Background: an optimization exercise with open tools, aiming at small area and a short achievable clock period. Do not read the settings as production practice.
At most, simulation tests tie the RTL to the original design; equivalence was not proved.
The series may have gaps, and a smaller design here may also do less where the tests do not look.
No functional check of the RTL was part of run 2.

==> flow/design.v <==
`timescale 1ns / 1ps
module top_pip(input [15:0] X,Y,
input [3:0] sn_1,
input clk,
input reset,
input [15:0] theta_in,
output reg [3:0] sn_op,
output reg [15:0] theta_op,
output reg [15:0] Xo,Yo);
wire [15:0] Xin_r1,Yin_r1,theta_in_r1;
reg [15:0] Xin_r2,Yin_r2,theta_in_r2;
reg [15:0] Xin_r3,Yin_r3,theta_in_r3;
reg [15:0] Xin_r4,Yin_r4,theta_in_r4;
reg [15:0] Xin_r5,Yin_r5,theta_in_r5;
reg [15:0] Xin_r6,Yin_r6,theta_in_r6;
reg [15:0] Xin_r7,Yin_r7,theta_in_r7;
reg [15:0] Xin_r8,Yin_r8,theta_in_r8;
reg [15:0] Xin_r9,Yin_r9,theta_in_r9;
reg [15:0] Xin_r10,Yin_r10,theta_in_r10;
reg [15:0] Xin_r11,Yin_r11,theta_in_r11;
wire [3:0] sn_l_r1;
reg [3:0] sn_l_r2;
reg [3:0] sn_l_r3;
reg [3:0] sn_l_r4;
reg [3:0] sn_l_r5;
reg [3:0] sn_l_r6;
reg [3:0] sn_l_r7;
reg [3:0] sn_l_r8;
reg [3:0] sn_l_r9;
reg [3:0] sn_l_r10;
reg [3:0] sn_l_r11;
wire [15:0] Xo_w1,Yo_w1,theta_op_w1;
wire [15:0] Xo_w2,Yo_w2,theta_op_w2;
wire [15:0] Xo_w3,Yo_w3,theta_op_w3;
wire [15:0] Xo_w4,Yo_w4,theta_op_w4;
wire [15:0] Xo_w5,Yo_w5,theta_op_w5;
wire [15:0] Xo_w6,Yo_w6,theta_op_w6;
wire [15:0] Xo_w7,Yo_w7,theta_op_w7;
wire [15:0] Xo_w8,Yo_w8,theta_op_w8;
wire [15:0] Xo_w9,Yo_w9,theta_op_w9;
wire [15:0] Xo_w10,Yo_w10,theta_op_w10;
wire [15:0] Xo_w11,Yo_w11,theta_op_w11;
wire [3:0] sn_op_w1;
wire [3:0] sn_op_w2;
wire [3:0] sn_op_w3;
wire [3:0] sn_op_w4;
wire [3:0] sn_op_w5;
wire [3:0] sn_op_w6;
wire [3:0] sn_op_w7;
wire [3:0] sn_op_w8;
wire [3:0] sn_op_w9;
wire [3:0] sn_op_w10;
wire [3:0] sn_op_w11;
assign Xin_r1 = X;
assign Yin_r1 = Y;
assign theta_in_r1 = theta_in;
assign sn_l_r1 = sn_1;
s_cordic itr_1(.X(Xin_r1),.Y(Yin_r1),.theta_in(theta_in_r1),.sn_1( sn_l_r1),.sn_op(sn_op_w1),.theta_op(theta_op_w1),.Xo(Xo_w1),.Yo(Yo_w1));
s_cordic itr_2(.X(Xin_r2),.Y(Yin_r2),.theta_in(theta_in_r2),.sn_1( sn_l_r2),.sn_op(sn_op_w2),.theta_op(theta_op_w2),.Xo(Xo_w2),.Yo(Yo_w2));
s_cordic itr_3(.X(Xin_r3),.Y(Yin_r3),.theta_in(theta_in_r3),.sn_1( sn_l_r3),.sn_op(sn_op_w3),.theta_op(theta_op_w3),.Xo(Xo_w3),.Yo(Yo_w3));
s_cordic itr_4(.X(Xin_r4),.Y(Yin_r4),.theta_in(theta_in_r4),.sn_1( sn_l_r4),.sn_op(sn_op_w4),.theta_op(theta_op_w4),.Xo(Xo_w4),.Yo(Yo_w4));
s_cordic itr_5(.X(Xin_r5),.Y(Yin_r5),.theta_in(theta_in_r5),.sn_1( sn_l_r5),.sn_op(sn_op_w5),.theta_op(theta_op_w5),.Xo(Xo_w5),.Yo(Yo_w5));
s_cordic itr_6(.X(Xin_r6),.Y(Yin_r6),.theta_in(theta_in_r6),.sn_1( sn_l_r6),.sn_op(sn_op_w6),.theta_op(theta_op_w6),.Xo(Xo_w6),.Yo(Yo_w6));
s_cordic itr_7(.X(Xin_r7),.Y(Yin_r7),.theta_in(theta_in_r7),.sn_1( sn_l_r7),.sn_op(sn_op_w7),.theta_op(theta_op_w7),.Xo(Xo_w7),.Yo(Yo_w7));
s_cordic itr_8(.X(Xin_r8),.Y(Yin_r8),.theta_in(theta_in_r8),.sn_1( sn_l_r8),.sn_op(sn_op_w8),.theta_op(theta_op_w8),.Xo(Xo_w8),.Yo(Yo_w8));
s_cordic itr_9(.X(Xin_r9),.Y(Yin_r9),.theta_in(theta_in_r9),.sn_1( sn_l_r9),.sn_op(sn_op_w9),.theta_op(theta_op_w9),.Xo(Xo_w9),.Yo(Yo_w9));
s_cordic itr_10(.X(Xin_r10),.Y(Yin_r10),.theta_in(theta_in_r10),.sn_1( sn_l_r10),.sn_op(sn_op_w10),.theta_op(theta_op_w10),.Xo(Xo_w10),.Yo(Yo_w10));
always@(posedge clk)
	begin
	if (reset)
	begin
	       Xo    <= 0;  
           Yo    <= 0;  
           sn_op <= 0;
           theta_op <= 0;
	end
	   else
	   begin
	   Xin_r2      <= Xo_w1;
	   Yin_r2      <= Yo_w1;
	   theta_in_r2 <= theta_op_w1;
	   sn_l_r2     <= sn_op_w1;
	   Xin_r3      <= Xo_w2;
	   Yin_r3      <= Yo_w2;
	   theta_in_r3 <= theta_op_w2;
	   sn_l_r3     <= sn_op_w2;
	   Xin_r4      <= Xo_w3;
	   Yin_r4      <= Yo_w3;
	   theta_in_r4 <= theta_op_w3;
	   sn_l_r4     <= sn_op_w3;
	   Xin_r5      <= Xo_w4;
	   Yin_r5      <= Yo_w4;
	   theta_in_r5 <= theta_op_w4;
	   sn_l_r5     <= sn_op_w4;
	   Xin_r6      <= Xo_w5;
	   Yin_r6      <= Yo_w5;
	   theta_in_r6 <= theta_op_w5;
	   sn_l_r6     <= sn_op_w5;
	   Xin_r7      <= Xo_w6;
	   Yin_r7      <= Yo_w6;
	   theta_in_r7 <= theta_op_w6;
	   sn_l_r7     <= sn_op_w6;
	   Xin_r8      <= Xo_w7;
	   Yin_r8      <= Yo_w7;
	   theta_in_r8 <= theta_op_w7;
	   sn_l_r8     <= sn_op_w7;
	   Xin_r9      <= Xo_w8;
	   Yin_r9      <= Yo_w8;
	   theta_in_r9 <= theta_op_w8;
	   sn_l_r9     <= sn_op_w8;
	   Xin_r10      <= Xo_w9;
	   Yin_r10      <= Yo_w9;
	   theta_in_r10 <= theta_op_w9;
	   sn_l_r10     <= sn_op_w9;
       Xo    <= Xo_w10;  
       Yo    <= Yo_w10;  
       sn_op <= sn_op_w10;
       theta_op <= theta_op_w10;
       end
    end
endmodule
module s_cordic( input [15:0] X,Y,
input [3:0] sn_1,
input [15:0] theta_in,
output [3:0] sn_op,
output [15:0] theta_op,
output [15:0] Xo,Yo
    );
wire [3:0] so;
wire [15:0] theta_o;
(*DONT_TOUCH = "YES"*) micro_sequence_gen inst_micro (.theta(theta_in),.so(so),.theta_o(theta_o));
assign theta_op =  theta_o;  
assign sn_op = so;  
wire [3:0] op1; 
wire [3:0] op2; 
(*DONT_TOUCH = "YES"*) shift inst_sh (.s_n_1(sn_1),.op1(op1),.op2(op2));
wire [15:0] Xout,Yout;
(*DONT_TOUCH = "YES"*) coordinate_calc inst_cord (.xn(X),.yn(Y),.i(sn_1),
                            .op1(op1),.op2(op2),
                             .xo(Xout),.yo(Yout));
assign Xo = Xout;  
assign Yo = Yout;  
endmodule
module micro_sequence_gen(input [15:0]theta,
                          output [3:0] so,  
                          output [15:0] theta_o);
wire [3:0] x1;
wire [3:0]ML;
localparam integer N = 15;  
wire [15:0] Nc;  
assign Nc = N[15:0];
(*DONT_TOUCH = "YES"*) MSODetector instMSO (.data(theta),.MSO(ML));
assign x1 = 15 - ML;  
assign so = (ML == N-1) ? 2 : x1;
wire [15:0] theta_n;
reg [15:0] temp;
always@ *
begin
    temp = 16'h7FFF; 
    temp[ML-1] = 0;  
end
assign theta_n = theta & temp;
assign theta_o = (ML == (Nc-4'b0001)) ? (theta - 16'b0010000000000000) :theta_n;
endmodule
module coordinate_calc(input [15:0]xn,yn,
                       input [3:0] op1,op2,i,
                       output [15:0]xo,yo);
wire [15:0] x1,x2;
wire [15:0] y1,y2;
assign x1 = xn + (xn >> op1);
assign y1 = (xn >> op2) + (xn >> i) ;
assign x2 = (yn >> op2) + (yn >> i) ;
assign y2 = yn + (yn >> op1);
assign xo = x1 + x2;
assign yo = y1 + y2;
endmodule 
module shift(input [3:0] s_n_1,
output reg [3:0] op1,op2);
wire [3:0] w1,w2;
assign w1 =  (s_n_1 << 1);
assign w2 =  s_n_1 + 2;
always@(*)begin
 op1 = w1 + 4'b0001;   
 op2 = w1 + w2;  
end
endmodule
module MSODetector (
    input [15:0] data,   
    output reg [3:0] MSO        
);
    parameter integer N = 16;   
    always @(data) begin
        casex (data)
		16'b01xxxxxxxxxxxxxx : MSO = 14;
		16'b001xxxxxxxxxxxxx : MSO = 13;
		16'b0001xxxxxxxxxxxx : MSO = 12;
		16'b00001xxxxxxxxxxx : MSO = 11;
		16'b000001xxxxxxxxxx : MSO = 10;
		16'b0000001xxxxxxxxx : MSO = 9;
		16'b00000001xxxxxxxx : MSO = 8;
		16'b000000001xxxxxxx : MSO = 7;
		16'b0000000001xxxxxx : MSO = 6;
		16'b00000000001xxxxx : MSO = 5;
		16'b000000000001xxxx : MSO = 4;
		16'b0000000000001xxx : MSO = 3;
		16'b00000000000001xx : MSO = 2;
		16'b000000000000001x : MSO = 1;
		16'b0000000000000001 : MSO = 0;
		default : MSO = 0;
		endcase    
    end
endmodule
==> flow/run.sh <==
#!/bin/bash
# synth_recipe.tcl (not shown) runs the flow's synth.tcl, then flattens the netlist and writes it again
# the make line also repeats each setting of config.mk as NAME=value (left out here)
make -C /OpenROAD-flow-scripts/flow DESIGN_CONFIG=/design/flow/config.mk WORK_HOME=/design/flow/orfs CLKGATE_MAP_FILE= SYNTH_SCRIPT=/design/flow/synth_recipe.tcl finish
==> flow/config.mk <==
export PLATFORM = sky130hd
export DESIGN_NAME = top_pip
export DESIGN_NICKNAME = top_pip
export VERILOG_FILES = /design/flow/design.v
export SDC_FILE = /design/flow/constraint.sdc
export NUM_CORES = 4
export LEC_CHECK = 0
export CAP_MARGIN = 20
export CORE_MARGIN = 2
export CORE_UTILIZATION = 40
export SLEW_MARGIN = 20
==> flow/constraint.sdc <==
create_clock -name core_clock -period 5.5 [get_ports {clk}]
set_input_delay 1.1000 -clock core_clock [delete_from_list [all_inputs] [get_ports {clk}]]
set_output_delay 1.1000 -clock core_clock [all_outputs]
set_load 0.01 [all_outputs]
==> run_1/final_congestion.png <==
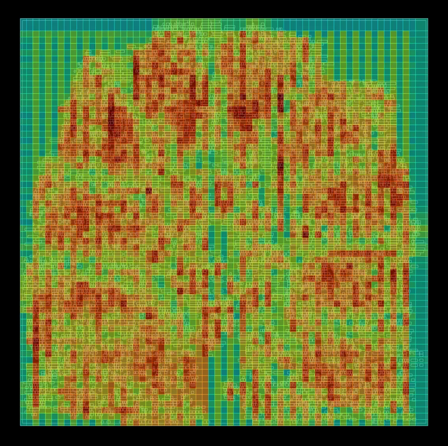
met2 GRT Util: 41.6%
GR peak layer: met2

==> run_1/met2.png <==
Drawn at 1 px/um.
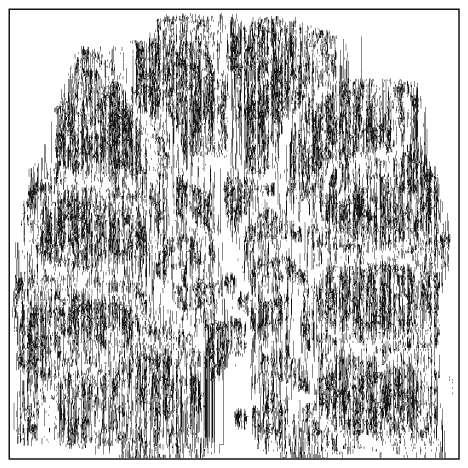
nets with wire on the layer = 9417
longest straight run = 96.6 um

==> run_1/zoom.png <==
Region (204, 115) to (244, 155) um. Cells in gray, sequential cells in the stronger gray; small squares are vias.
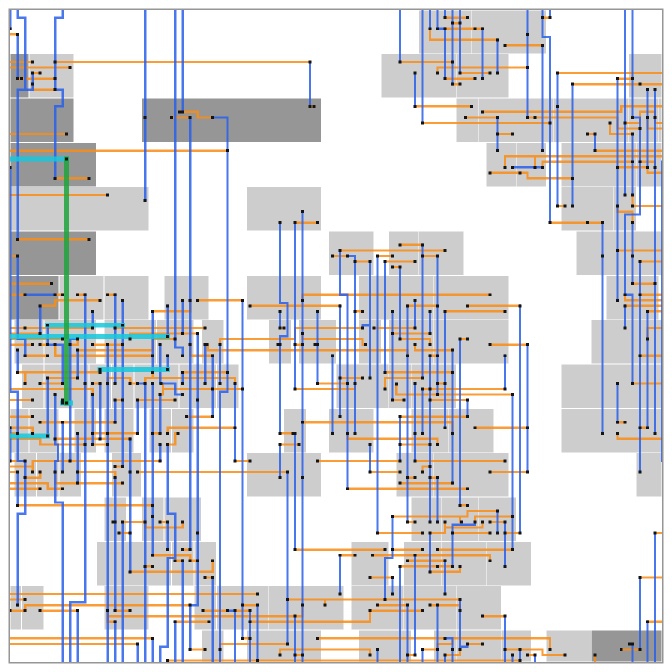
orange -> met1
blue -> met2
green -> met4
cyan -> met3
cells with their middle in the window = 97
sequential cells in the window = 1
most frequent = ha_1 (16), nor2_1 (11), buf_4 (10)
netlist names of flops here include = theta_in_r2 (1)

==> results by group, run 1 <==
Outcome
  • Status: finished clean

Synth
  • Most common cell in the netlist: nor2_1
  • Mux cell area share after synthesis: 10.8%
  • Syn Inst Count: 9448

Worst setup path
  • Crit path launch: sn_l_r8[0]

Cells and area
  • N_diodes: 0
  • Final clock-cell share: 2.75%
  • Top cell category: multi-input combinational cells
  • Area taken by multi-input logic gates: 0.0600 mm^2
  • Commonest non-fill, non-tap cell in the layout: nor2_1
  • Fraction of layout cells with a size suffix above 1: 15.5%

Timing
  • Fin crit share: 96.3%

Floorplan
  • Tap Count: 2640
  • Die X: 448 um
  • Starting Density: 40.1%

CTS
  • Setup Buffers After CTS: 5
  • Num CTS Buffers: 70
  • Clock Sink Count: 520
  • Clk latency of the worst-skew pair: 0.70 ns
  • CTS tree: built

Detailed routing
  • TritonRoute pass-1 iters: 9
  • Uppermost routed layer: met5

Place
  • IO Port Bufs: 105
## Run 2: what changed since run 1
==> flow/design.v (replaced) <==
module top_pip(input [15:0] X,Y,
input [3:0] sn_1,
input clk,
input reset,
input [15:0] theta_in,
output reg [3:0] sn_op,
output reg [15:0] theta_op,
output reg [15:0] Xo,Yo);
wire [14:0] t = theta_in[14:0];
reg  [3:0]  s_c;
reg  [14:0] th_fin;
integer j;
always @* begin
    s_c = 4'd15;
    for (j = 1; j <= 13; j = j + 1)
        if (t[j]) s_c = 15 - j;
    if (t[14]) s_c = 4'd2;
end
always @* begin
    for (j = 0; j <= 12; j = j + 1)
        th_fin[j] = t[j] & ~(t[j+1] & ~|(t >> (j+2)));
    th_fin[13] = t[13];
    th_fin[14] = 1'b0;
    if (t[14]) th_fin = {3'b010, t[11:0]};
end
wire [15:0] xo_w [1:10];
wire [15:0] yo_w [1:10];
wire [14:0] th_w [1:10];
wire [3:0]  s_w  [1:10];
reg         b15;
rot r1 (.xn(X), .yn(Y), .i(sn_1), .xo(xo_w[1]), .yo(yo_w[1]));
assign th_w[1] = th_fin;
assign s_w[1]  = s_c;
always @(posedge clk) b15 <= theta_in[15];
genvar k;
generate
    for (k = 2; k <= 10; k = k + 1) begin : st
        reg [15:0] xr, yr;
        reg [14:0] thr;
        reg [3:0]  sr;
        always @(posedge clk) begin
            xr  <= xo_w[k-1];
            yr  <= yo_w[k-1];
            thr <= th_w[k-1];
            sr  <= s_w[k-1];
        end
        if (k == 2) begin : first
            rot rk (.xn(xr), .yn(yr), .i(b15 ? 4'd15 : sr), .xo(xo_w[k]), .yo(yo_w[k]));
        end else begin : other
            rot rk (.xn(xr), .yn(yr), .i(sr), .xo(xo_w[k]), .yo(yo_w[k]));
        end
        assign th_w[k] = thr;
        assign s_w[k]  = sr;
    end
endgenerate
always @(posedge clk) begin
    if (reset) begin
        Xo <= 0;
        Yo <= 0;
        sn_op <= 0;
        theta_op <= 0;
    end else begin
        Xo <= xo_w[10];
        Yo <= yo_w[10];
        sn_op <= s_w[10];
        theta_op <= {1'b0, th_w[10]};
    end
end
endmodule
module rot(input [15:0] xn, yn,
           input [3:0] i,
           output [15:0] xo, yo);
wire [3:0] op1 = {i[2:0], 1'b1};       
wire [3:0] op2 = {i[2:0], 1'b0} + i + 4'd2;  
assign xo = xn + (xn >> op1) + (yn >> op2) + (yn >> i);
assign yo = yn + (yn >> op1) + (xn >> op2) + (xn >> i);
endmodule
==> run_2/zoom.png <==
Region (187, 104) to (227, 144) um. Cells in gray, sequential cells in the stronger gray; small squares are vias.
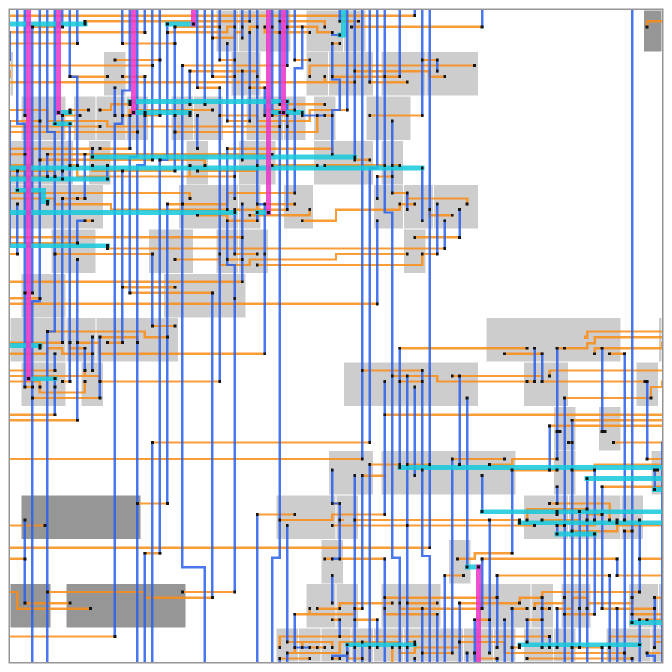
magenta -> met4
blue -> met2
cyan -> met3
orange -> met1
sequential cells in the window = 2
most frequent = nand2_1 (17), buf_4 (10), nor2_1 (9)
netlist names of flops here include = st.yr (2)
cells with their middle in the window = 81

==> results by group, run 2 <==
Outcome
  • Status: finished clean

Timing
  • Fin crit share: 94.9% (-1.3 points)
  • WHS: 0.315 ns

CTS
  • Setup Buffers After CTS: 0 (-5)
  • Clock Sink Count: 501 (-3.7%)
  • CTS tree: built
  • Num CTS Buffers: 66 (-5.7%)
  • Clk latency of the worst-skew pair: 0.70 ns (about the same)

Cells and area
  • Final clock-cell share: 3.06% (+0.31 points)
  • Commonest non-fill, non-tap cell in the layout: nand2_1
  • Fraction of layout cells with a size suffix above 1: 12.8% (-2.6 points)
  • Fillers: 16700
  • Final core utilization: 46.2%
  • Area taken by multi-input logic gates: 0.0522 mm^2 (-13%)
  • N_diodes: 0 (unchanged)
  • Top cell category: multi-input combinational cells

Synth
  • Mux cell area share after synthesis: 12.0% (+1.1 points)
  • Syn Inst Count: 8591 (-9.1%)
  • Most common cell in the netlist: nand2_1

Detailed routing
  • TritonRoute pass-1 iters: 8 (-1)
  • Post-route DRC violation count: 0
  • Uppermost routed layer: met4

GRT
  • GR peak layer: met2
  • Met2 GRT Util: 45.6% (+3.9 points)

Floorplan
  • Die X: 414 um (-7.6%)
  • Starting Density: 40.3% (+0.17 points)
  • Tap Count: 2204 (-17%)

Worst setup path
  • Crit path launch: st[2].sr[2]
==> run_2/final_clocks.png <==
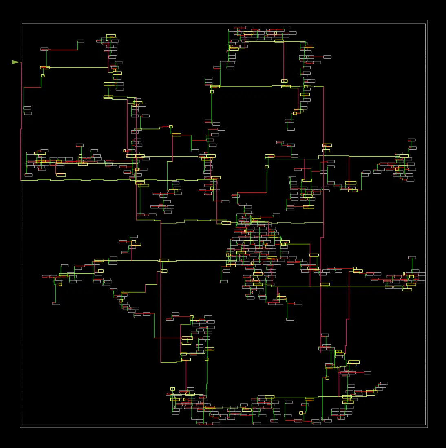
clk_skew: 0.0346 ns
# clk buffers: 75

## Run 3: what changed since run 2
==> flow/design.v (replaced) <==
module top_pip(input [15:0] X,Y,
input [3:0] sn_1,
input clk,
input reset,
input [15:0] theta_in,
output reg [3:0] sn_op,
output reg [15:0] theta_op,
output reg [15:0] Xo,Yo);
wire [14:0] t = theta_in[14:0];
reg  [3:0]  s_c;
reg  [14:0] th_fin;
integer j;
always @* begin
    s_c = 4'd15;
    for (j = 1; j <= 13; j = j + 1)
        if (t[j]) s_c = 15 - j;
    if (t[14]) s_c = 4'd2;
end
always @* begin
    for (j = 0; j <= 12; j = j + 1)
        th_fin[j] = t[j] & ~(t[j+1] & ~|(t >> (j+2)));
    th_fin[13] = t[13];
    th_fin[14] = 1'b0;
    if (t[14]) th_fin = {3'b010, t[11:0]};
end
wire [3:0] p_c = {s_c[2:0], 1'b0} + s_c + 4'd2;    
wire [3:0] s_1 = theta_in[15] ? 4'd15 : s_c;
wire [3:0] p_1 = theta_in[15] ? 4'd15 : p_c;        
wire [15:0] xo_w [1:10];
wire [15:0] yo_w [1:10];
rot1 r1 (.xn(X), .yn(Y), .i(sn_1), .xo(xo_w[1]), .yo(yo_w[1]));
reg [15:0] x2r, y2r;
reg [14:0] th2r;
reg [3:0]  i2r, p2r, c2r, q2r;    
always @(posedge clk) begin
    x2r <= xo_w[1]; y2r <= yo_w[1];
    th2r <= th_fin;
    i2r <= s_1; p2r <= p_1;
    c2r <= s_c; q2r <= p_c;
end
rot r2 (.xn(x2r), .yn(y2r), .i(i2r), .op2(p2r), .xo(xo_w[2]), .yo(yo_w[2]));
wire [14:0] th_w [2:10];
wire [3:0]  i_w  [2:10];
wire [3:0]  p_w  [2:10];
assign th_w[2] = th2r;
assign i_w[2]  = c2r;
assign p_w[2]  = q2r;
genvar k;
generate
    for (k = 3; k <= 10; k = k + 1) begin : st
        reg [15:0] xr, yr;
        reg [14:0] thr;
        reg [3:0]  ir, pr;
        always @(posedge clk) begin
            xr  <= xo_w[k-1];
            yr  <= yo_w[k-1];
            thr <= th_w[k-1];
            ir  <= i_w[k-1];
            pr  <= p_w[k-1];
        end
        rot rk (.xn(xr), .yn(yr), .i(ir), .op2(pr), .xo(xo_w[k]), .yo(yo_w[k]));
        assign th_w[k] = thr;
        assign i_w[k]  = ir;
        assign p_w[k]  = pr;
    end
endgenerate
always @(posedge clk) begin
    if (reset) begin
        Xo <= 0;
        Yo <= 0;
        sn_op <= 0;
        theta_op <= 0;
    end else begin
        Xo <= xo_w[10];
        Yo <= yo_w[10];
        sn_op <= i_w[10];
        theta_op <= {1'b0, th_w[10]};
    end
end
endmodule
module shr16(input [15:0] a, input [3:0] s, output [15:0] y);
wire [15:0] l1 = s[0] ? {1'b0, a[15:1]}  : a;
wire [15:0] l2 = s[1] ? {2'b0, l1[15:2]} : l1;
wire [15:0] l4 = s[2] ? {4'b0, l2[15:4]} : l2;
assign y       = s[3] ? {8'b0, l4[15:8]} : l4;
endmodule
module add4(input [15:0] a, b, c, d, output [15:0] y);
wire [15:0] s1 = a ^ b ^ c;
wire [15:0] c1 = {(a[14:0] & b[14:0]) | (a[14:0] & c[14:0]) | (b[14:0] & c[14:0]), 1'b0};
wire [15:0] s2 = s1 ^ c1 ^ d;
wire [15:0] c2 = {(s1[14:0] & c1[14:0]) | (s1[14:0] & d[14:0]) | (c1[14:0] & d[14:0]), 1'b0};
assign y = s2 + c2;
endmodule
module rot1(input [15:0] xn, yn,
            input [3:0] i,
            output [15:0] xo, yo);
wire [3:0] op2 = {i[2:0], 1'b0} + i + 4'd2;    
wire [15:0] x1, y1, x2, y2, xi, yi;
assign x1 = {1'b0, xn[15:1]} >> {i[2:0], 1'b0};
assign y1 = {1'b0, yn[15:1]} >> {i[2:0], 1'b0};
shr16 sx2 (.a(xn), .s(op2), .y(x2));
shr16 sy2 (.a(yn), .s(op2), .y(y2));
shr16 sxi (.a(xn), .s(i),   .y(xi));
shr16 syi (.a(yn), .s(i),   .y(yi));
add4 ax (.a(xn), .b(x1), .c(y2), .d(yi), .y(xo));
add4 ay (.a(yn), .b(y1), .c(x2), .d(xi), .y(yo));
endmodule
module rot(input [15:0] xn, yn,
           input [3:0] i, op2,
           output [15:0] xo, yo);
wire [3:0] u = i - 4'd2;                        
wire [15:0] x1 = {1'b0, xn[15:1]} >> {i[2:0], 1'b0};
wire [15:0] y1 = {1'b0, yn[15:1]} >> {i[2:0], 1'b0};
wire [15:0] x2, y2, xi, yi;
shr16 sx2 (.a(xn), .s(op2), .y(x2));
shr16 sy2 (.a(yn), .s(op2), .y(y2));
shr16 sxi (.a({2'b0, xn[15:2]}), .s(u), .y(xi));
shr16 syi (.a({2'b0, yn[15:2]}), .s(u), .y(yi));
add4 ax (.a(xn), .b(x1), .c(y2), .d(yi), .y(xo));
add4 ay (.a(yn), .b(y1), .c(x2), .d(xi), .y(yo));
endmodule
==> run_3/met2.png <==
Drawn at 1 px/um.
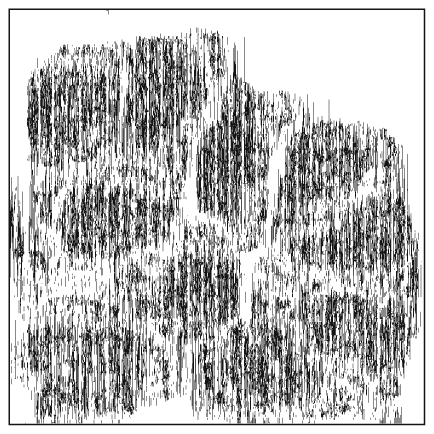
share of all routed wire = 45%
main direction = vertical
wire length on this layer = 103 mm
nets with wire on the layer = 7755
longest straight run = 87.0 um

==> results by group, run 3 <==
Timing
  • Clk_skew: 0.0441 ns (+0.00953 ns)
  • WHS: 0.320 ns (+0.00491 ns)
  • Fin crit share: 96.0% (+1.0 points)

Synth
  • Async set or reset register ratio after synthesis: 0%
  • Mux cell area share after synthesis: 13.1% (+1.2 points)
  • Most common cell in the netlist: nor2_1
  • Syn Inst Count: 8344 (-2.9%)

Min path
  • Worst hold path endpoint: st[7].thr[3]

Cells and area
  • Fraction of layout cells with a size suffix above 1: 10.4% (-2.4 points)
  • Commonest non-fill, non-tap cell in the layout: nor2_1
  • # clk buffers: 73 (-2.7%)
  • Fillers: 16800 (+0.14%)
  • Top cell category: multi-input combinational cells

Detailed routing
  • Post-route DRC violation count: 0 (unchanged)
  • TritonRoute pass-1 iters: 8 (unchanged)
  • Uppermost routed layer: met4

CTS
  • Num CTS Buffers: 61 (-7.6%)
  • Setup Buffers After CTS: 0 (unchanged)
  • Clock Sink Count: 534 (+6.6%)
  • Clk latency of the worst-skew pair: 0.73 ns (+0.03 ns)

Outcome
  • Status: finished clean

GRT
  • Met2 GRT Util: 41.7% (-3.9 points)

Floorplan
  • Tap Count: 2204 (unchanged)
  • Die X: 414 um (-0.15%)
  • Starting Density: 40.2% (-0.075 points)
==> run_3/zoom.png <==
Region (187, 104) to (227, 144) um. Cells in gray, sequential cells in the stronger gray; small squares are vias.
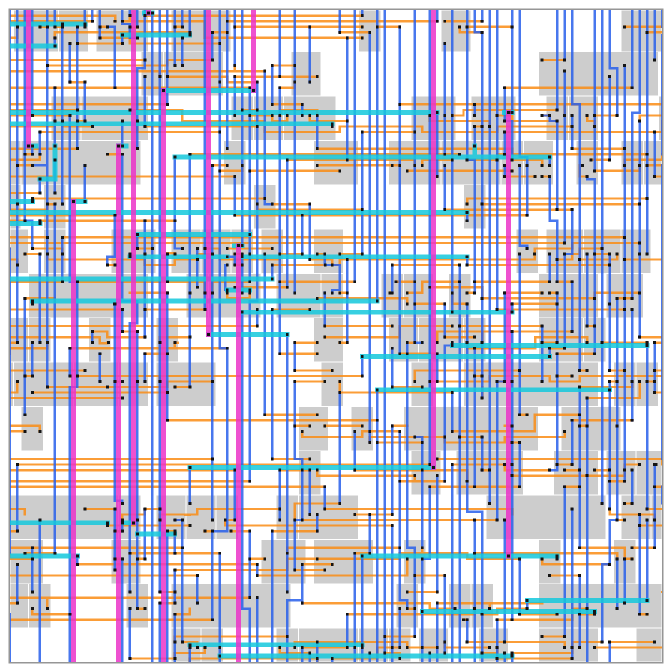
magenta -> met4
blue -> met2
cyan -> met3
orange -> met1
most frequent = nor2_1 (26), a21oi_1 (16), nand2_1 (15)
cells with their middle in the window = 114
sequential cells in the window = 0

## Run 4: what changed since run 3
--- a/flow/config.mk
+++ b/flow/config.mk
@@ -7,5 +7,5 @@
 export LEC_CHECK = 0
 export CAP_MARGIN = 20
 export CORE_MARGIN = 2
-export CORE_UTILIZATION = 40
+export CORE_UTILIZATION = 65
 export SLEW_MARGIN = 20
==> run_4/zoom.png <==
Region (143, 78) to (183, 118) um. Cells in gray, sequential cells in the stronger gray; small squares are vias.
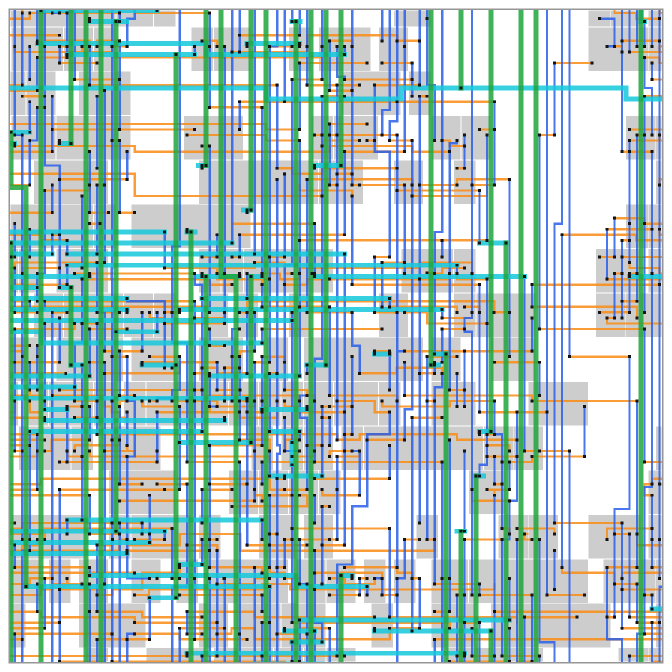
orange -> met1
blue -> met2
green -> met4
cyan -> met3
sequential cells in the window = 0
cells with their middle in the window = 127
most frequent = nor2_1 (28), a21oi_1 (20), nand2_1 (15)

==> results by group, run 4 <==
Floorplan
  • Starting Density: 65.8% (+26 points)
  • Die X: 326 um (-21%)
  • Tap Count: 1368 (-38%)

CTS
  • Clk latency of the worst-skew pair: 0.70 ns (-0.03 ns)
  • Num CTS Buffers: 60 (-1.6%)
  • Setup Buffers After CTS: 0 (unchanged)
  • Clock Sink Count: 534 (unchanged)

Detailed routing
  • TritonRoute pass-1 iters: 7 (-1)
  • Post-route DRC violation count: 0 (unchanged)

GRT
  • Met2 GRT Util: 63.9% (+22 points)
  • Grt met1 use: 56.9%

Worst setup path
  • Cell chain of the critical path: buf_4 > nor2_1 > a211oi_1 > nor3_1 > a21oi_1 > nor2_1 > a21o_1 > fa_1 > inv_1 > fa_1 > ha_1 > inv_1 > fa_1 > nor2b_1 > o31a_1 > o22ai_1 > o211ai_1 > o41ai_1 > xnor2_1
  • R2R cell count: 19
  • Setup crit end kind: flip-flop

Synth
  • Most common cell in the netlist: nor2_1
  • Syn Inst Count: 8344 (unchanged)
  • Mux cell area share after synthesis: 13.1% (unchanged)
  • Async set or reset register ratio after synthesis: 0% (unchanged)

Outcome
  • Status: finished clean

Cells and area
  • Commonest non-fill, non-tap cell in the layout: nor2_1
  • # clk buffers: 71 (-2.7%)
  • Fillers: 8219 (-51%)
  • Fraction of layout cells with a size suffix above 1: 10.0% (-0.44 points)

Timing
  • Fin crit share: 95.5% (-0.50 points)
  • Clk_skew: 0.0307 ns (-0.0135 ns)

Min path
  • Worst hold path endpoint: st[4].thr[1]

Place
  • Placer's final routability congestion estimate: 1.08
==> run_4/port_nets.png <==
Drawn at 2 px/um.
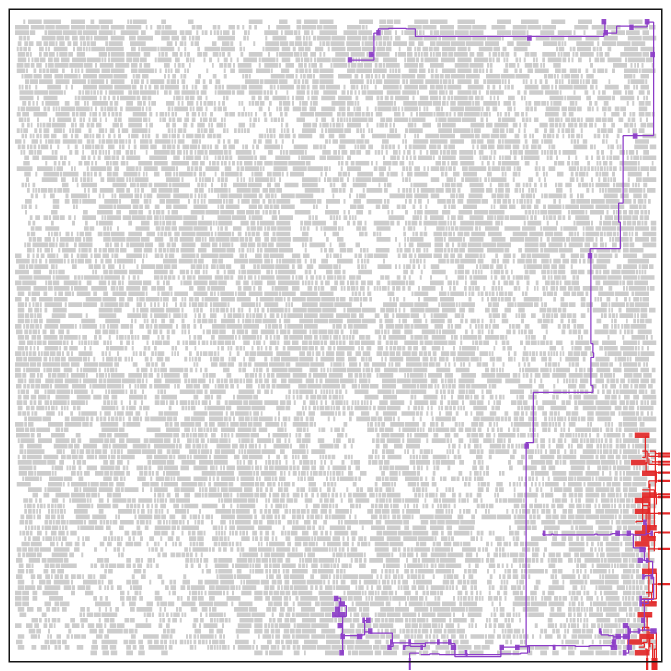
purple -> reset  # direction input, end cells 63, wire 1070 um
red -> Xo  # direction output, end cells 16, wire 387 um
I/O Pins: 106
IO Port Bufs: 103

## Run 5: what changed since run 4
--- a/flow/config.mk
+++ b/flow/config.mk
@@ -7,5 +7,6 @@
 export LEC_CHECK = 0
 export CAP_MARGIN = 20
 export CORE_MARGIN = 2
-export CORE_UTILIZATION = 65
+export CORE_UTILIZATION = 40
+export SETUP_SLACK_MARGIN = 1.0
 export SLEW_MARGIN = 20
==> run_5/zoom.png <==
Region (187, 104) to (227, 144) um. Cells in gray, sequential cells in the stronger gray; small squares are vias.
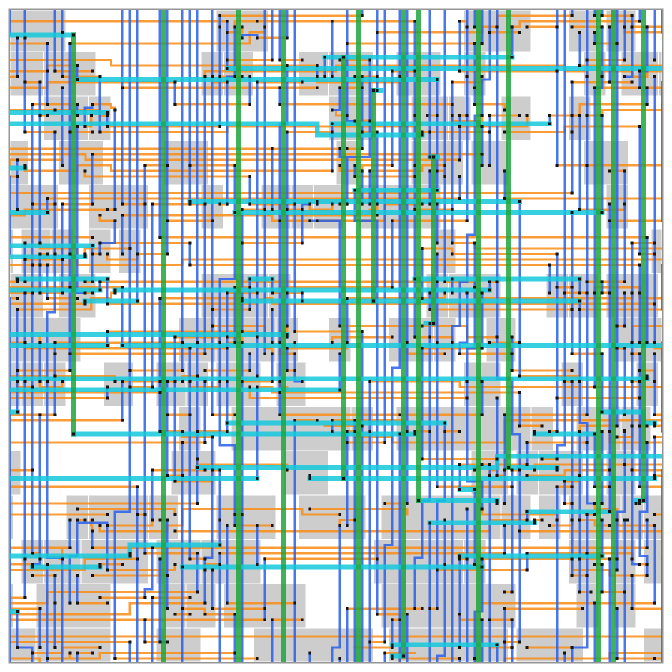
blue -> met2
cyan -> met3
green -> met4
orange -> met1
sequential cells in the window = 0
most frequent = nor2_1 (27), nand2_1 (16), a21oi_1 (13)
cells with their middle in the window = 120

==> results by group, run 5 <==
Outcome
  • Status: finished clean

Detailed routing
  • Post-route DRC violation count: 0 (unchanged)

CTS
  • Setup Buffers After CTS: 98 (+98)
  • Clk latency of the worst-skew pair: 0.71 ns (about the same)
  • Clock Sink Count: 534 (unchanged)

Worst setup path
  • Setup crit end kind: flip-flop
  • Flop-to-flop setup slack: 0.94 ns
  • WP buf/inv: 5
  • R2R cell count: 14 (-5)
  • Critical path depth: 19
  • Cell chain of the critical path: clkdlybuf4s50_1 > buf_4 > mux2i_1 > nor2_1 > a31oi_1 > a21oi_1 > fa_1 > inv_2 > fa_1 > inv_2 > ha_4 > inv_2 > fa_2 > nor2b_2 > o2111ai_2 > a211oi_2 > nor4_1 > o21bai_1 > xnor2_1

Synth
  • Most common cell in the netlist: nor2_1
  • Async set or reset register ratio after synthesis: 0% (unchanged)
  • Syn Inst Count: 8344 (unchanged)

GRT
  • Grt met1 use: 39.1% (-18 points)
  • Met2 GRT Util: 41.8% (-22 points)

Timing
  • Fin crit share: 85.5% (-10 points)
  • # setup viols final: 0

Place
  • IO Port Bufs: 103 (unchanged)
  • Placer's final routability congestion estimate: 0.994 (-8.2%)

Cells and area
  • Commonest non-fill, non-tap cell in the layout: nor2_1
  • Fraction of layout cells with a size suffix above 1: 21.2% (+11 points)
  • Multi-input gates: 6537
  • Invs w/o clock: 778
  • Fillers: 16100 (+96%)

Floorplan
  • Tap Count: 2204 (+61%)
  • I/O Pins: 106 (unchanged)
  • Die X: 414 um (+27%)

Min path
  • Worst hold path endpoint: st[10].thr[13]
==> run_5/final_clocks.png <==
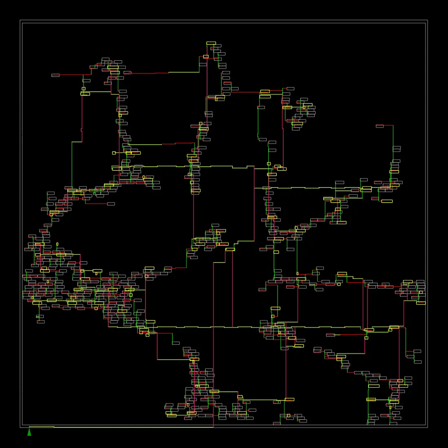
clk_skew: 0.0622 ns
Num CTS Buffers: 68
# clk buffers: 88

## Run 6: what changed since run 5
==> flow/flow/run.sh (new file) <==
#!/bin/bash
# The standard layout, with Yosys's generic synthesis run without its quick
# ABC pass (SYNTH_ARGS=-noabc): the full adders are then extracted from the
# unmapped logic and need no polarity-fixing inverters.  Everything else,
# including the final ABC mapping, is the standard flow.
set -euo pipefail
bash standard.sh SYNTH_ARGS=-noabc finish > orfs_make.log 2>&1
==> flow/standard.sh (new file) <==
#!/bin/bash
# synth_recipe.tcl (not shown) runs the flow's synth.tcl, then flattens the netlist and writes it again
# the make line also repeats each setting of config.mk as NAME=value (left out here)
make -C /OpenROAD-flow-scripts/flow DESIGN_CONFIG=/design/flow/config.mk WORK_HOME=/design/flow/orfs CLKGATE_MAP_FILE= SYNTH_SCRIPT=/design/flow/synth_recipe.tcl "${@:-finish}"
--- a/flow/config.mk
+++ b/flow/config.mk
@@ -8,5 +8,4 @@
 export CAP_MARGIN = 20
 export CORE_MARGIN = 2
 export CORE_UTILIZATION = 40
-export SETUP_SLACK_MARGIN = 1.0
 export SLEW_MARGIN = 20
removed: flow/run.sh
==> run_6/final_congestion.png <==
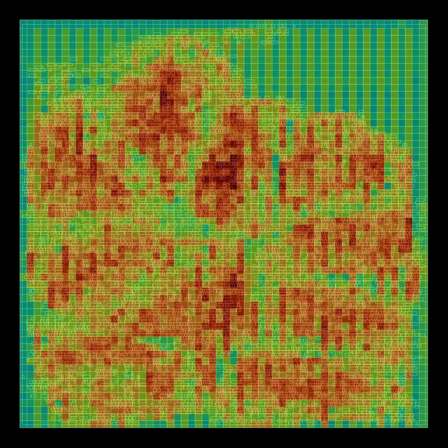
grt met1 use: 40.2%
GRT Util Overall: 27.5%

==> results by group, run 6 <==
Outcome
  • Status: finished clean

Detailed routing
  • Post-route DRC violation count: 0 (unchanged)
  • Initial DRC Count: 6402
  • Met3 WL: 20900 um

Timing
  • Final count of hold timing violations: 0
  • Unrepaired setup endpoints after global routing: no
  • Fin crit share: 94.8% (+9.3 points)
  • Fmax: 192 MHz
  • # setup viols final: 0 (unchanged)

Cells and area
  • Fillers: 15500 (-3.9%)
  • Commonest non-fill, non-tap cell in the layout: nor2_1
  • Final core utilization: 45.3%
  • Invs w/o clock: 107 (-86%)
  • Non-filler instance count after layout: 9615
  • Fraction of layout cells with a size suffix above 1: 12.1% (-9.1 points)
  • # clk buffers: 85 (-3.4%)
  • Multi-input gates: 6247 (-4.4%)
  • Fraction of area in multi-input gates: 71.0%

Worst setup path
  • Critical path depth: 14 (-5)
  • R2R cell count: 14 (unchanged)
  • Setup crit end kind: flip-flop
  • Flop-to-flop setup slack: 0.29 ns (-0.65 ns)
  • Cell chain of the critical path: mux4_2 > and2_1 > a211oi_1 > a21oi_1 > fa_1 > fa_1 > ha_1 > fa_1 > a211oi_2 > o21bai_2 > o41ai_2 > a21oi_2 > or4_1 > and3_1
  • Crit path max-delay family: adder cells
  • WP buf/inv: 0 (-5)

CTS
  • Hold_buf cts: 0
  • Clock Sink Count: 534 (unchanged)
  • Num CTS Buffers: 69 (+1.5%)
  • Clk latency of the worst-skew pair: 0.71 ns (about the same)
  • Setup Buffers After CTS: 0 (-100%)

Floorplan
  • I/O Pins: 106 (unchanged)
  • Die X: 402 um (-3.0%)
  • Tap Count: 2058 (-6.6%)
  • Die Height: 402 um

GRT
  • Vias in the first global route: 56000
  • Met2 GRT Util: 40.7% (-1.1 points)
  • GR peak layer: met2

Flow run
  • Max cap viols: 0

Place
  • IO Port Bufs: 103 (unchanged)
  • Placer's final routability congestion estimate: 0.998 (+0.38%)

Synth
  • Most common cell in the netlist: nor2_1
  • Mux cell area share after synthesis: 15.1%
  • Syn Inst Count: 7331 (-12%)
  • Synth Warn #: 1
  • Async set or reset register ratio after synthesis: 0% (unchanged)

Min path
  • Worst hold path endpoint: st[8].thr[0]
==> run_6/port_nets.png <==
Drawn at 1.5 px/um.
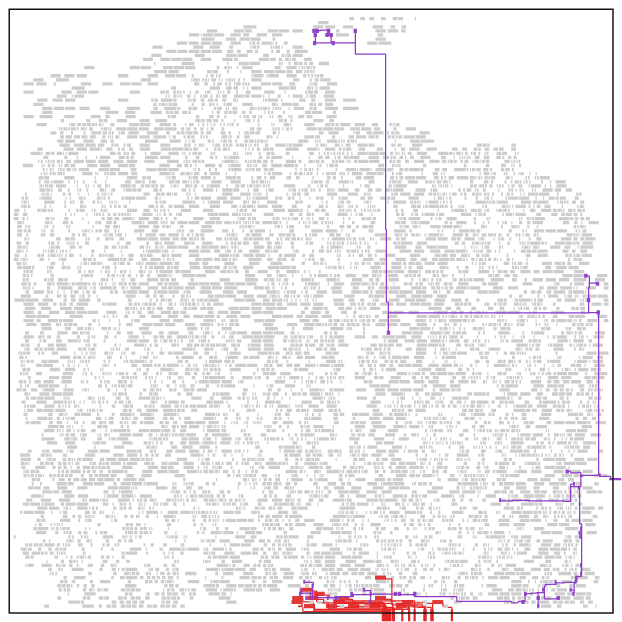
purple -> reset  # direction input, end cells 50, wire 1030 um
red -> Xo  # direction output, end cells 16, wire 623 um

## Run 7: what changed since run 6
--- a/flow/design.v
+++ b/flow/design.v
@@ -30,16 +30,16 @@
 wire [15:0] yo_w [1:10];
 rot1 r1 (.xn(X), .yn(Y), .i(sn_1), .xo(xo_w[1]), .yo(yo_w[1]));
 reg [15:0] x2r, y2r;
-reg [14:0] th2r;
+reg [11:0] th2r;
 reg [3:0]  i2r, p2r, c2r, q2r;    
 always @(posedge clk) begin
     x2r <= xo_w[1]; y2r <= yo_w[1];
-    th2r <= th_fin;
+    th2r <= th_fin[11:0];
     i2r <= s_1; p2r <= p_1;
     c2r <= s_c; q2r <= p_c;
 end
 rot r2 (.xn(x2r), .yn(y2r), .i(i2r), .op2(p2r), .xo(xo_w[2]), .yo(yo_w[2]));
-wire [14:0] th_w [2:10];
+wire [11:0] th_w [2:10];
 wire [3:0]  i_w  [2:10];
 wire [3:0]  p_w  [2:10];
 assign th_w[2] = th2r;
@@ -49,7 +49,7 @@
 generate
     for (k = 3; k <= 10; k = k + 1) begin : st
         reg [15:0] xr, yr;
-        reg [14:0] thr;
+        reg [11:0] thr;
         reg [3:0]  ir, pr;
         always @(posedge clk) begin
             xr  <= xo_w[k-1];
@@ -74,7 +74,7 @@
         Xo <= xo_w[10];
         Yo <= yo_w[10];
         sn_op <= i_w[10];
-        theta_op <= {1'b0, th_w[10]};
+        theta_op <= {2'b00, i_w[10] == 4'd2, i_w[10] == 4'd3, th_w[10]};
     end
 end
 endmodule
==> run_7/port_nets.png <==
Drawn at 1.5 px/um.
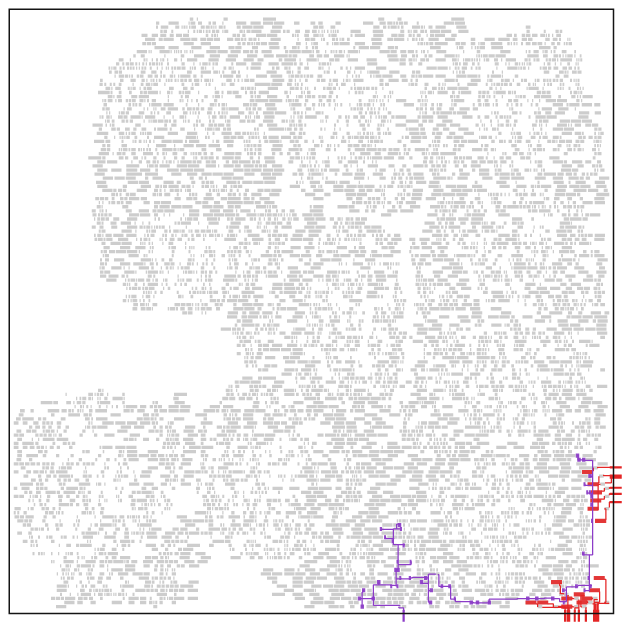
red -> Xo  # direction output, end cells 16, wire 240 um
purple -> reset  # direction input, end cells 49, wire 481 um

==> results by group, run 7 <==
GRT
  • Vias in the first global route: 56600 (+1.0%)
  • Met2 GRT Util: 42.5% (+1.8 points)
  • Largest net degree at the start of global routing: 71
  • GRT Util Overall: 26.5% (-0.96 points)
  • GR peak layer: met2
  • Grt met1 use: 37.1% (-3.0 points)

Worst setup path
  • Crit path max-delay family: compound AO/OA/AOI/OAI gates
  • Setup crit end kind: flip-flop
  • Flop-to-flop setup slack: 0.21 ns (-0.08 ns)
  • Critical path depth: 14 (unchanged)
  • WP buf/inv: 0 (unchanged)
  • Cell chain of the critical path: mux2_2 > o21ai_0 > nor2_1 > a311oi_1 > a21oi_1 > fa_1 > fa_1 > fa_1 > a211oi_1 > o21bai_1 > a2111oi_1 > o21bai_1 > a21oi_1 > xnor2_1

Synth
  • Number of flops mapped to enable cells by yosys: 0
  • Cell Area, Synth: 0.0633 mm^2
  • Synth Warn #: 1 (unchanged)
  • Async set or reset register ratio after synthesis: 0% (unchanged)
  • Mux cell area share after synthesis: 14.9% (-0.21 points)
  • Most common cell in the netlist: nor2_1
  • Synth Flop Type: dfxtp_1
  • Syn Inst Count: 7374 (+0.59%)

Cells and area
  • Fraction of area in multi-input gates: 72.0% (+0.99 points)
  • # clk buffers: 69 (-19%)
  • Fraction of layout cells with a size suffix above 1: 11.6% (-0.52 points)
  • Multi-input gates: 6292 (+0.72%)
  • Final core utilization: 45.0% (-0.31 points)
  • Final clock-cell share: 2.91%
  • Commonest non-fill, non-tap cell in the layout: nor2_1
  • Fillers: 15600 (+0.64%)
  • Non-filler instance count after layout: 9599 (-0.17%)
  • Invs w/o clock: 111 (+3.7%)

Floorplan
  • I/O Pins: 106 (unchanged)
  • Die area: 0.161 mm^2
  • Tap Count: 2058 (unchanged)
  • Die Height: 402 um (about the same)
  • Die X: 402 um (about the same)

CTS
  • Hold_buf cts: 0 (unchanged)
  • Setup Buffers After CTS: 0 (unchanged)
  • Num CTS Buffers: 59 (-14%)

Flow run
  • Max cap viols: 0 (unchanged)

Min path
  • Worst hold path endpoint: st[3].pr[2]

Timing
  • Fin crit share: 96.2% (+1.5 points)
  • Final count of hold timing violations: 0 (unchanged)
  • Unrepaired setup endpoints after global routing: no
  • # setup viols final: 0 (unchanged)
  • Fmax: 189 MHz (-1.5%)

Detailed routing
  • Post-route DRC violation count: 0 (unchanged)
  • M1 WL: 96800 um
  • Met3 WL: 16000 um (-23%)
  • Initial DRC Count: 5832 (-8.9%)

Outcome
  • Status: finished clean

Place
  • Post-DP HPWL: 176000 um
  • Placer's final routability congestion estimate: 0.975 (-2.3%)
  • IO Port Bufs: 103 (unchanged)
==> run_7/final_clocks.png <==
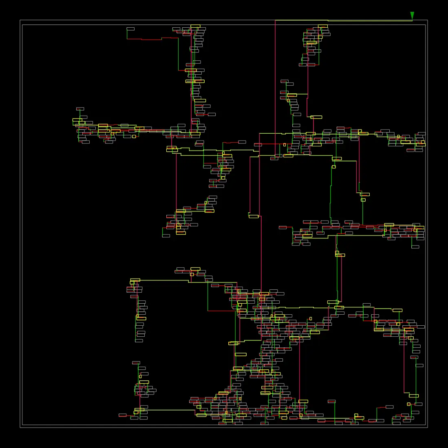
sequential cells: 516
clk latency of the worst-skew pair: 0.71 ns
clk_skew: 0.0743 ns
Clock Sink Count: 516

## Run 8: what changed since run 7
--- a/flow/config.mk
+++ b/flow/config.mk
@@ -5,6 +5,7 @@
 export SDC_FILE = /design/flow/constraint.sdc
 export NUM_CORES = 4
 export LEC_CHECK = 0
+export ABC_AREA = 1
 export CAP_MARGIN = 20
 export CORE_MARGIN = 2
 export CORE_UTILIZATION = 40
==> run_8/met2.png <==
Drawn at 1 px/um.
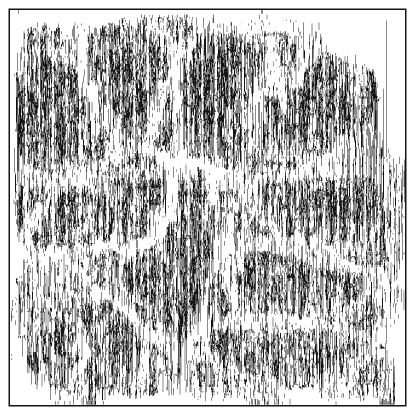
longest straight run = 136 um
main direction = vertical
share of all routed wire = 44%
met2 GRT Util: 43.0%
via count: 61200
Routed WL: 223000 um

==> results by group, run 8 <==
Min path
  • Worst hold path endpoint: st[6].thr[1]

Outcome
  • Status: finished clean

Cells and area
  • Sequential cells: 516 (unchanged)
  • Top cell category: multi-input combinational cells
  • Non-filler instance count after layout: 11100 (+15%)
  • Multi-input gates: 7550 (+20%)
  • Fillers: 16100 (+3.0%)
  • Invs w/o clock: 517 (+370%)
  • Fraction of layout cells with a size suffix above 1: 4.48% (-7.1 points)
  • Final clock-cell share: 3.51% (+0.60 points)
  • Commonest non-fill, non-tap cell in the layout: nand2_1

Synth
  • Number of flops mapped to enable cells by yosys: 0 (unchanged)
  • Mux cell area share after synthesis: 0.147% (-15 points)
  • Async set or reset register ratio after synthesis: 0% (unchanged)
  • Cell Area, Synth: 0.0611 mm^2 (-3.4%)
  • Synth Flop Type: dfxtp_1
  • Synth Warn #: 1 (unchanged)
  • Most common cell in the netlist: nand2_1

Timing
  • Unrepaired setup endpoints after global routing: no
  • Fin crit share: 89.9% (-6.3 points)
  • Final count of hold timing violations: 0 (unchanged)

GRT
  • GR peak layer: met2
  • GRT Util Overall: 27.9% (+1.4 points)
  • Largest net degree at the start of global routing: 71 (unchanged)
  • Grt met1 use: 40.0% (+2.8 points)
  • Vias in the first global route: 58200 (+2.9%)

Place
  • Post-DP HPWL: 183000 um (+3.9%)
  • Placer's final routability congestion estimate: 0.963 (-1.2%)

CTS
  • Hold_buf cts: 0 (unchanged)
  • Clock Sink Count: 516 (unchanged)
  • Setup Buffers After CTS: 0 (unchanged)

Detailed routing
  • Post-route DRC violation count: 0 (unchanged)
  • Initial DRC Count: 6015 (+3.1%)
  • M1 WL: 103000 um (+6.1%)

Worst setup path
  • WP buf/inv: 2 (+2)
  • Cell chain of the critical path: inv_2 > nand2_1 > nand2_1 > inv_1 > nand2_1 > o21ai_0 > nand2_1 > nand2_1 > o21ai_0 > fa_1 > fa_1 > ha_1 > a21oi_1 > nand2_1 > a21boi_0 > o21ai_0 > xor2_1
  • Critical path depth: 17 (+3)
  • Flop-to-flop setup slack: 0.55 ns (+0.35 ns)
  • Setup crit end kind: flip-flop
  • Crit path max-delay family: adder cells

Floorplan
  • I/O Pins: 106 (unchanged)
  • Die Height: 395 um (-1.7%)
  • Die area: 0.156 mm^2 (-3.4%)

Flow run
  • Max cap viols: 0 (unchanged)
==> run_8/final_clocks.png <==
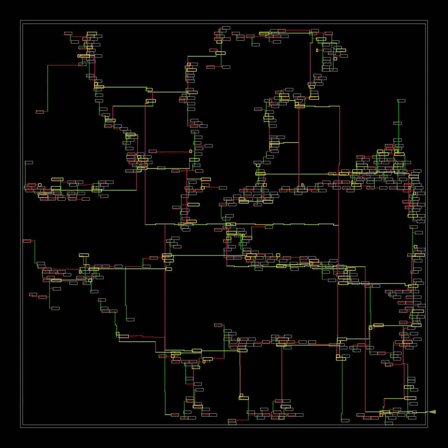
clk latency of the worst-skew pair: 0.68 ns
clk_skew: 0.0279 ns
# clk buffers: 82

## Run 9: what changed since run 8
--- a/flow/config.mk
+++ b/flow/config.mk
@@ -5,8 +5,9 @@
 export SDC_FILE = /design/flow/constraint.sdc
 export NUM_CORES = 4
 export LEC_CHECK = 0
-export ABC_AREA = 1
 export CAP_MARGIN = 20
 export CORE_MARGIN = 2
 export CORE_UTILIZATION = 40
+export CTS_BUF_LIST = sky130_fd_sc_hd__clkbuf_8 sky130_fd_sc_hd__clkbuf_4
+export CTS_CLUSTER_SIZE = 24
 export SLEW_MARGIN = 20
==> run_9/final_congestion.png <==
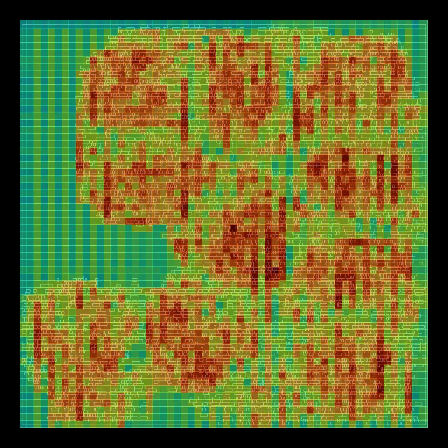
met3 usage: 3.56%
GRT Util Overall: 26.6%
grt met1 use: 37.0%
mean routed wirelength per cell: 22.8 um

==> results by group, run 9 <==
Outcome
  • Status: finished clean

Synth
  • Synth Warn #: 1 (unchanged)
  • Number of flops mapped to enable cells by yosys: 0 (unchanged)
  • Synth Flop Type: dfxtp_1
  • Mux cell area share after synthesis: 14.9% (+15 points)

Cells and area
  • Non-filler instance count after layout: 9647 (-13%)
  • Invs w/o clock: 111 (-79%)
  • Sequential cells: 516 (unchanged)
  • Multi-input gates: 6292 (-17%)
  • # clk buffers: 125 (+52%)
  • Final clock-cell share: 2.71% (-0.81 points)
  • Fillers: 15600 (-2.7%)
  • Top cell category: multi-input combinational cells

Timing
  • Fin crit share: 96.1% (+6.1 points)
  • Final count of hold timing violations: 0 (unchanged)
  • Unrepaired setup endpoints after global routing: no

Place
  • Post-DP HPWL: 176000 um (-3.7%)
  • Placer's final routability congestion estimate: 0.975 (+1.2%)

Detailed routing
  • Routed WL: 220000 um (-1.1%)
  • M1 WL: 97100 um (-5.5%)
  • Initial DRC Count: 5807 (-3.5%)

GRT
  • Met2 GRT Util: 42.4% (-0.53 points)
  • Largest net degree at the start of global routing: 71 (unchanged)
  • Vias in the first global route: 56900 (-2.3%)

Floorplan
  • Die area: 0.161 mm^2 (+3.5%)
  • I/O Pins: 106 (unchanged)
  • Die Height: 402 um (+1.7%)

Min path
  • Worst hold path endpoint: st[8].thr[2]

Worst setup path
  • Setup crit end kind: flip-flop
  • Critical path depth: 14 (-3)
  • WP buf/inv: 0 (-2)

CTS
  • Clk latency of the worst-skew pair: 0.84 ns (+0.16 ns)
  • Hold_buf cts: 0 (unchanged)
  • Setup Buffers After CTS: 0 (unchanged)

Flow run
  • Max cap viols: 0 (unchanged)
==> run_9/zoom.png <==
Region (181, 101) to (221, 141) um. Cells in gray, sequential cells in the stronger gray; small squares are vias.
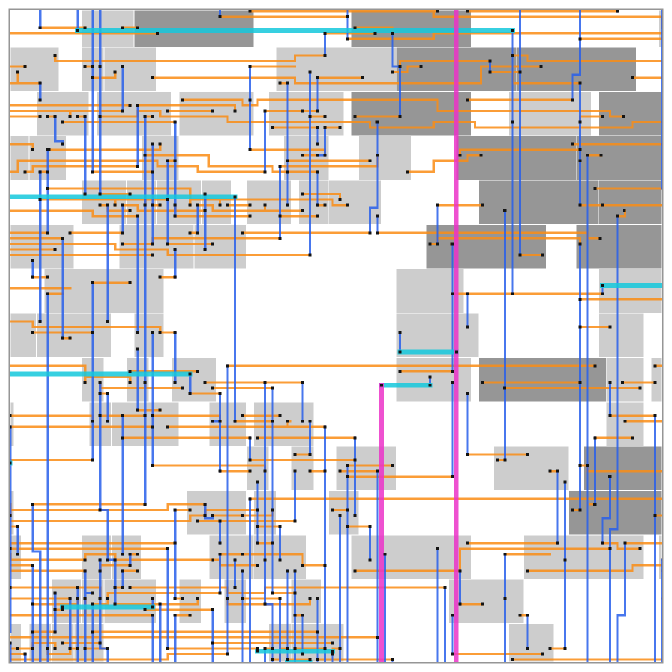
blue -> met2
orange -> met1
magenta -> met4
cyan -> met3
netlist names of flops here include = st.yr (8), st.xr (5), p2r (2)
sequential cells in the window = 15
most frequent = dfxtp_1 (14), ha_1 (9), nand2_1 (8)
cells with their middle in the window = 82

## Run 10: what changed since run 9
==> flow/flow/run.sh (replaced) <==
#!/bin/bash
# The standard layout, with two synthesis options changed:
#  - Yosys's generic synthesis runs without its quick ABC pass
#    (SYNTH_ARGS=-noabc), so the full adders are extracted from the unmapped
#    logic and need no polarity-fixing inverters;
#  - the carry-propagate adders use Yosys's own Brent-Kung carry-lookahead
#    instead of the Kogge-Stone extra map (SYNTH_OPERATIONS_ARGS holds only
#    -nofsm, which the standard flow's synthesis passes anyway).
# Everything else, including the final ABC mapping, is the standard flow.
set -euo pipefail
bash standard.sh SYNTH_ARGS=-noabc SYNTH_OPERATIONS_ARGS=-nofsm finish > orfs_make.log 2>&1
==> flow/config.mk (replaced) <==
export PLATFORM = sky130hd
export DESIGN_NAME = top_pip
export DESIGN_NICKNAME = top_pip
export VERILOG_FILES = /design/flow/design.v
export SDC_FILE = /design/flow/constraint.sdc
export NUM_CORES = 4
export LEC_CHECK = 0
export ABC_AREA = 1
export CAP_MARGIN = 20
export CORE_MARGIN = 2
export CORE_UTILIZATION = 40
export SLEW_MARGIN = 20
==> run_10/met2.png <==
Drawn at 1 px/um.
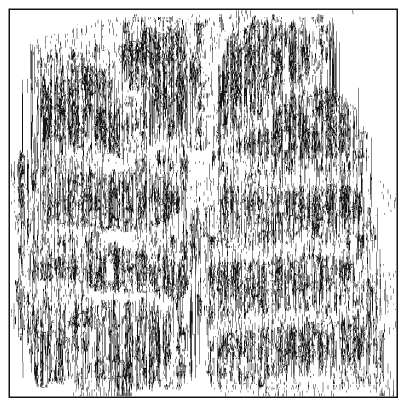
longest straight run = 108 um
share of all routed wire = 43%

==> results by group, run 10 <==
Outcome
  • Status: finished clean

Synth
  • Synth Flop Type: dfxtp_1
  • Synth Warn #: 1 (unchanged)
  • Number of flops mapped to enable cells by yosys: 0 (unchanged)
  • Mux cell area share after synthesis: 0.0856% (-15 points)

Place
  • Placer's final routability congestion estimate: 0.953 (-2.2%)

Detailed routing
  • Initial DRC Count: 5815 (+0.14%)
  • Routed WL: 204000 um (-7.3%)
  • M1 WL: 95800 um (-1.4%)

Worst setup path
  • Setup crit end kind: flip-flop
  • WP buf/inv: 3 (+3)

Floorplan
  • Die Height: 386 um (-3.8%)
  • Die area: 0.149 mm^2 (-7.5%)

GRT
  • Grt met1 use: 40.8% (+3.8 points)
  • Met2 GRT Util: 40.3% (-2.1 points)
  • Vias in the first global route: 52500 (-7.7%)
  • Met3 usage: 3.77% (+0.20 points)
  • Largest net degree at the start of global routing: 69 (-2.8%)

Timing
  • Fin crit share: 92.6% (-3.5 points)
  • Final count of hold timing violations: 0 (unchanged)
  • Unrepaired setup endpoints after global routing: no

Cells and area
  • Invs w/o clock: 471 (+320%)
  • Top cell category: multi-input combinational cells
  • Fillers: 15100 (-3.2%)
  • Multi-input gates: 6555 (+4.2%)
  • Non-filler instance count after layout: 10000 (+3.7%)
  • Sequential cells: 516 (unchanged)

CTS
  • Hold_buf cts: 0 (unchanged)
  • Clock Sink Count: 516
  • Clk latency of the worst-skew pair: 0.67 ns (-0.17 ns)
  • Setup Buffers After CTS: 0 (unchanged)

Min path
  • Worst hold path endpoint: st[4].thr[7]

Flow run
  • Max cap viols: 0 (unchanged)
==> run_10/zoom.png <==
Region (173, 96) to (213, 136) um. Cells in gray, sequential cells in the stronger gray; small squares are vias.
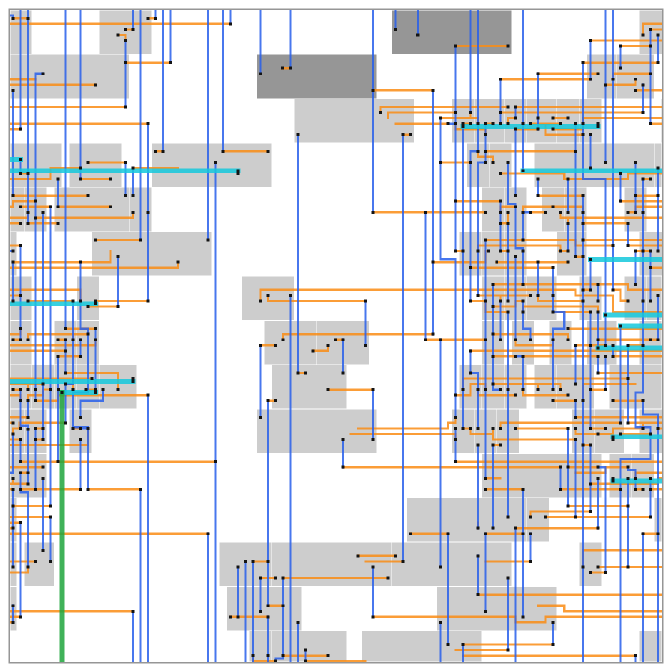
green -> met4
orange -> met1
blue -> met2
cyan -> met3
cells with their middle in the window = 89
most frequent = nand2_1 (36), nor2_1 (14), fa_1 (12)
netlist names of flops here include = st.yr (2)
sequential cells in the window = 2

## Run 11: what changed since run 10
--- a/flow/design.v
+++ b/flow/design.v
@@ -30,16 +30,16 @@
 wire [15:0] yo_w [1:10];
 rot1 r1 (.xn(X), .yn(Y), .i(sn_1), .xo(xo_w[1]), .yo(yo_w[1]));
 reg [15:0] x2r, y2r;
-reg [11:0] th2r;
+reg [14:0] th2r;
 reg [3:0]  i2r, p2r, c2r, q2r;    
 always @(posedge clk) begin
     x2r <= xo_w[1]; y2r <= yo_w[1];
-    th2r <= th_fin[11:0];
+    th2r <= th_fin;
     i2r <= s_1; p2r <= p_1;
     c2r <= s_c; q2r <= p_c;
 end
 rot r2 (.xn(x2r), .yn(y2r), .i(i2r), .op2(p2r), .xo(xo_w[2]), .yo(yo_w[2]));
-wire [11:0] th_w [2:10];
+wire [14:0] th_w [2:10];
 wire [3:0]  i_w  [2:10];
 wire [3:0]  p_w  [2:10];
 assign th_w[2] = th2r;
@@ -49,7 +49,7 @@
 generate
     for (k = 3; k <= 10; k = k + 1) begin : st
         reg [15:0] xr, yr;
-        reg [11:0] thr;
+        reg [14:0] thr;
         reg [3:0]  ir, pr;
         always @(posedge clk) begin
             xr  <= xo_w[k-1];
@@ -74,7 +74,7 @@
         Xo <= xo_w[10];
         Yo <= yo_w[10];
         sn_op <= i_w[10];
-        theta_op <= {2'b00, i_w[10] == 4'd2, i_w[10] == 4'd3, th_w[10]};
+        theta_op <= {1'b0, th_w[10]};
     end
 end
 endmodule
--- a/flow/config.mk
+++ b/flow/config.mk
@@ -5,7 +5,6 @@
 export SDC_FILE = /design/flow/constraint.sdc
 export NUM_CORES = 4
 export LEC_CHECK = 0
-export ABC_AREA = 1
 export CAP_MARGIN = 20
 export CORE_MARGIN = 2
 export CORE_UTILIZATION = 40
==> run_11/port_nets.png <==
Drawn at 1.5 px/um.
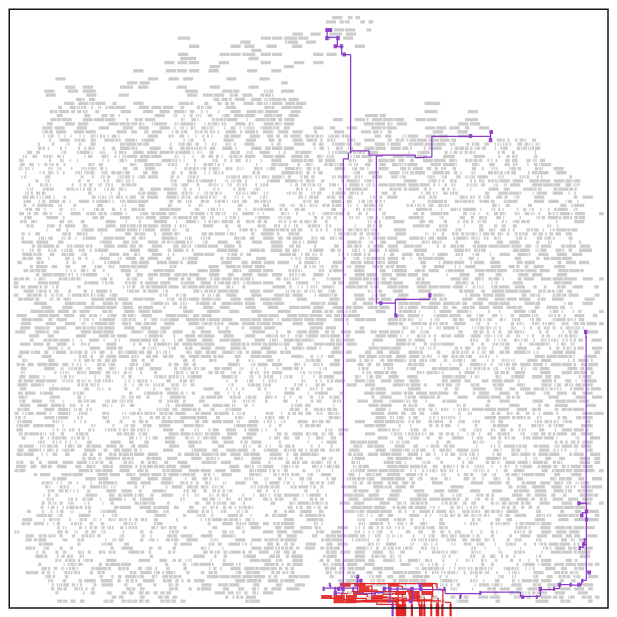
purple -> reset  # direction input, end cells 50, wire 1110 um
red -> Xo  # direction output, end cells 16, wire 513 um

==> results by group, run 11 <==
Synth
  • Synthesized-area fraction occupied by xor and xnor cells: 3.14%
  • Number of flops mapped to enable cells by yosys: 0 (unchanged)
  • Synth Warn #: 1 (unchanged)
  • Synth Flop Type: dfxtp_1

Cells and area
  • Sequential cells: 534 (+3.5%)
  • Invs w/o clock: 121 (-74%)
  • Top cell category: multi-input combinational cells
  • Non-filler instance count after layout: 9097 (-9.0%)
  • Area growth from synthesis to layout: 11.6%
  • Fillers: 15100 (+0.020%)

Flow run
  • Max cap viols: 0 (unchanged)

Detailed routing
  • Routed WL: 220000 um (+7.7%)
  • Initial DRC Count: 6425 (+10%)
  • Met2 Wirelength: 93200 um
  • M1 WL: 99900 um (+4.3%)

Worst setup path
  • WP buf/inv: 0 (-3)
  • Cell chain of the critical path: mux4_2 > and2_1 > a211oi_1 > a21oi_1 > fa_1 > fa_1 > ha_1 > fa_1 > a21oi_1 > nand4b_1 > a21bo_2 > o21a_1 > o21ai_0 > fa_1 > xor2_1
  • Setup crit end kind: flip-flop
  • Worst path required time: 6.02 ns

Floorplan
  • Die Height: 398 um (+3.0%)

CTS
  • Clock Sink Count: 534 (+3.5%)
  • Hold_buf cts: 0 (unchanged)
  • Clk latency of the worst-skew pair: 0.68 ns (about the same)

GRT
  • Grt met1 use: 40.4% (-0.39 points)
  • Largest net degree at the start of global routing: 70 (+1.4%)
  • Met3 usage: 4.65% (+0.88 points)
  • First-pass GRT wire length: 333000 um

Min path
  • Worst hold path endpoint: st[7].thr[6]

Place
  • Post-DP HPWL: 177000 um
  • Placer's final routability congestion estimate: 0.982 (+3.1%)

Timing
  • Unrepaired setup endpoints after global routing: no
  • Final count of hold timing violations: 0 (unchanged)

Outcome
  • Status: finished clean
==> run_11/met2.png <==
Drawn at 1 px/um.
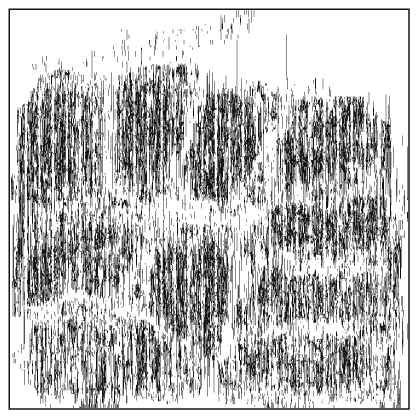
wire length on this layer = 93.2 mm
longest straight run = 90.8 um
main direction = vertical
share of all routed wire = 42%
nets with wire on the layer = 6793

## Run 12: what changed since run 11
--- a/flow/design.v
+++ b/flow/design.v
@@ -23,45 +23,39 @@
     th_fin[14] = 1'b0;
     if (t[14]) th_fin = {3'b010, t[11:0]};
 end
-wire [3:0] p_c = {s_c[2:0], 1'b0} + s_c + 4'd2;    
 wire [3:0] s_1 = theta_in[15] ? 4'd15 : s_c;
-wire [3:0] p_1 = theta_in[15] ? 4'd15 : p_c;        
 wire [15:0] xo_w [1:10];
 wire [15:0] yo_w [1:10];
 rot1 r1 (.xn(X), .yn(Y), .i(sn_1), .xo(xo_w[1]), .yo(yo_w[1]));
 reg [15:0] x2r, y2r;
-reg [14:0] th2r;
-reg [3:0]  i2r, p2r, c2r, q2r;    
+reg [11:0] th2r;
+reg [3:0]  i2r, c2r;    
 always @(posedge clk) begin
     x2r <= xo_w[1]; y2r <= yo_w[1];
-    th2r <= th_fin;
-    i2r <= s_1; p2r <= p_1;
-    c2r <= s_c; q2r <= p_c;
+    th2r <= th_fin[11:0];
+    i2r <= s_1;
+    c2r <= s_c;
 end
-rot r2 (.xn(x2r), .yn(y2r), .i(i2r), .op2(p2r), .xo(xo_w[2]), .yo(yo_w[2]));
-wire [14:0] th_w [2:10];
+rot r2 (.xn(x2r), .yn(y2r), .i(i2r), .xo(xo_w[2]), .yo(yo_w[2]));
+wire [11:0] th_w [2:10];
 wire [3:0]  i_w  [2:10];
-wire [3:0]  p_w  [2:10];
 assign th_w[2] = th2r;
 assign i_w[2]  = c2r;
-assign p_w[2]  = q2r;
 genvar k;
 generate
     for (k = 3; k <= 10; k = k + 1) begin : st
         reg [15:0] xr, yr;
-        reg [14:0] thr;
-        reg [3:0]  ir, pr;
+        reg [11:0] thr;
+        reg [3:0]  ir;
         always @(posedge clk) begin
             xr  <= xo_w[k-1];
             yr  <= yo_w[k-1];
             thr <= th_w[k-1];
             ir  <= i_w[k-1];
-            pr  <= p_w[k-1];
         end
-        rot rk (.xn(xr), .yn(yr), .i(ir), .op2(pr), .xo(xo_w[k]), .yo(yo_w[k]));
+        rot rk (.xn(xr), .yn(yr), .i(ir), .xo(xo_w[k]), .yo(yo_w[k]));
         assign th_w[k] = thr;
         assign i_w[k]  = ir;
-        assign p_w[k]  = pr;
     end
 endgenerate
 always @(posedge clk) begin
@@ -74,7 +68,7 @@
         Xo <= xo_w[10];
         Yo <= yo_w[10];
         sn_op <= i_w[10];
-        theta_op <= {1'b0, th_w[10]};
+        theta_op <= {2'b00, i_w[10] == 4'd2, i_w[10] == 4'd3, th_w[10]};
     end
 end
 endmodule
@@ -94,7 +88,15 @@
 module rot1(input [15:0] xn, yn,
             input [3:0] i,
             output [15:0] xo, yo);
-wire [3:0] op2 = {i[2:0], 1'b0} + i + 4'd2;    
+function [3:0] op2f(input [3:0] i);
+    case (i)
+        4'd0: op2f = 4'd2;   4'd1: op2f = 4'd5;   4'd2: op2f = 4'd8;   4'd3: op2f = 4'd11;
+        4'd4: op2f = 4'd14;  4'd5: op2f = 4'd1;   4'd6: op2f = 4'd4;   4'd7: op2f = 4'd7;
+        4'd8: op2f = 4'd10;  4'd9: op2f = 4'd13;  4'd10: op2f = 4'd0;  4'd11: op2f = 4'd3;
+        4'd12: op2f = 4'd6;  4'd13: op2f = 4'd9;  4'd14: op2f = 4'd12; default: op2f = 4'd15;
+    endcase
+endfunction
+wire [3:0] op2 = op2f(i);
 wire [15:0] x1, y1, x2, y2, xi, yi;
 assign x1 = {1'b0, xn[15:1]} >> {i[2:0], 1'b0};
 assign y1 = {1'b0, yn[15:1]} >> {i[2:0], 1'b0};
@@ -106,8 +108,17 @@
 add4 ay (.a(yn), .b(y1), .c(x2), .d(xi), .y(yo));
 endmodule
 module rot(input [15:0] xn, yn,
-           input [3:0] i, op2,
+           input [3:0] i,
            output [15:0] xo, yo);
+function [3:0] op2f(input [3:0] i);
+    case (i)
+        4'd0: op2f = 4'd2;   4'd1: op2f = 4'd5;   4'd2: op2f = 4'd8;   4'd3: op2f = 4'd11;
+        4'd4: op2f = 4'd14;  4'd5: op2f = 4'd1;   4'd6: op2f = 4'd4;   4'd7: op2f = 4'd7;
+        4'd8: op2f = 4'd10;  4'd9: op2f = 4'd13;  4'd10: op2f = 4'd0;  4'd11: op2f = 4'd3;
+        4'd12: op2f = 4'd6;  4'd13: op2f = 4'd9;  4'd14: op2f = 4'd12; default: op2f = 4'd15;
+    endcase
+endfunction
+wire [3:0] op2 = op2f(i);
 wire [3:0] u = i - 4'd2;                        
 wire [15:0] x1 = {1'b0, xn[15:1]} >> {i[2:0], 1'b0};
 wire [15:0] y1 = {1'b0, yn[15:1]} >> {i[2:0], 1'b0};
--- a/flow/config.mk
+++ b/flow/config.mk
@@ -5,6 +5,7 @@
 export SDC_FILE = /design/flow/constraint.sdc
 export NUM_CORES = 4
 export LEC_CHECK = 0
+export ABC_AREA = 1
 export CAP_MARGIN = 20
 export CORE_MARGIN = 2
 export CORE_UTILIZATION = 40
==> run_12/met2.png <==
Drawn at 1 px/um.
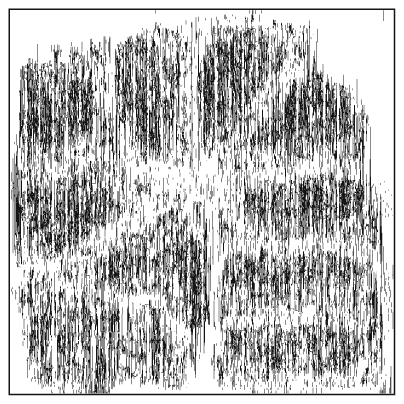
share of all routed wire = 43%
wire length on this layer = 89.5 mm
main direction = vertical
met2 GRT Util: 42.1%
Routed WL: 209000 um
via count: 55600

==> results by group, run 12 <==
Outcome
  • Status: finished clean

CTS
  • Root Driver: clkbuf_16
  • Hold_buf cts: 0 (unchanged)
  • Clock Sink Count: 514 (-3.7%)
  • CTS tree: built
  • Clk latency of the worst-skew pair: 0.68 ns (about the same)

GRT
  • Largest net degree at the start of global routing: 56 (-20%)
  • GRT overflow: 0
  • Met3 usage: 5.45% (+0.80 points)
  • Vias in the first global route: 52800
  • Grt met1 use: 41.3% (+0.86 points)

Synth
  • Synthesized-area fraction occupied by xor and xnor cells: 3.28% (+0.14 points)
  • Synth Warn #: 3 (+2)
  • Top cells by area, synth: fa_1 (24%), dfxtp_1 (18%), nand2_1 (14%)
  • Number of flops mapped to enable cells by yosys: 0 (unchanged)
  • Synth Flop Type: dfxtp_1
  • Synthesized area per cell: 7.29 um^2
  • Post-synthesis adder-cell area fraction: 31.0%
  • Synth area leader: fa_1

Flow run
  • Max cap viols: 0 (unchanged)

Worst setup path
  • WP buf/inv: 2 (+2)
  • Crit path arrival time: 5.75 ns
  • Cell chain of the critical path: clkinv_1 > a21boi_0 > nand2_1 > o21ai_0 > mux2i_1 > inv_1 > o21ai_0 > fa_1 > fa_1 > ha_1 > fa_1 > nand3_1 > nand2_1 > nand4_1 > nand3_1 > nand4_1 > nand2_1 > fa_1 > xor2_1
  • Setup crit end kind: flip-flop
  • Worst path required time: 6.04 ns (+0.02 ns)

Cells and area
  • Layout Nets: 9137
  • Non-filler instance count after layout: 10000 (+10%)
  • Fraction of area in multi-input gates: 67.0%
  • Top cell category: multi-input combinational cells
  • Register area: 0.0103 mm^2
  • Sequential cells: 514 (-3.7%)
  • Fillers: 14600 (-3.6%)
  • Invs w/o clock: 561 (+360%)
  • Area growth from synthesis to layout: 12.5%

Timing
  • Final count of hold timing violations: 0 (unchanged)
  • Fin crit share: 94.8%
  • Pins Over Slew Limit: 0
  • Tmin final: 5.21 ns
  • Unrepaired setup endpoints after global routing: no

Place
  • IO Port Bufs: 103
  • Placer's final routability congestion estimate: 0.989 (+0.64%)
  • Post-DP HPWL: 174000 um (-2.0%)

Detailed routing
  • M1 WL: 95000 um (-5.0%)
  • Initial DRC Count: 6317 (-1.7%)
  • Met2 Wirelength: 89500 um (-4.0%)

Floorplan
  • Die Height: 384 um (-3.6%)
  • Starting Density: 40.2%

Min path
  • Worst hold path endpoint: st[8].thr[8]
==> run_12/zoom.png <==
Region (172, 95) to (212, 135) um. Cells in gray, sequential cells in the stronger gray; small squares are vias.
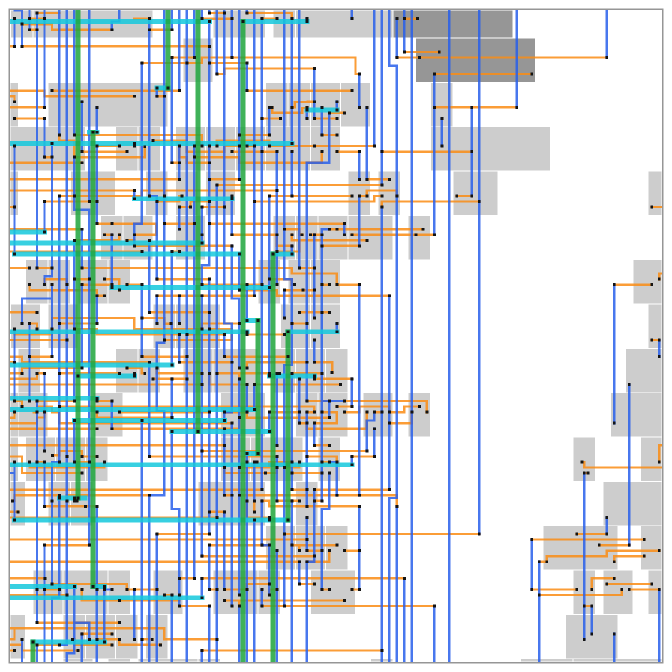
orange -> met1
blue -> met2
cyan -> met3
green -> met4
sequential cells in the window = 2
cells with their middle in the window = 101
netlist names of flops here include = i2r (1), r2.sx2.s (1)
most frequent = nand2_1 (23), inv_1 (15), a21oi_1 (13)

## Run 13: what changed since run 12
==> flow/flow/run.sh (replaced) <==
#!/bin/bash
# The standard layout, with Yosys's generic synthesis run without its quick
# ABC pass (SYNTH_ARGS=-noabc): the full adders are then extracted from the
# unmapped logic and need no polarity-fixing inverters.  Everything else,
# including the final ABC mapping, is the standard flow.
set -euo pipefail
bash standard.sh SYNTH_ARGS=-noabc finish > orfs_make.log 2>&1
--- a/flow/config.mk
+++ b/flow/config.mk
@@ -9,4 +9,5 @@
 export CAP_MARGIN = 20
 export CORE_MARGIN = 2
 export CORE_UTILIZATION = 40
+export SETUP_SLACK_MARGIN = 0.3
 export SLEW_MARGIN = 20
==> run_13/final_clocks.png <==
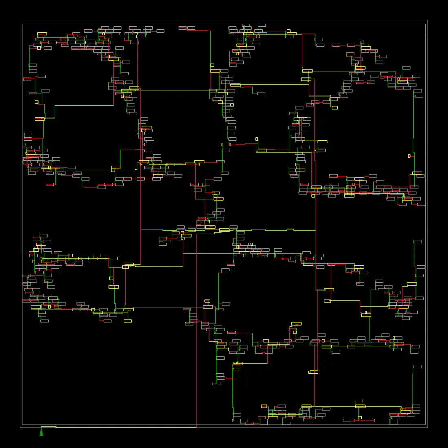
clk latency of the worst-skew pair: 0.69 ns
sequential cells: 514
# clk buffers: 86

==> results by group, run 13 <==
GRT
  • Grt met1 use: 43.0% (+1.7 points)
  • Met2 GRT Util: 43.7% (+1.7 points)
  • Met3 usage: 4.98% (-0.47 points)
  • Largest net degree at the start of global routing: 54 (-3.6%)
  • Vias in the first global route: 56000 (+6.1%)
  • GRT overflow: 0 (unchanged)

Detailed routing
  • Routed WL: 225000 um (+7.7%)
  • Mean routed wirelength per cell: 21.4 um
  • M1 WL: 105000 um (+10%)
  • Initial DRC Count: 6317 (unchanged)

Worst setup path
  • Worst path required time: 6.10 ns (+0.06 ns)
  • Setup crit end kind: flip-flop
  • Crit path arrival time: 5.48 ns (-0.27 ns)
  • WP buf/inv: 2 (unchanged)
  • Cell chain of the critical path: inv_1 > nor2_1 > inv_1 > o21ai_0 > fa_1 > fa_1 > ha_1 > nand2_1 > o21ai_0 > a21oi_1 > o21ai_0 > nand2_1 > o21bai_1 > xor2_1

Cells and area
  • Layout Nets: 9508 (+4.1%)
  • Fraction of area in registers: 15.7%
  • Final core utilization: 44.2%
  • Non-filler instance count after layout: 10500 (+5.0%)
  • Area growth from synthesis to layout: 9.78%
  • Fraction of area in multi-input gates: 68.9% (+1.9 points)
  • Top cell category: multi-input combinational cells
  • Register area: 0.0103 mm^2 (unchanged)
  • Fillers: 15400 (+5.5%)
  • Invs w/o clock: 622 (+11%)

Synth
  • Number of flops mapped to enable cells by yosys: 0 (unchanged)
  • Synth Flop Type: dfxtp_1
  • Synthesized area per cell: 6.97 um^2 (-4.4%)
  • Synth Warn #: 3 (unchanged)
  • Synthesized-area fraction occupied by xor and xnor cells: 4.80% (+1.5 points)
  • Post-synthesis adder-cell area fraction: 26.4% (-4.6 points)
  • Top cells by area, synth: fa_1 (20%), dfxtp_1 (17%), nand2_1 (15%)

Place
  • Placed insts: 10400
  • Post-DP HPWL: 185000 um (+6.3%)

Floorplan
  • Starting Density: 40.3% (+0.089 points)
  • Die Height: 390 um (+1.6%)

Flow run
  • Max cap viols: 0 (unchanged)

CTS
  • CTS tree: built
  • Clock Sink Count: 514 (unchanged)
  • Hold_buf cts: 0 (unchanged)
  • Root Driver: clkbuf_16

Timing
  • Fin crit share: 88.7% (-6.1 points)
  • Tmin final: 4.88 ns (-0.334 ns)
  • Final count of hold timing violations: 0 (unchanged)
  • Pins Over Slew Limit: 0 (unchanged)
  • Unrepaired setup endpoints after global routing: no

Min path
  • Worst hold path endpoint: st[10].thr[8]

Outcome
  • Status: finished clean
==> run_13/port_nets.png <==
Drawn at 1.5 px/um.
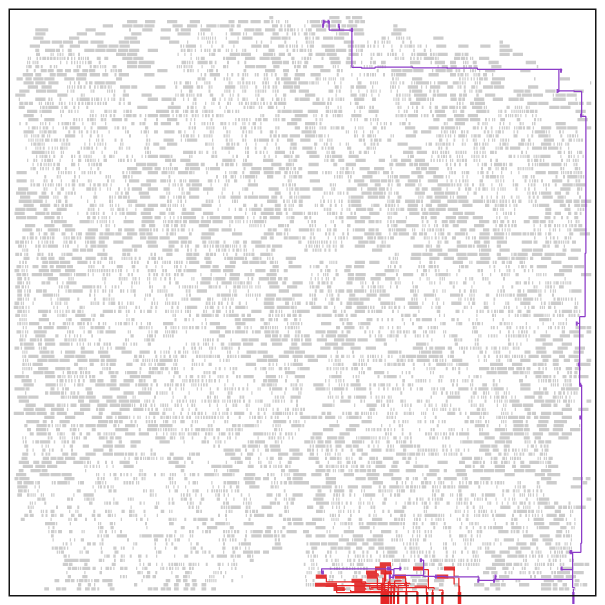
purple -> reset  # direction input, end cells 25, wire 801 um
red -> Xo  # direction output, end cells 16, wire 481 um

## Run 14: what changed since run 13
--- a/flow/config.mk
+++ b/flow/config.mk
@@ -8,6 +8,5 @@
 export ABC_AREA = 1
 export CAP_MARGIN = 20
 export CORE_MARGIN = 2
-export CORE_UTILIZATION = 40
-export SETUP_SLACK_MARGIN = 0.3
+export CORE_UTILIZATION = 55
 export SLEW_MARGIN = 20
==> run_14/final_congestion.png <==
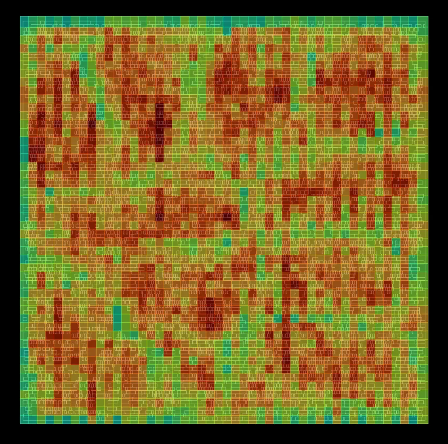
grt met1 use: 51.4%
final core utilization: 59.6%
GRT Util Overall: 35.6%
met3 usage: 5.67%

==> results by group, run 14 <==
Detailed routing
  • Mean routed wirelength per cell: 20.4 um (-4.5%)
  • Met2 Wirelength: 87700 um
  • Routed WL: 202000 um (-10%)
  • Initial DRC Count: 7243 (+15%)

Worst setup path
  • WP buf/inv: 2 (unchanged)
  • Worst path required time: 6.05 ns (-0.05 ns)
  • Setup crit end kind: flip-flop
  • Cell chain of the critical path: inv_2 > buf_4 > a21oi_1 > nand2_1 > o21ai_0 > o21ai_0 > nand2_1 > o21ai_0 > fa_1 > fa_1 > ha_1 > fa_1 > nand3_1 > nand3_1 > a31oi_1 > o21ai_0 > a21oi_1 > xnor2_1

CTS
  • Clk latency of the worst-skew pair: 0.69 ns (about the same)
  • CTS tree: built
  • Root Driver: clkbuf_16
  • Hold_buf cts: 0 (unchanged)

Cells and area
  • Invs w/o clock: 622 (unchanged)
  • Fraction of area in multi-input gates: 70.5% (+1.6 points)
  • Register area: 0.0103 mm^2 (unchanged)
  • Layout Nets: 9417 (-0.96%)
  • Non-filler instance count after layout: 9907 (-5.9%)
  • N_diodes: 0
  • Fillers: 10200 (-33%)
  • Sequential cells: 514 (unchanged)
  • Area growth from synthesis to layout: 7.24%

Synth
  • Synthesized-area fraction occupied by xor and xnor cells: 4.80% (unchanged)
  • Synth Warn #: 3 (unchanged)
  • Synthesized area per cell: 6.97 um^2 (unchanged)
  • Async set or reset register ratio after synthesis: 0%
  • Post-synthesis adder-cell area fraction: 26.4% (unchanged)
  • Number of flops mapped to enable cells by yosys: 0 (unchanged)
  • Compound-Gate Fraction of Synth Area: 20.6%
  • Top cells by area, synth: fa_1 (20%), dfxtp_1 (17%), nand2_1 (15%)
  • Synth Flop Type: dfxtp_1

Place
  • Post-DP HPWL: 164000 um (-11%)
  • Placed insts: 9797 (-5.8%)

GRT
  • Met2 GRT Util: 54.2% (+10 points)
  • Largest net degree at the start of global routing: 54 (unchanged)
  • Vias in the first global route: 55000 (-1.7%)
  • GRT overflow: 0 (unchanged)

Flow run
  • Max cap viols: 0 (unchanged)

Floorplan
  • Die Height: 333 um (-15%)

Outcome
  • Status: finished clean

Timing
  • Final count of hold timing violations: 0 (unchanged)
  • Tmin final: 5.07 ns (+0.190 ns)
  • Fmax: 197 MHz
  • Worst-margin pin slew: 1.12 ns
  • Fin crit share: 92.1% (+3.5 points)
  • Unrepaired setup endpoints after global routing: no

Min path
  • Worst hold path endpoint: st[4].thr[11]
==> run_14/final_clocks.png <==
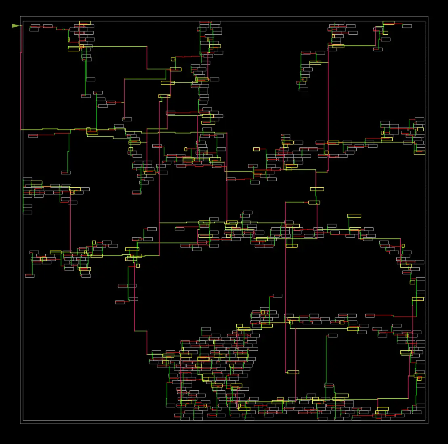
clk_skew: 0.0536 ns

## Run 15: what changed since run 14
--- a/flow/config.mk
+++ b/flow/config.mk
@@ -8,5 +8,6 @@
 export ABC_AREA = 1
 export CAP_MARGIN = 20
 export CORE_MARGIN = 2
-export CORE_UTILIZATION = 55
+export CORE_UTILIZATION = 40
+export SETUP_SLACK_MARGIN = 0.8
 export SLEW_MARGIN = 20
==> run_15/zoom.png <==
Region (175, 97) to (215, 137) um. Cells in gray, sequential cells in the stronger gray; small squares are vias.
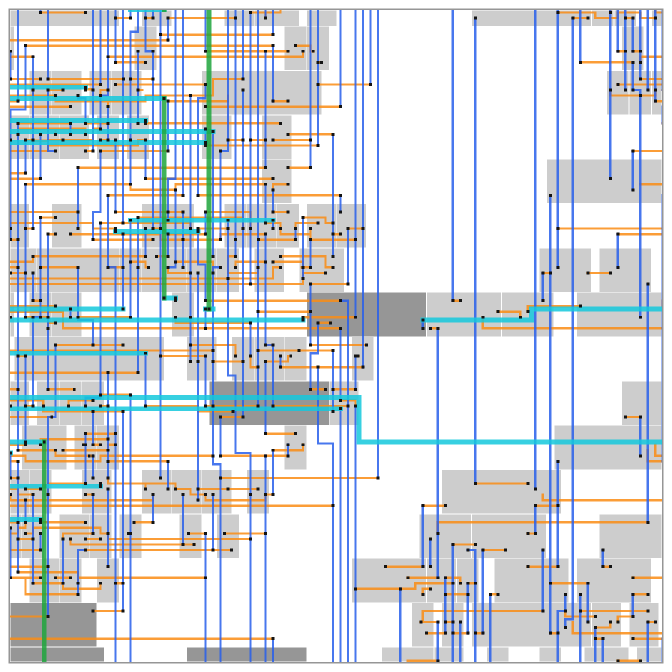
orange -> met1
cyan -> met3
blue -> met2
green -> met4
cells with their middle in the window = 95
most frequent = nand2_1 (28), o21ai_0 (14), a21oi_1 (12)
sequential cells in the window = 3
netlist names of flops here include = st.thr (2), y2r (1)

==> results by group, run 15 <==
Worst setup path
  • Worst path required time: 6.10 ns (+0.05 ns)
  • WP buf/inv: 3 (+1)
  • Cell chain of the critical path: buf_4 > nor2_2 > buf_4 > clkinv_1 > o221ai_1 > fa_1 > fa_1 > ha_1 > fa_1 > nand3_1 > nand2_1 > a21oi_1 > o21ai_0 > a31oi_1 > xnor2_1

Detailed routing
  • Mean routed wirelength per cell: 21.5 um (+5.0%)
  • Met2 Wirelength: 96800 um (+10%)
  • Initial DRC Count: 6390 (-12%)
  • Routed WL: 226000 um (+12%)

Outcome
  • Status: finished clean

Cells and area
  • Area growth from synthesis to layout: 11.0%
  • Fraction of area in multi-input gates: 68.6% (-1.9 points)
  • Invs w/o clock: 626 (+0.64%)
  • Fillers: 15300 (+50%)
  • Layout Nets: 9526 (+1.2%)
  • Sequential cells: 514 (unchanged)
  • Register area: 0.0103 mm^2 (+0.12%)

Synth
  • Post-synthesis adder-cell area fraction: 26.4% (unchanged)
  • Synth Flop Type: dfxtp_1
  • Async set or reset register ratio after synthesis: 0% (unchanged)
  • Top cells by area, synth: fa_1 (20%), dfxtp_1 (17%), nand2_1 (15%)
  • Synth Warn #: 3 (unchanged)
  • Compound-Gate Fraction of Synth Area: 20.6% (unchanged)
  • Number of flops mapped to enable cells by yosys: 0 (unchanged)
  • Synthesized area per cell: 6.97 um^2 (unchanged)

GRT
  • GRT overflow: 0 (unchanged)
  • Met3 usage: 4.98% (-0.69 points)
  • GRT Util Overall: 29.2% (-6.5 points)
  • Met2 GRT Util: 43.8% (-10 points)
  • Vias in the first global route: 56000 (+1.8%)
  • Largest net degree at the start of global routing: 54 (unchanged)

CTS
  • CTS tree: built
  • Root Driver: clkbuf_16
  • Hold_buf cts: 0 (unchanged)
  • Clk latency of the worst-skew pair: 0.69 ns (about the same)

Timing
  • Tmin final: 4.57 ns (-0.498 ns)
  • Clk_skew: 0.0457 ns (-0.00794 ns)
  • Final count of hold timing violations: 0 (unchanged)
  • Fmax: 219 MHz (+11%)

Place
  • Post-DP HPWL: 185000 um (+13%)

Floorplan
  • Die Height: 390 um (+17%)

Min path
  • Worst hold path endpoint: st[3].thr[4]
==> run_15/port_nets.png <==
Drawn at 1.5 px/um.
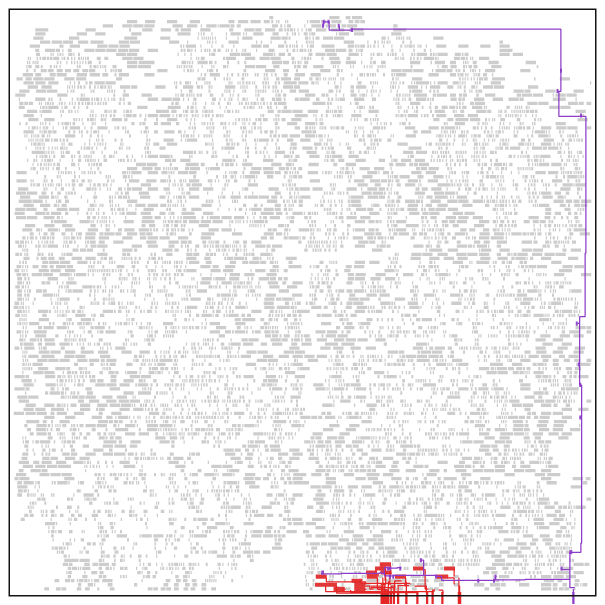
purple -> reset  # direction input, end cells 25, wire 799 um
red -> Xo  # direction output, end cells 16, wire 484 um

## Run 16: what changed since run 15
--- a/flow/config.mk
+++ b/flow/config.mk
@@ -9,5 +9,5 @@
 export CAP_MARGIN = 20
 export CORE_MARGIN = 2
 export CORE_UTILIZATION = 40
-export SETUP_SLACK_MARGIN = 0.8
+export SETUP_SLACK_MARGIN = 2.0
 export SLEW_MARGIN = 20
==> run_16/final_clocks.png <==
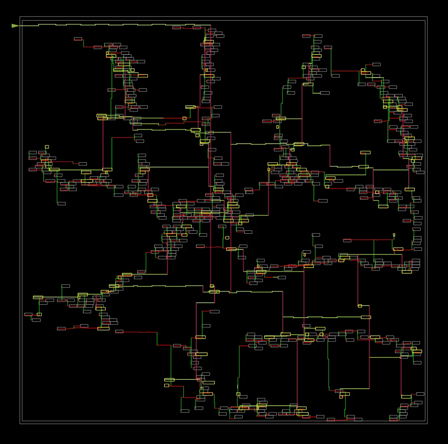
Num CTS Buffers: 67
clk latency of the worst-skew pair: 0.67 ns

==> results by group, run 16 <==
GRT
  • Largest net degree at the start of global routing: 70 (+30%)
  • GRT Util Overall: 31.6% (+2.5 points)
  • Met2 GRT Util: 49.3% (+5.5 points)
  • Vias in the first global route: 63300 (+13%)
  • GRT overflow: 0 (unchanged)

Detailed routing
  • M1 WL: 106000 um
  • Initial DRC Count: 6742 (+5.5%)
  • Mean routed wirelength per cell: 22.4 um (+4.6%)
  • Routed WL: 254000 um (+12%)
  • Met2 Wirelength: 113000 um (+17%)

Cells and area
  • Layout Nets: 10300 (+8.2%)
  • Fillers: 13100 (-14%)
  • Commonest non-fill, non-tap cell in the layout: nand2_1
  • Fraction of area in multi-input gates: 65.2% (-3.4 points)
  • Fraction of area in registers: 12.0%
  • N_diodes: 1
  • Sequential cells: 514 (unchanged)
  • Top cell category: multi-input combinational cells
  • Register area: 0.0104 mm^2 (+0.93%)
  • Area growth from synthesis to layout: 45.0%
  • Invs w/o clock: 647 (+3.4%)

Timing
  • Fmax: 246 MHz (+13%)
  • Final count of hold timing violations: 0 (unchanged)
  • Clk_skew: 0.0299 ns (-0.0158 ns)
  • Tmin final: 4.06 ns (-0.510 ns)

Worst setup path
  • WP buf/inv: 12 (+9)
  • Cell chain of the critical path: buf_6 > buf_16 > buf_8 > nand2_4 > inv_4 > a21oi_4 > nor2_1 > o311ai_1 > o21ai_1 > fa_2 > fa_1 > ha_2 > fa_2 > buf_4 > buf_6 > buf_6 > buf_6 > buf_6 > buf_6 > buf_6 > buf_6 > xor2_1
  • Crit path launch: st[4].rk.sx2.s[0]
  • Kind of critical path: reg2reg
  • Max incr delay on CP: 0.47 ns
  • Worst path required time: 6.04 ns (-0.06 ns)

Place
  • Placed insts: 10300
  • Post-DP HPWL: 179000 um (-3.3%)

CTS
  • CTS tree: built
  • Root Driver: clkbuf_16
  • Hold_buf cts: 0 (unchanged)

Synth
  • Compound-Gate Fraction of Synth Area: 20.6% (unchanged)
  • Number of flops mapped to enable cells by yosys: 0 (unchanged)
  • Synthesized area per cell: 6.97 um^2 (unchanged)
  • Simple-gate share of the synthesized area: 23.4%
  • Post-synthesis adder-cell area fraction: 26.4% (unchanged)
  • Top cells by area, synth: fa_1 (20%), dfxtp_1 (17%), nand2_1 (15%)
  • Largest family of logic cells by synthesized area: adder cells
  • Synth Flop Type: dfxtp_1
  • Synth Warn #: 3 (unchanged)
  • Async set or reset register ratio after synthesis: 0% (unchanged)

Min path
  • Worst hold path endpoint: st[4].thr[5]

Floorplan
  • Die Height: 390 um (unchanged)
  • Core area: 0.148 mm^2

Outcome
  • Status: finished clean
==> run_16/final_congestion.png <==
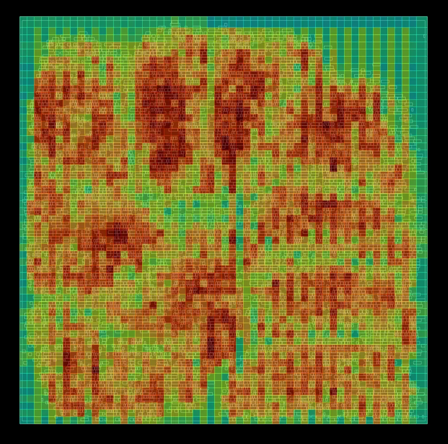
grt met1 use: 43.2%
final core utilization: 58.5%
met3 usage: 6.12%

## Run 17: what changed since run 16
--- a/flow/config.mk
+++ b/flow/config.mk
@@ -9,5 +9,5 @@
 export CAP_MARGIN = 20
 export CORE_MARGIN = 2
 export CORE_UTILIZATION = 40
-export SETUP_SLACK_MARGIN = 2.0
+export SETUP_SLACK_MARGIN = 1.6
 export SLEW_MARGIN = 20
==> run_17/final_congestion.png <==
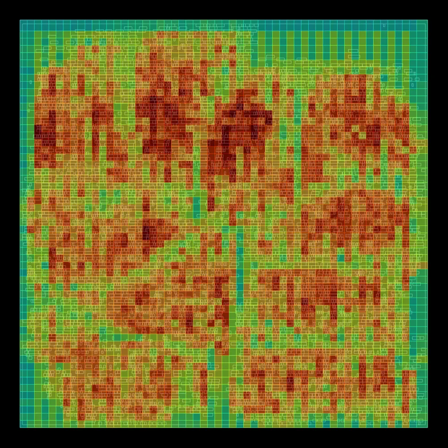
met3 usage: 4.75%
met2 GRT Util: 46.0%
mean routed wirelength per cell: 22.2 um
GRT Util Overall: 30.0%
grt met1 use: 42.5%

==> results by group, run 17 <==
Synth
  • Simple-gate share of the synthesized area: 23.4% (unchanged)
  • Top cells by area, synth: fa_1 (20%), dfxtp_1 (17%), nand2_1 (15%)
  • Largest family of logic cells by synthesized area: adder cells
  • Post-synthesis adder-cell area fraction: 26.4% (unchanged)
  • Async set or reset register ratio after synthesis: 0% (unchanged)
  • Number of flops mapped to enable cells by yosys: 0 (unchanged)
  • Synth Warn #: 3 (unchanged)

CTS
  • CTS tree: built
  • Hold_buf cts: 0 (unchanged)
  • Num CTS Buffers: 67 (unchanged)

Cells and area
  • Register area: 0.0104 mm^2 (unchanged)
  • Layout Nets: 9973 (-3.2%)
  • Sequential cells: 514 (unchanged)
  • Top cell category: multi-input combinational cells
  • Area growth from synthesis to layout: 32.2%
  • Fraction of area in multi-input gates: 66.8% (+1.6 points)
  • Commonest non-fill, non-tap cell in the layout: nand2_1
  • Fillers: 14100 (+7.6%)
  • N_diodes: 1 (unchanged)
  • Fraction of area in registers: 13.2% (+1.2 points)
  • Final core utilization: 53.3% (-5.2 points)

Min path
  • Worst hold path endpoint: st[6].thr[9]

Timing
  • Clk_skew: 0.0482 ns (+0.0183 ns)
  • Final count of hold timing violations: 0 (unchanged)

Floorplan
  • Die Height: 390 um (unchanged)
  • Core area: 0.148 mm^2 (unchanged)

GRT
  • Vias in the first global route: 58600 (-7.4%)
  • GRT overflow: 0 (unchanged)

Place
  • Post-DP HPWL: 183000 um (+2.3%)

Worst setup path
  • Crit path launch: st[3].rk.sx2.s[0]
  • Worst path required time: 6.12 ns (+0.08 ns)
  • Max incr delay on CP: 0.55 ns (+0.08 ns)

Detailed routing
  • Met2 Wirelength: 108000 um (-4.9%)
  • M1 WL: 106000 um (+0.22%)
  • Routed WL: 244000 um (-4.0%)

Outcome
  • Status: finished clean
==> run_17/zoom.png <==
Region (175, 97) to (215, 137) um. Cells in gray, sequential cells in the stronger gray; small squares are vias.
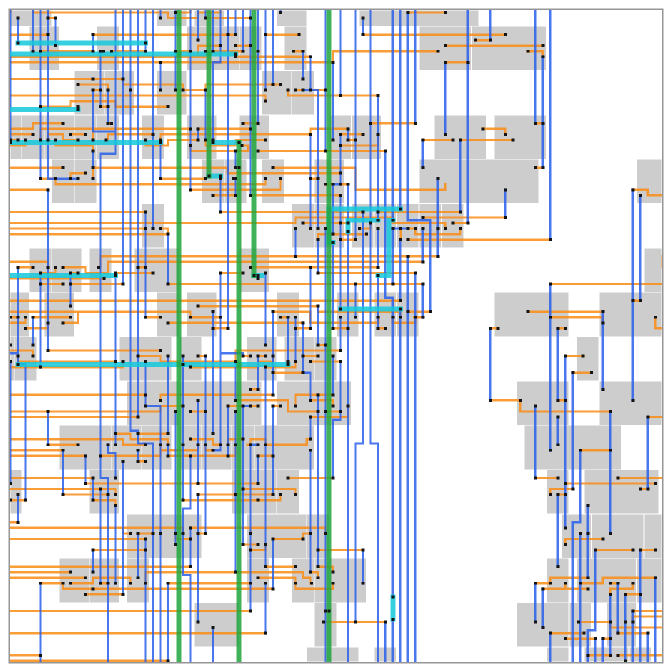
cyan -> met3
blue -> met2
green -> met4
orange -> met1
sequential cells in the window = 0
cells with their middle in the window = 101
most frequent = nand2_1 (27), nor2_1 (12)

## Run 18: what changed since run 17
--- a/flow/config.mk
+++ b/flow/config.mk
@@ -9,5 +9,5 @@
 export CAP_MARGIN = 20
 export CORE_MARGIN = 2
 export CORE_UTILIZATION = 40
-export SETUP_SLACK_MARGIN = 1.6
+export SETUP_SLACK_MARGIN = 1.35
 export SLEW_MARGIN = 20
==> run_18/final_clocks.png <==
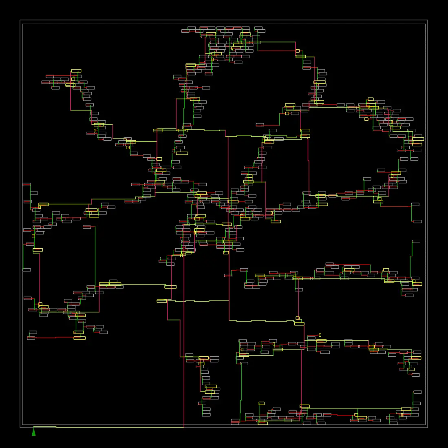
clk latency of the worst-skew pair: 0.69 ns
# clk buffers: 79
clk_skew: 0.0231 ns
Clock Sink Count: 514

==> results by group, run 18 <==
Outcome
  • Status: finished clean

Min path
  • Worst hold path endpoint: st[10].thr[9]

Timing
  • Final count of hold timing violations: 0 (unchanged)

Floorplan
  • Core area: 0.148 mm^2 (unchanged)
  • Die Height: 390 um (unchanged)

Detailed routing
  • M1 WL: 102000 um (-3.8%)
  • Mean routed wirelength per cell: 21.3 um (-3.9%)
  • Met2 Wirelength: 96200 um (-11%)

Cells and area
  • N_diodes: 1 (unchanged)
  • Fillers: 14800 (+4.8%)
  • Top cell category: multi-input combinational cells
  • Area growth from synthesis to layout: 19.3%
  • Sequential cells: 514 (unchanged)
  • Final core utilization: 48.1% (-5.2 points)
  • Fraction of area in multi-input gates: 68.1% (+1.3 points)
  • Register area: 0.0104 mm^2 (-0.38%)
  • Fraction of area in registers: 14.6% (+1.4 points)
  • Commonest non-fill, non-tap cell in the layout: nand2_1

GRT
  • GRT overflow: 0 (unchanged)
  • Met3 usage: 5.65% (+0.90 points)
  • Vias in the first global route: 56000 (-4.4%)
  • GRT Util Overall: 28.2% (-1.8 points)

Synth
  • Top cells by area, synth: fa_1 (20%), dfxtp_1 (17%), nand2_1 (15%)
  • Synth Warn #: 3 (unchanged)
  • Number of flops mapped to enable cells by yosys: 0 (unchanged)
  • Simple-gate share of the synthesized area: 23.4% (unchanged)
  • Largest family of logic cells by synthesized area: adder cells

Worst setup path
  • Worst path required time: 6.12 ns (about the same)
  • Max incr delay on CP: 0.60 ns (+0.05 ns)

CTS
  • CTS tree: built
  • Num CTS Buffers: 61 (-9.0%)
==> run_18/met2.png <==
Drawn at 1 px/um.
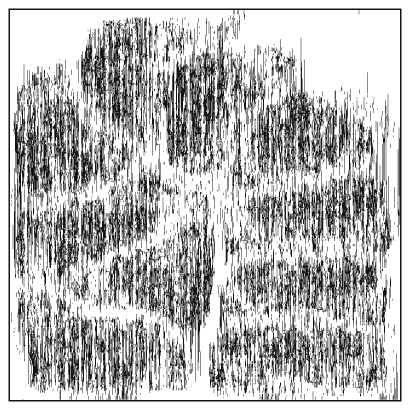
main direction = vertical
wire length on this layer = 96.2 mm
via count: 60900
met2 GRT Util: 41.8%
Routed WL: 227000 um

## Run 19: what changed since run 18
--- a/flow/config.mk
+++ b/flow/config.mk
@@ -9,5 +9,4 @@
 export CAP_MARGIN = 20
 export CORE_MARGIN = 2
 export CORE_UTILIZATION = 40
-export SETUP_SLACK_MARGIN = 1.35
 export SLEW_MARGIN = 20
==> run_19/met2.png <==
Drawn at 1 px/um.
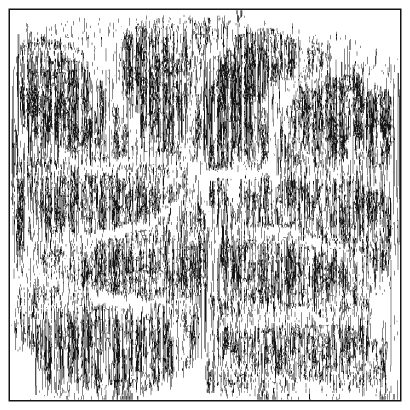
nets with wire on the layer = 7669
share of all routed wire = 43%
main direction = vertical
longest straight run = 146 um
wire length on this layer = 96.0 mm

==> results by group, run 19 <==
Floorplan
  • Core area: 0.148 mm^2 (unchanged)
  • Die X: 390 um
  • Die Height: 390 um (unchanged)

CTS
  • Hold_buf cts: 0
  • H-tree depth: 3
  • Post-cts gate resize count: 0
  • Clk latency of the worst-skew pair: 0.69 ns (about the same)
  • CTS tree: built
  • Clock Sink Count: 514 (unchanged)

Detailed routing
  • M1 WL: 105000 um (+2.6%)
  • Mean routed wirelength per cell: 21.4 um (+0.37%)
  • Routed WL: 225000 um (-0.96%)
  • Via count: 59000 (-3.1%)
  • Met2 Wirelength: 96000 um (-0.20%)

Worst setup path
  • Max incr delay on CP: 0.78 ns (+0.18 ns)
  • Worst path required time: 6.10 ns (-0.02 ns)
  • Crit path max-delay family: adder cells
  • Crit path arrival time: 5.50 ns

Cells and area
  • Top cell category: multi-input combinational cells
  • Invs w/o clock: 622
  • Fraction of layout cells with a size suffix above 1: 5.47%
  • Sequential cells: 514 (unchanged)
  • Fraction of area in multi-input gates: 68.9% (+0.78 points)
  • Fillers: 15400 (+4.0%)
  • Final core utilization: 44.2% (-3.8 points)
  • Fraction of area in registers: 15.7% (+1.2 points)
  • Register area: 0.0103 mm^2 (-0.66%)
  • Commonest non-fill, non-tap cell in the layout: nand2_1
  • N_diodes: 1 (unchanged)
  • Area growth from synthesis to layout: 9.77%
  • Non-filler instance count after layout: 10500

GRT
  • Met3 usage: 4.98% (-0.67 points)
  • Vias in the first global route: 56000 (+0.025%)
  • GRT overflow: 0 (unchanged)
  • Met2 GRT Util: 43.7% (+2.0 points)
  • GRT Util Overall: 29.2% (+0.95 points)

Timing
  • Tmin final: 4.89 ns
  • Final count of hold timing violations: 0 (unchanged)
  • Fin crit share: 89.0%

Outcome
  • Status: finished clean

Synth
  • Simple-gate share of the synthesized area: 23.4% (unchanged)
  • Synth Warn #: 3 (unchanged)
  • Top cells by area, synth: fa_1 (20%), dfxtp_1 (17%), nand2_1 (15%)
  • Top-area cell type share of the netlist area: 19.6%
  • Number of flops mapped to enable cells by yosys: 0 (unchanged)
  • Post-synth top cells: nand2_1 (2331), o21ai_0 (1065), nor2_1 (735)
  • Largest family of logic cells by synthesized area: adder cells

Min path
  • Worst hold path endpoint: st[10].thr[8]
==> run_19/final_clocks.png <==
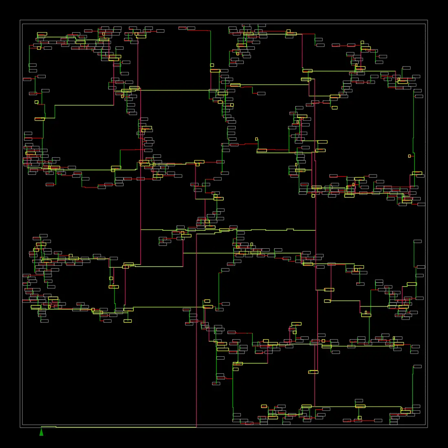
clk_skew: 0.0419 ns
Num CTS Buffers: 68
# clk buffers: 86

## Run 20: what changed since run 19
--- a/flow/config.mk
+++ b/flow/config.mk
@@ -9,4 +9,5 @@
 export CAP_MARGIN = 20
 export CORE_MARGIN = 2
 export CORE_UTILIZATION = 40
+export SETUP_SLACK_MARGIN = 1.0
 export SLEW_MARGIN = 20
==> run_20/final_clocks.png <==
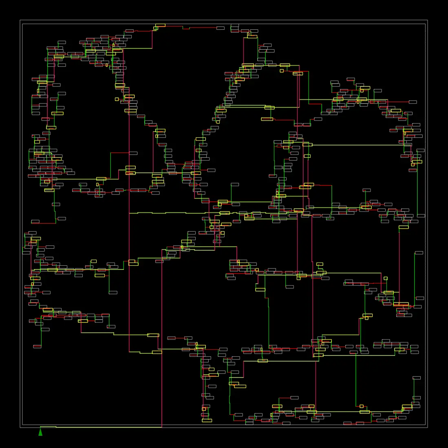
Num CTS Buffers: 71
clk latency of the worst-skew pair: 0.70 ns
# clk buffers: 94
clk_skew: 0.0477 ns

==> results by group, run 20 <==
Cells and area
  • Non-filler instance count after layout: 10600 (+0.35%)
  • Fraction of layout cells with a size suffix above 1: 8.12% (+2.7 points)
  • Fraction of area in multi-input gates: 68.1% (-0.75 points)
  • Commonest non-fill, non-tap cell in the layout: nand2_1
  • Area growth from synthesis to layout: 12.8%
  • Final core utilization: 45.5% (+1.2 points)
  • Top cell category: multi-input combinational cells
  • Fillers: 15200 (-1.4%)
  • Sequential cells: 514 (unchanged)

Timing
  • Tmin final: 4.36 ns (-0.529 ns)
  • Final count of hold timing violations: 0 (unchanged)
  • Fin crit share: 79.4% (-9.6 points)

Worst setup path
  • Max incr delay on CP: 0.46 ns (-0.32 ns)
  • Crit path arrival time: 4.92 ns (-0.58 ns)

Detailed routing
  • Met2 Wirelength: 93400 um (-2.6%)
  • Via count: 59700 (+1.3%)
  • M1 WL: 101000 um (-3.7%)

CTS
  • Post-cts gate resize count: 74 (+74)
  • H-tree depth: 3 (unchanged)
  • Hold_buf cts: 0 (unchanged)
  • CTS tree: built
  • Clock Sink Count: 514 (unchanged)

Synth
  • Simple-gate share of the synthesized area: 23.4% (unchanged)
  • Post-synth top cells: nand2_1 (2331), o21ai_0 (1065), nor2_1 (735)

Floorplan
  • Die X: 390 um (unchanged)
  • Core area: 0.148 mm^2 (unchanged)
  • Die Height: 390 um (unchanged)

GRT
  • GRT overflow: 0 (unchanged)

Outcome
  • Status: finished clean
==> run_20/final_congestion.png <==
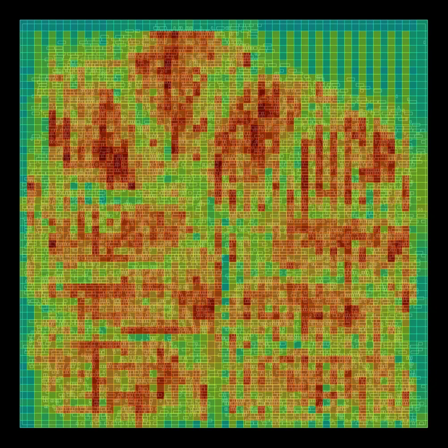
mean routed wirelength per cell: 21.1 um
GRT Util Overall: 28.2%
met3 usage: 5.80%

## Run 21: what changed since run 20
--- a/flow/config.mk
+++ b/flow/config.mk
@@ -9,5 +9,5 @@
 export CAP_MARGIN = 20
 export CORE_MARGIN = 2
 export CORE_UTILIZATION = 40
-export SETUP_SLACK_MARGIN = 1.0
+export SETUP_SLACK_MARGIN = 1.2
 export SLEW_MARGIN = 20
==> run_21/final_congestion.png <==
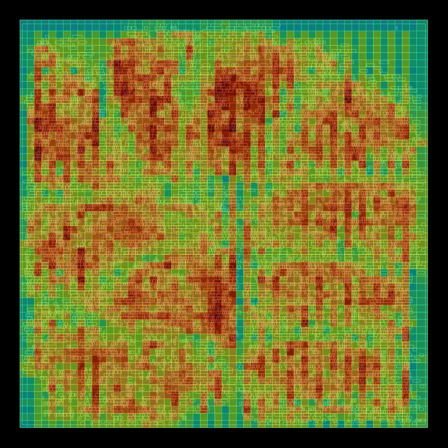
grt met1 use: 42.4%
met2 GRT Util: 43.7%
final core utilization: 46.5%

==> results by group, run 21 <==
Synth
  • Number of flops mapped to enable cells by yosys: 0
  • Post-synth top cells: nand2_1 (2331), o21ai_0 (1065), nor2_1 (735)
  • Simple-gate share of the synthesized area: 23.4% (unchanged)
  • Seq/Total Area, Yosys: 17.3%

CTS
  • Clk latency of the worst-skew pair: 0.70 ns (about the same)
  • CTS tree: built
  • Post-cts gate resize count: 215 (+190%)
  • Clock Sink Count: 514 (unchanged)
  • Hold_buf cts: 0 (unchanged)

GRT
  • GRT overflow: 0 (unchanged)
  • Met3 usage: 4.56% (-1.2 points)
  • GRT Util Overall: 28.8% (+0.56 points)

Cells and area
  • Commonest non-fill, non-tap cell in the layout: nand2_1
  • # clk buffers: 74 (-21%)
  • Top cell category: multi-input combinational cells
  • Fraction of layout cells with a size suffix above 1: 11.3% (+3.2 points)
  • Fillers: 15200 (-0.013%)
  • Data buffer area share: 6.12%
  • Sequential cells: 514 (unchanged)
  • Fraction of area in multi-input gates: 68.3% (+0.18 points)
  • Register area: 0.0103 mm^2

Timing
  • Fin crit share: 75.8% (-3.6 points)
  • Final count of hold timing violations: 0 (unchanged)
  • Clk_skew: 0.0450 ns (-0.00274 ns)
  • Tmin final: 4.17 ns (-0.198 ns)

Worst setup path
  • Reg-to-Reg End: st[4].xr[13]
  • Kind of critical path: reg2reg
  • Max incr delay on CP: 0.47 ns (about the same)

Detailed routing
  • Via count: 59800 (+0.062%)
  • Mean routed wirelength per cell: 21.5 um (+1.9%)
  • M1 WL: 105000 um (+4.2%)

Floorplan
  • Die X: 390 um (unchanged)
  • Core area: 0.148 mm^2 (unchanged)
  • Die Height: 390 um (unchanged)

Outcome
  • Status: finished clean
==> run_21/final_clocks.png <==
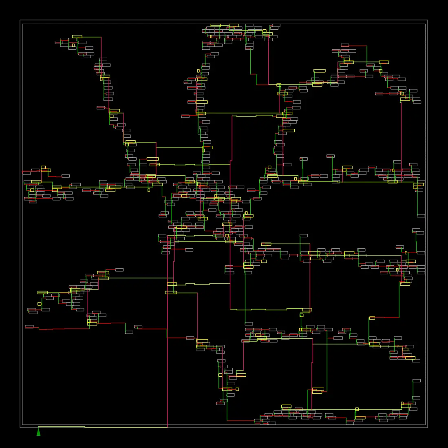
Num CTS Buffers: 61


==> notes/layouts.md <==
Pictures saved along the way, in no particular order.

M2 wires.
image #1
Drawn at 1 px/um.
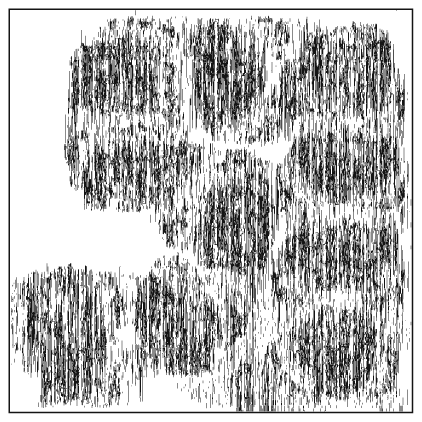
image #2
Drawn at 1 px/um.
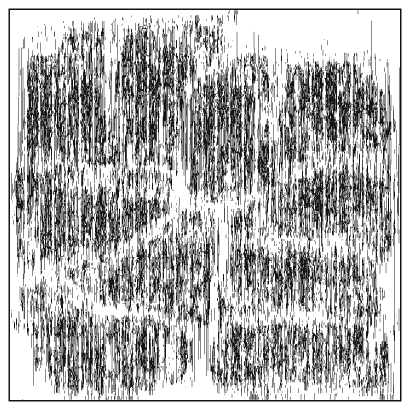
image #3
Drawn at 1.5 px/um.
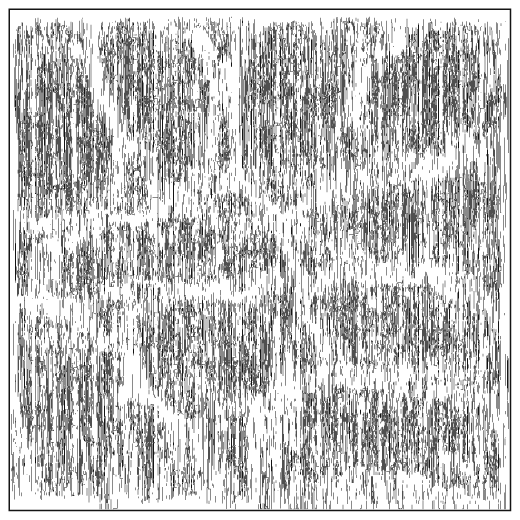
For run 17, see image #2.
For run 9, see image #1.
For run 14, see image #3.
- smallest die: image #3


==> layout pictures side by side <==
Port wiring.
Drawn at 1.5 px/um.
picture 1
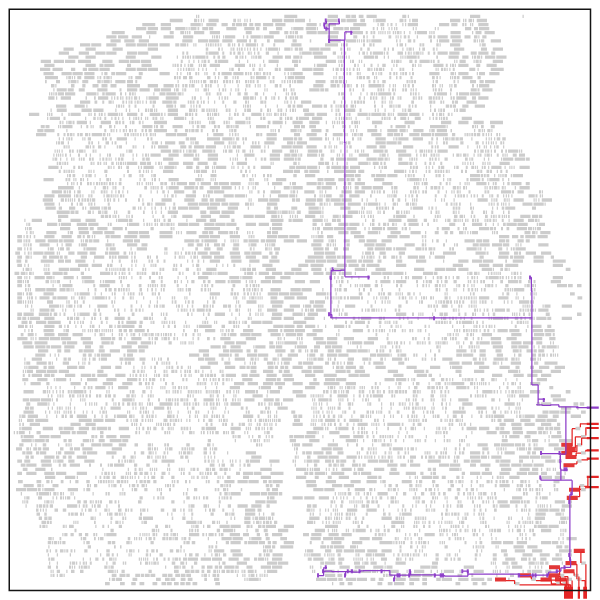
picture 2
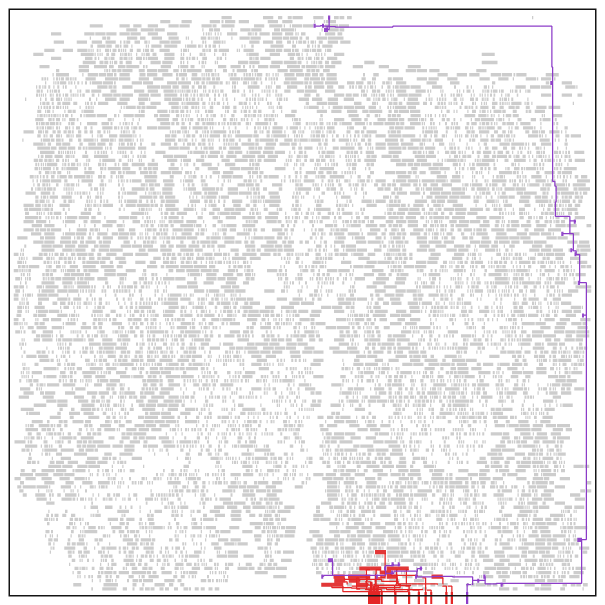
picture 3
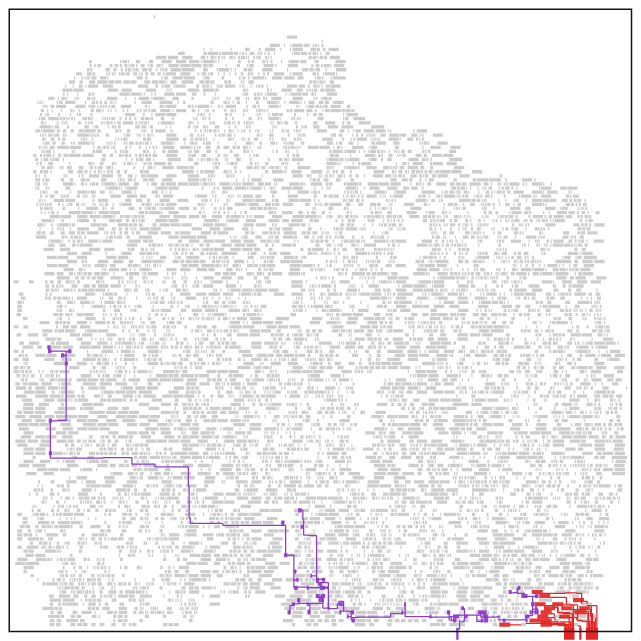
picture 4
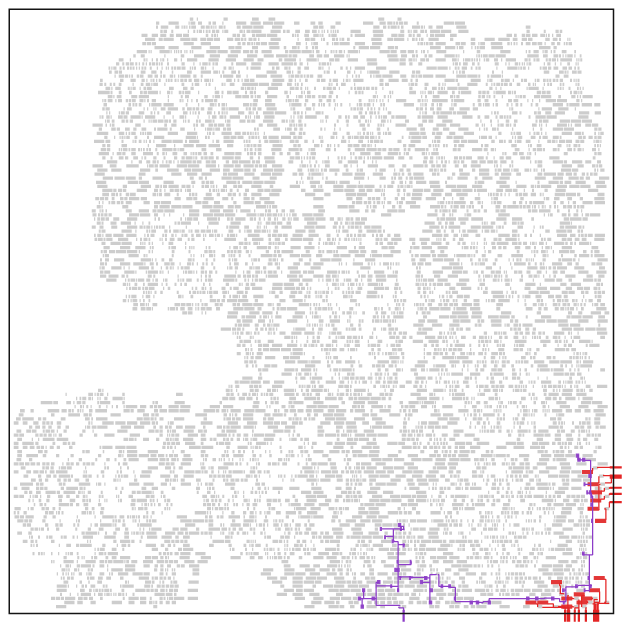
picture 5
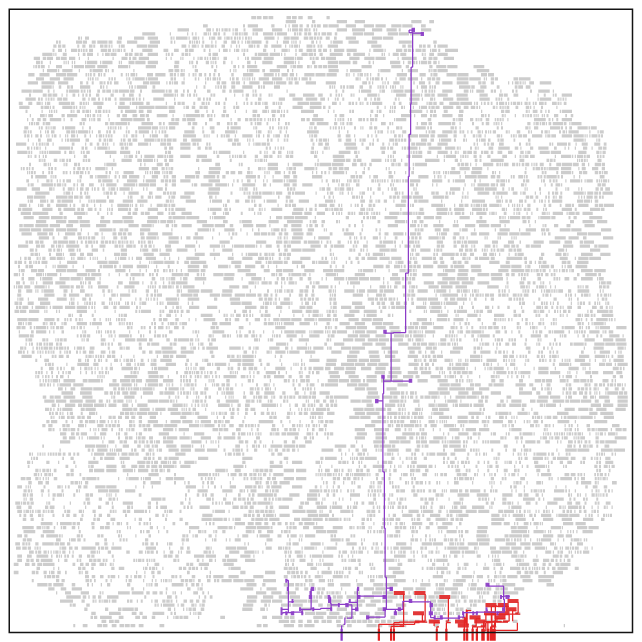
Picture 4 is run 9.
Picture 1 is run 10.
Picture 5 is run 2.
Picture 3 is run 3.
Picture 2 is run 17.

Key to picture 3:
red -> Xo  # direction output, end cells 16, wire 402 um
purple -> reset  # direction input, end cells 63, wire 815 um

## re-timing with driven ports
The results above use ideal ports. As a check the final layouts listed here were re-extracted and re-timed, cells and wires unchanged. Step 1 assumes that a clkbuf_16 drives the clock port and a buf_2 every other input. Step 2 moves the port delays by t, midway between the first and last clock arrival at a register: inputs arrive t later, outputs are due t later. That takes back most of the time a late clock gives input paths. Slacks: ideal / step 1 / step 2; pairs: ideal / step 1.
run | t (ns) | slack for setup (ns) | worst setup path after step 2 | clock arrival spread, ns | worst register clock-pin slew, ns
run 1 | 0.769 | 0.205 / 0.205 / -0.483 | input to register | 0.049 / 0.048 | 0.07 / 0.07
run 2 | 0.753 | 0.278 / 0.278 / -0.319 | input to register | 0.042 / 0.042 | 0.07 / 0.07
run 3 | 0.780 | 0.221 / 0.221 / -0.239 | input to register | 0.053 / 0.053 | 0.07 / 0.07
run 4 | 0.774 | 0.248 / 0.248 / -0.333 | input to register | 0.041 / 0.041 | 0.08 / 0.08
run 5 | 0.752 | 0.799 / 0.855 / 0.103 | input to register | 0.071 / 0.072 | 0.08 / 0.08
run 6 | 0.761 | 0.287 / 0.287 / -0.295 | input to register | 0.054 / 0.054 | 0.07 / 0.07
run 7 | 0.751 | 0.207 / 0.207 / -0.193 | input to register | 0.074 / 0.074 | 0.07 / 0.07
run 8 | 0.746 | 0.554 / 0.554 / -0.097 | input to register | 0.029 / 0.029 | 0.07 / 0.07
run 9 | 0.897 | 0.216 / 0.216 / -0.210 | input to register | 0.071 / 0.072 | 0.08 / 0.08
run 10 | 0.729 | 0.407 / 0.457 / -0.272 | input to register | 0.032 / 0.032 | 0.07 / 0.07
run 11 | 0.735 | 0.142 / 0.142 / -0.454 | input to register | 0.052 / 0.052 | 0.08 / 0.08
run 12 | 0.732 | 0.288 / 0.288 / -0.351 | input to register | 0.033 / 0.033 | 0.07 / 0.07
run 13 | 0.736 | 0.622 / 0.622 / 0.111 | input to register | 0.047 / 0.047 | 0.07 / 0.07
run 14 | 0.746 | 0.432 / 0.432 / -0.031 | input to register | 0.058 / 0.058 | 0.07 / 0.07
run 15 | 0.740 | 0.929 / 0.929 / 0.301 | input to register | 0.049 / 0.049 | 0.07 / 0.07
run 16 | 0.740 | 1.439 / 1.439 / 0.811 | input to register | 0.034 / 0.034 | 0.07 / 0.07
run 17 | 0.752 | 1.435 / 1.435 / 0.784 | input to register | 0.063 / 0.063 | 0.07 / 0.07
run 18 | 0.758 | 1.342 / 1.342 / 0.617 | input to register | 0.025 / 0.025 | 0.06 / 0.06
run 19 | 0.736 | 0.606 / 0.606 / 0.111 | input to register | 0.047 / 0.047 | 0.07 / 0.07
run 20 | 0.756 | 1.135 / 1.135 / 0.449 | input to register | 0.055 / 0.055 | 0.07 / 0.07
run 21 | 0.753 | 1.334 / 1.334 / 0.629 | input to register | 0.050 / 0.050 | 0.07 / 0.07
Met with ideal ports but missed after step 2: setup timing in 12 of these runs. For run 18, which loses most, drivers alone change the setup slack by 0.000 ns; drivers and shift together by -0.725 ns.
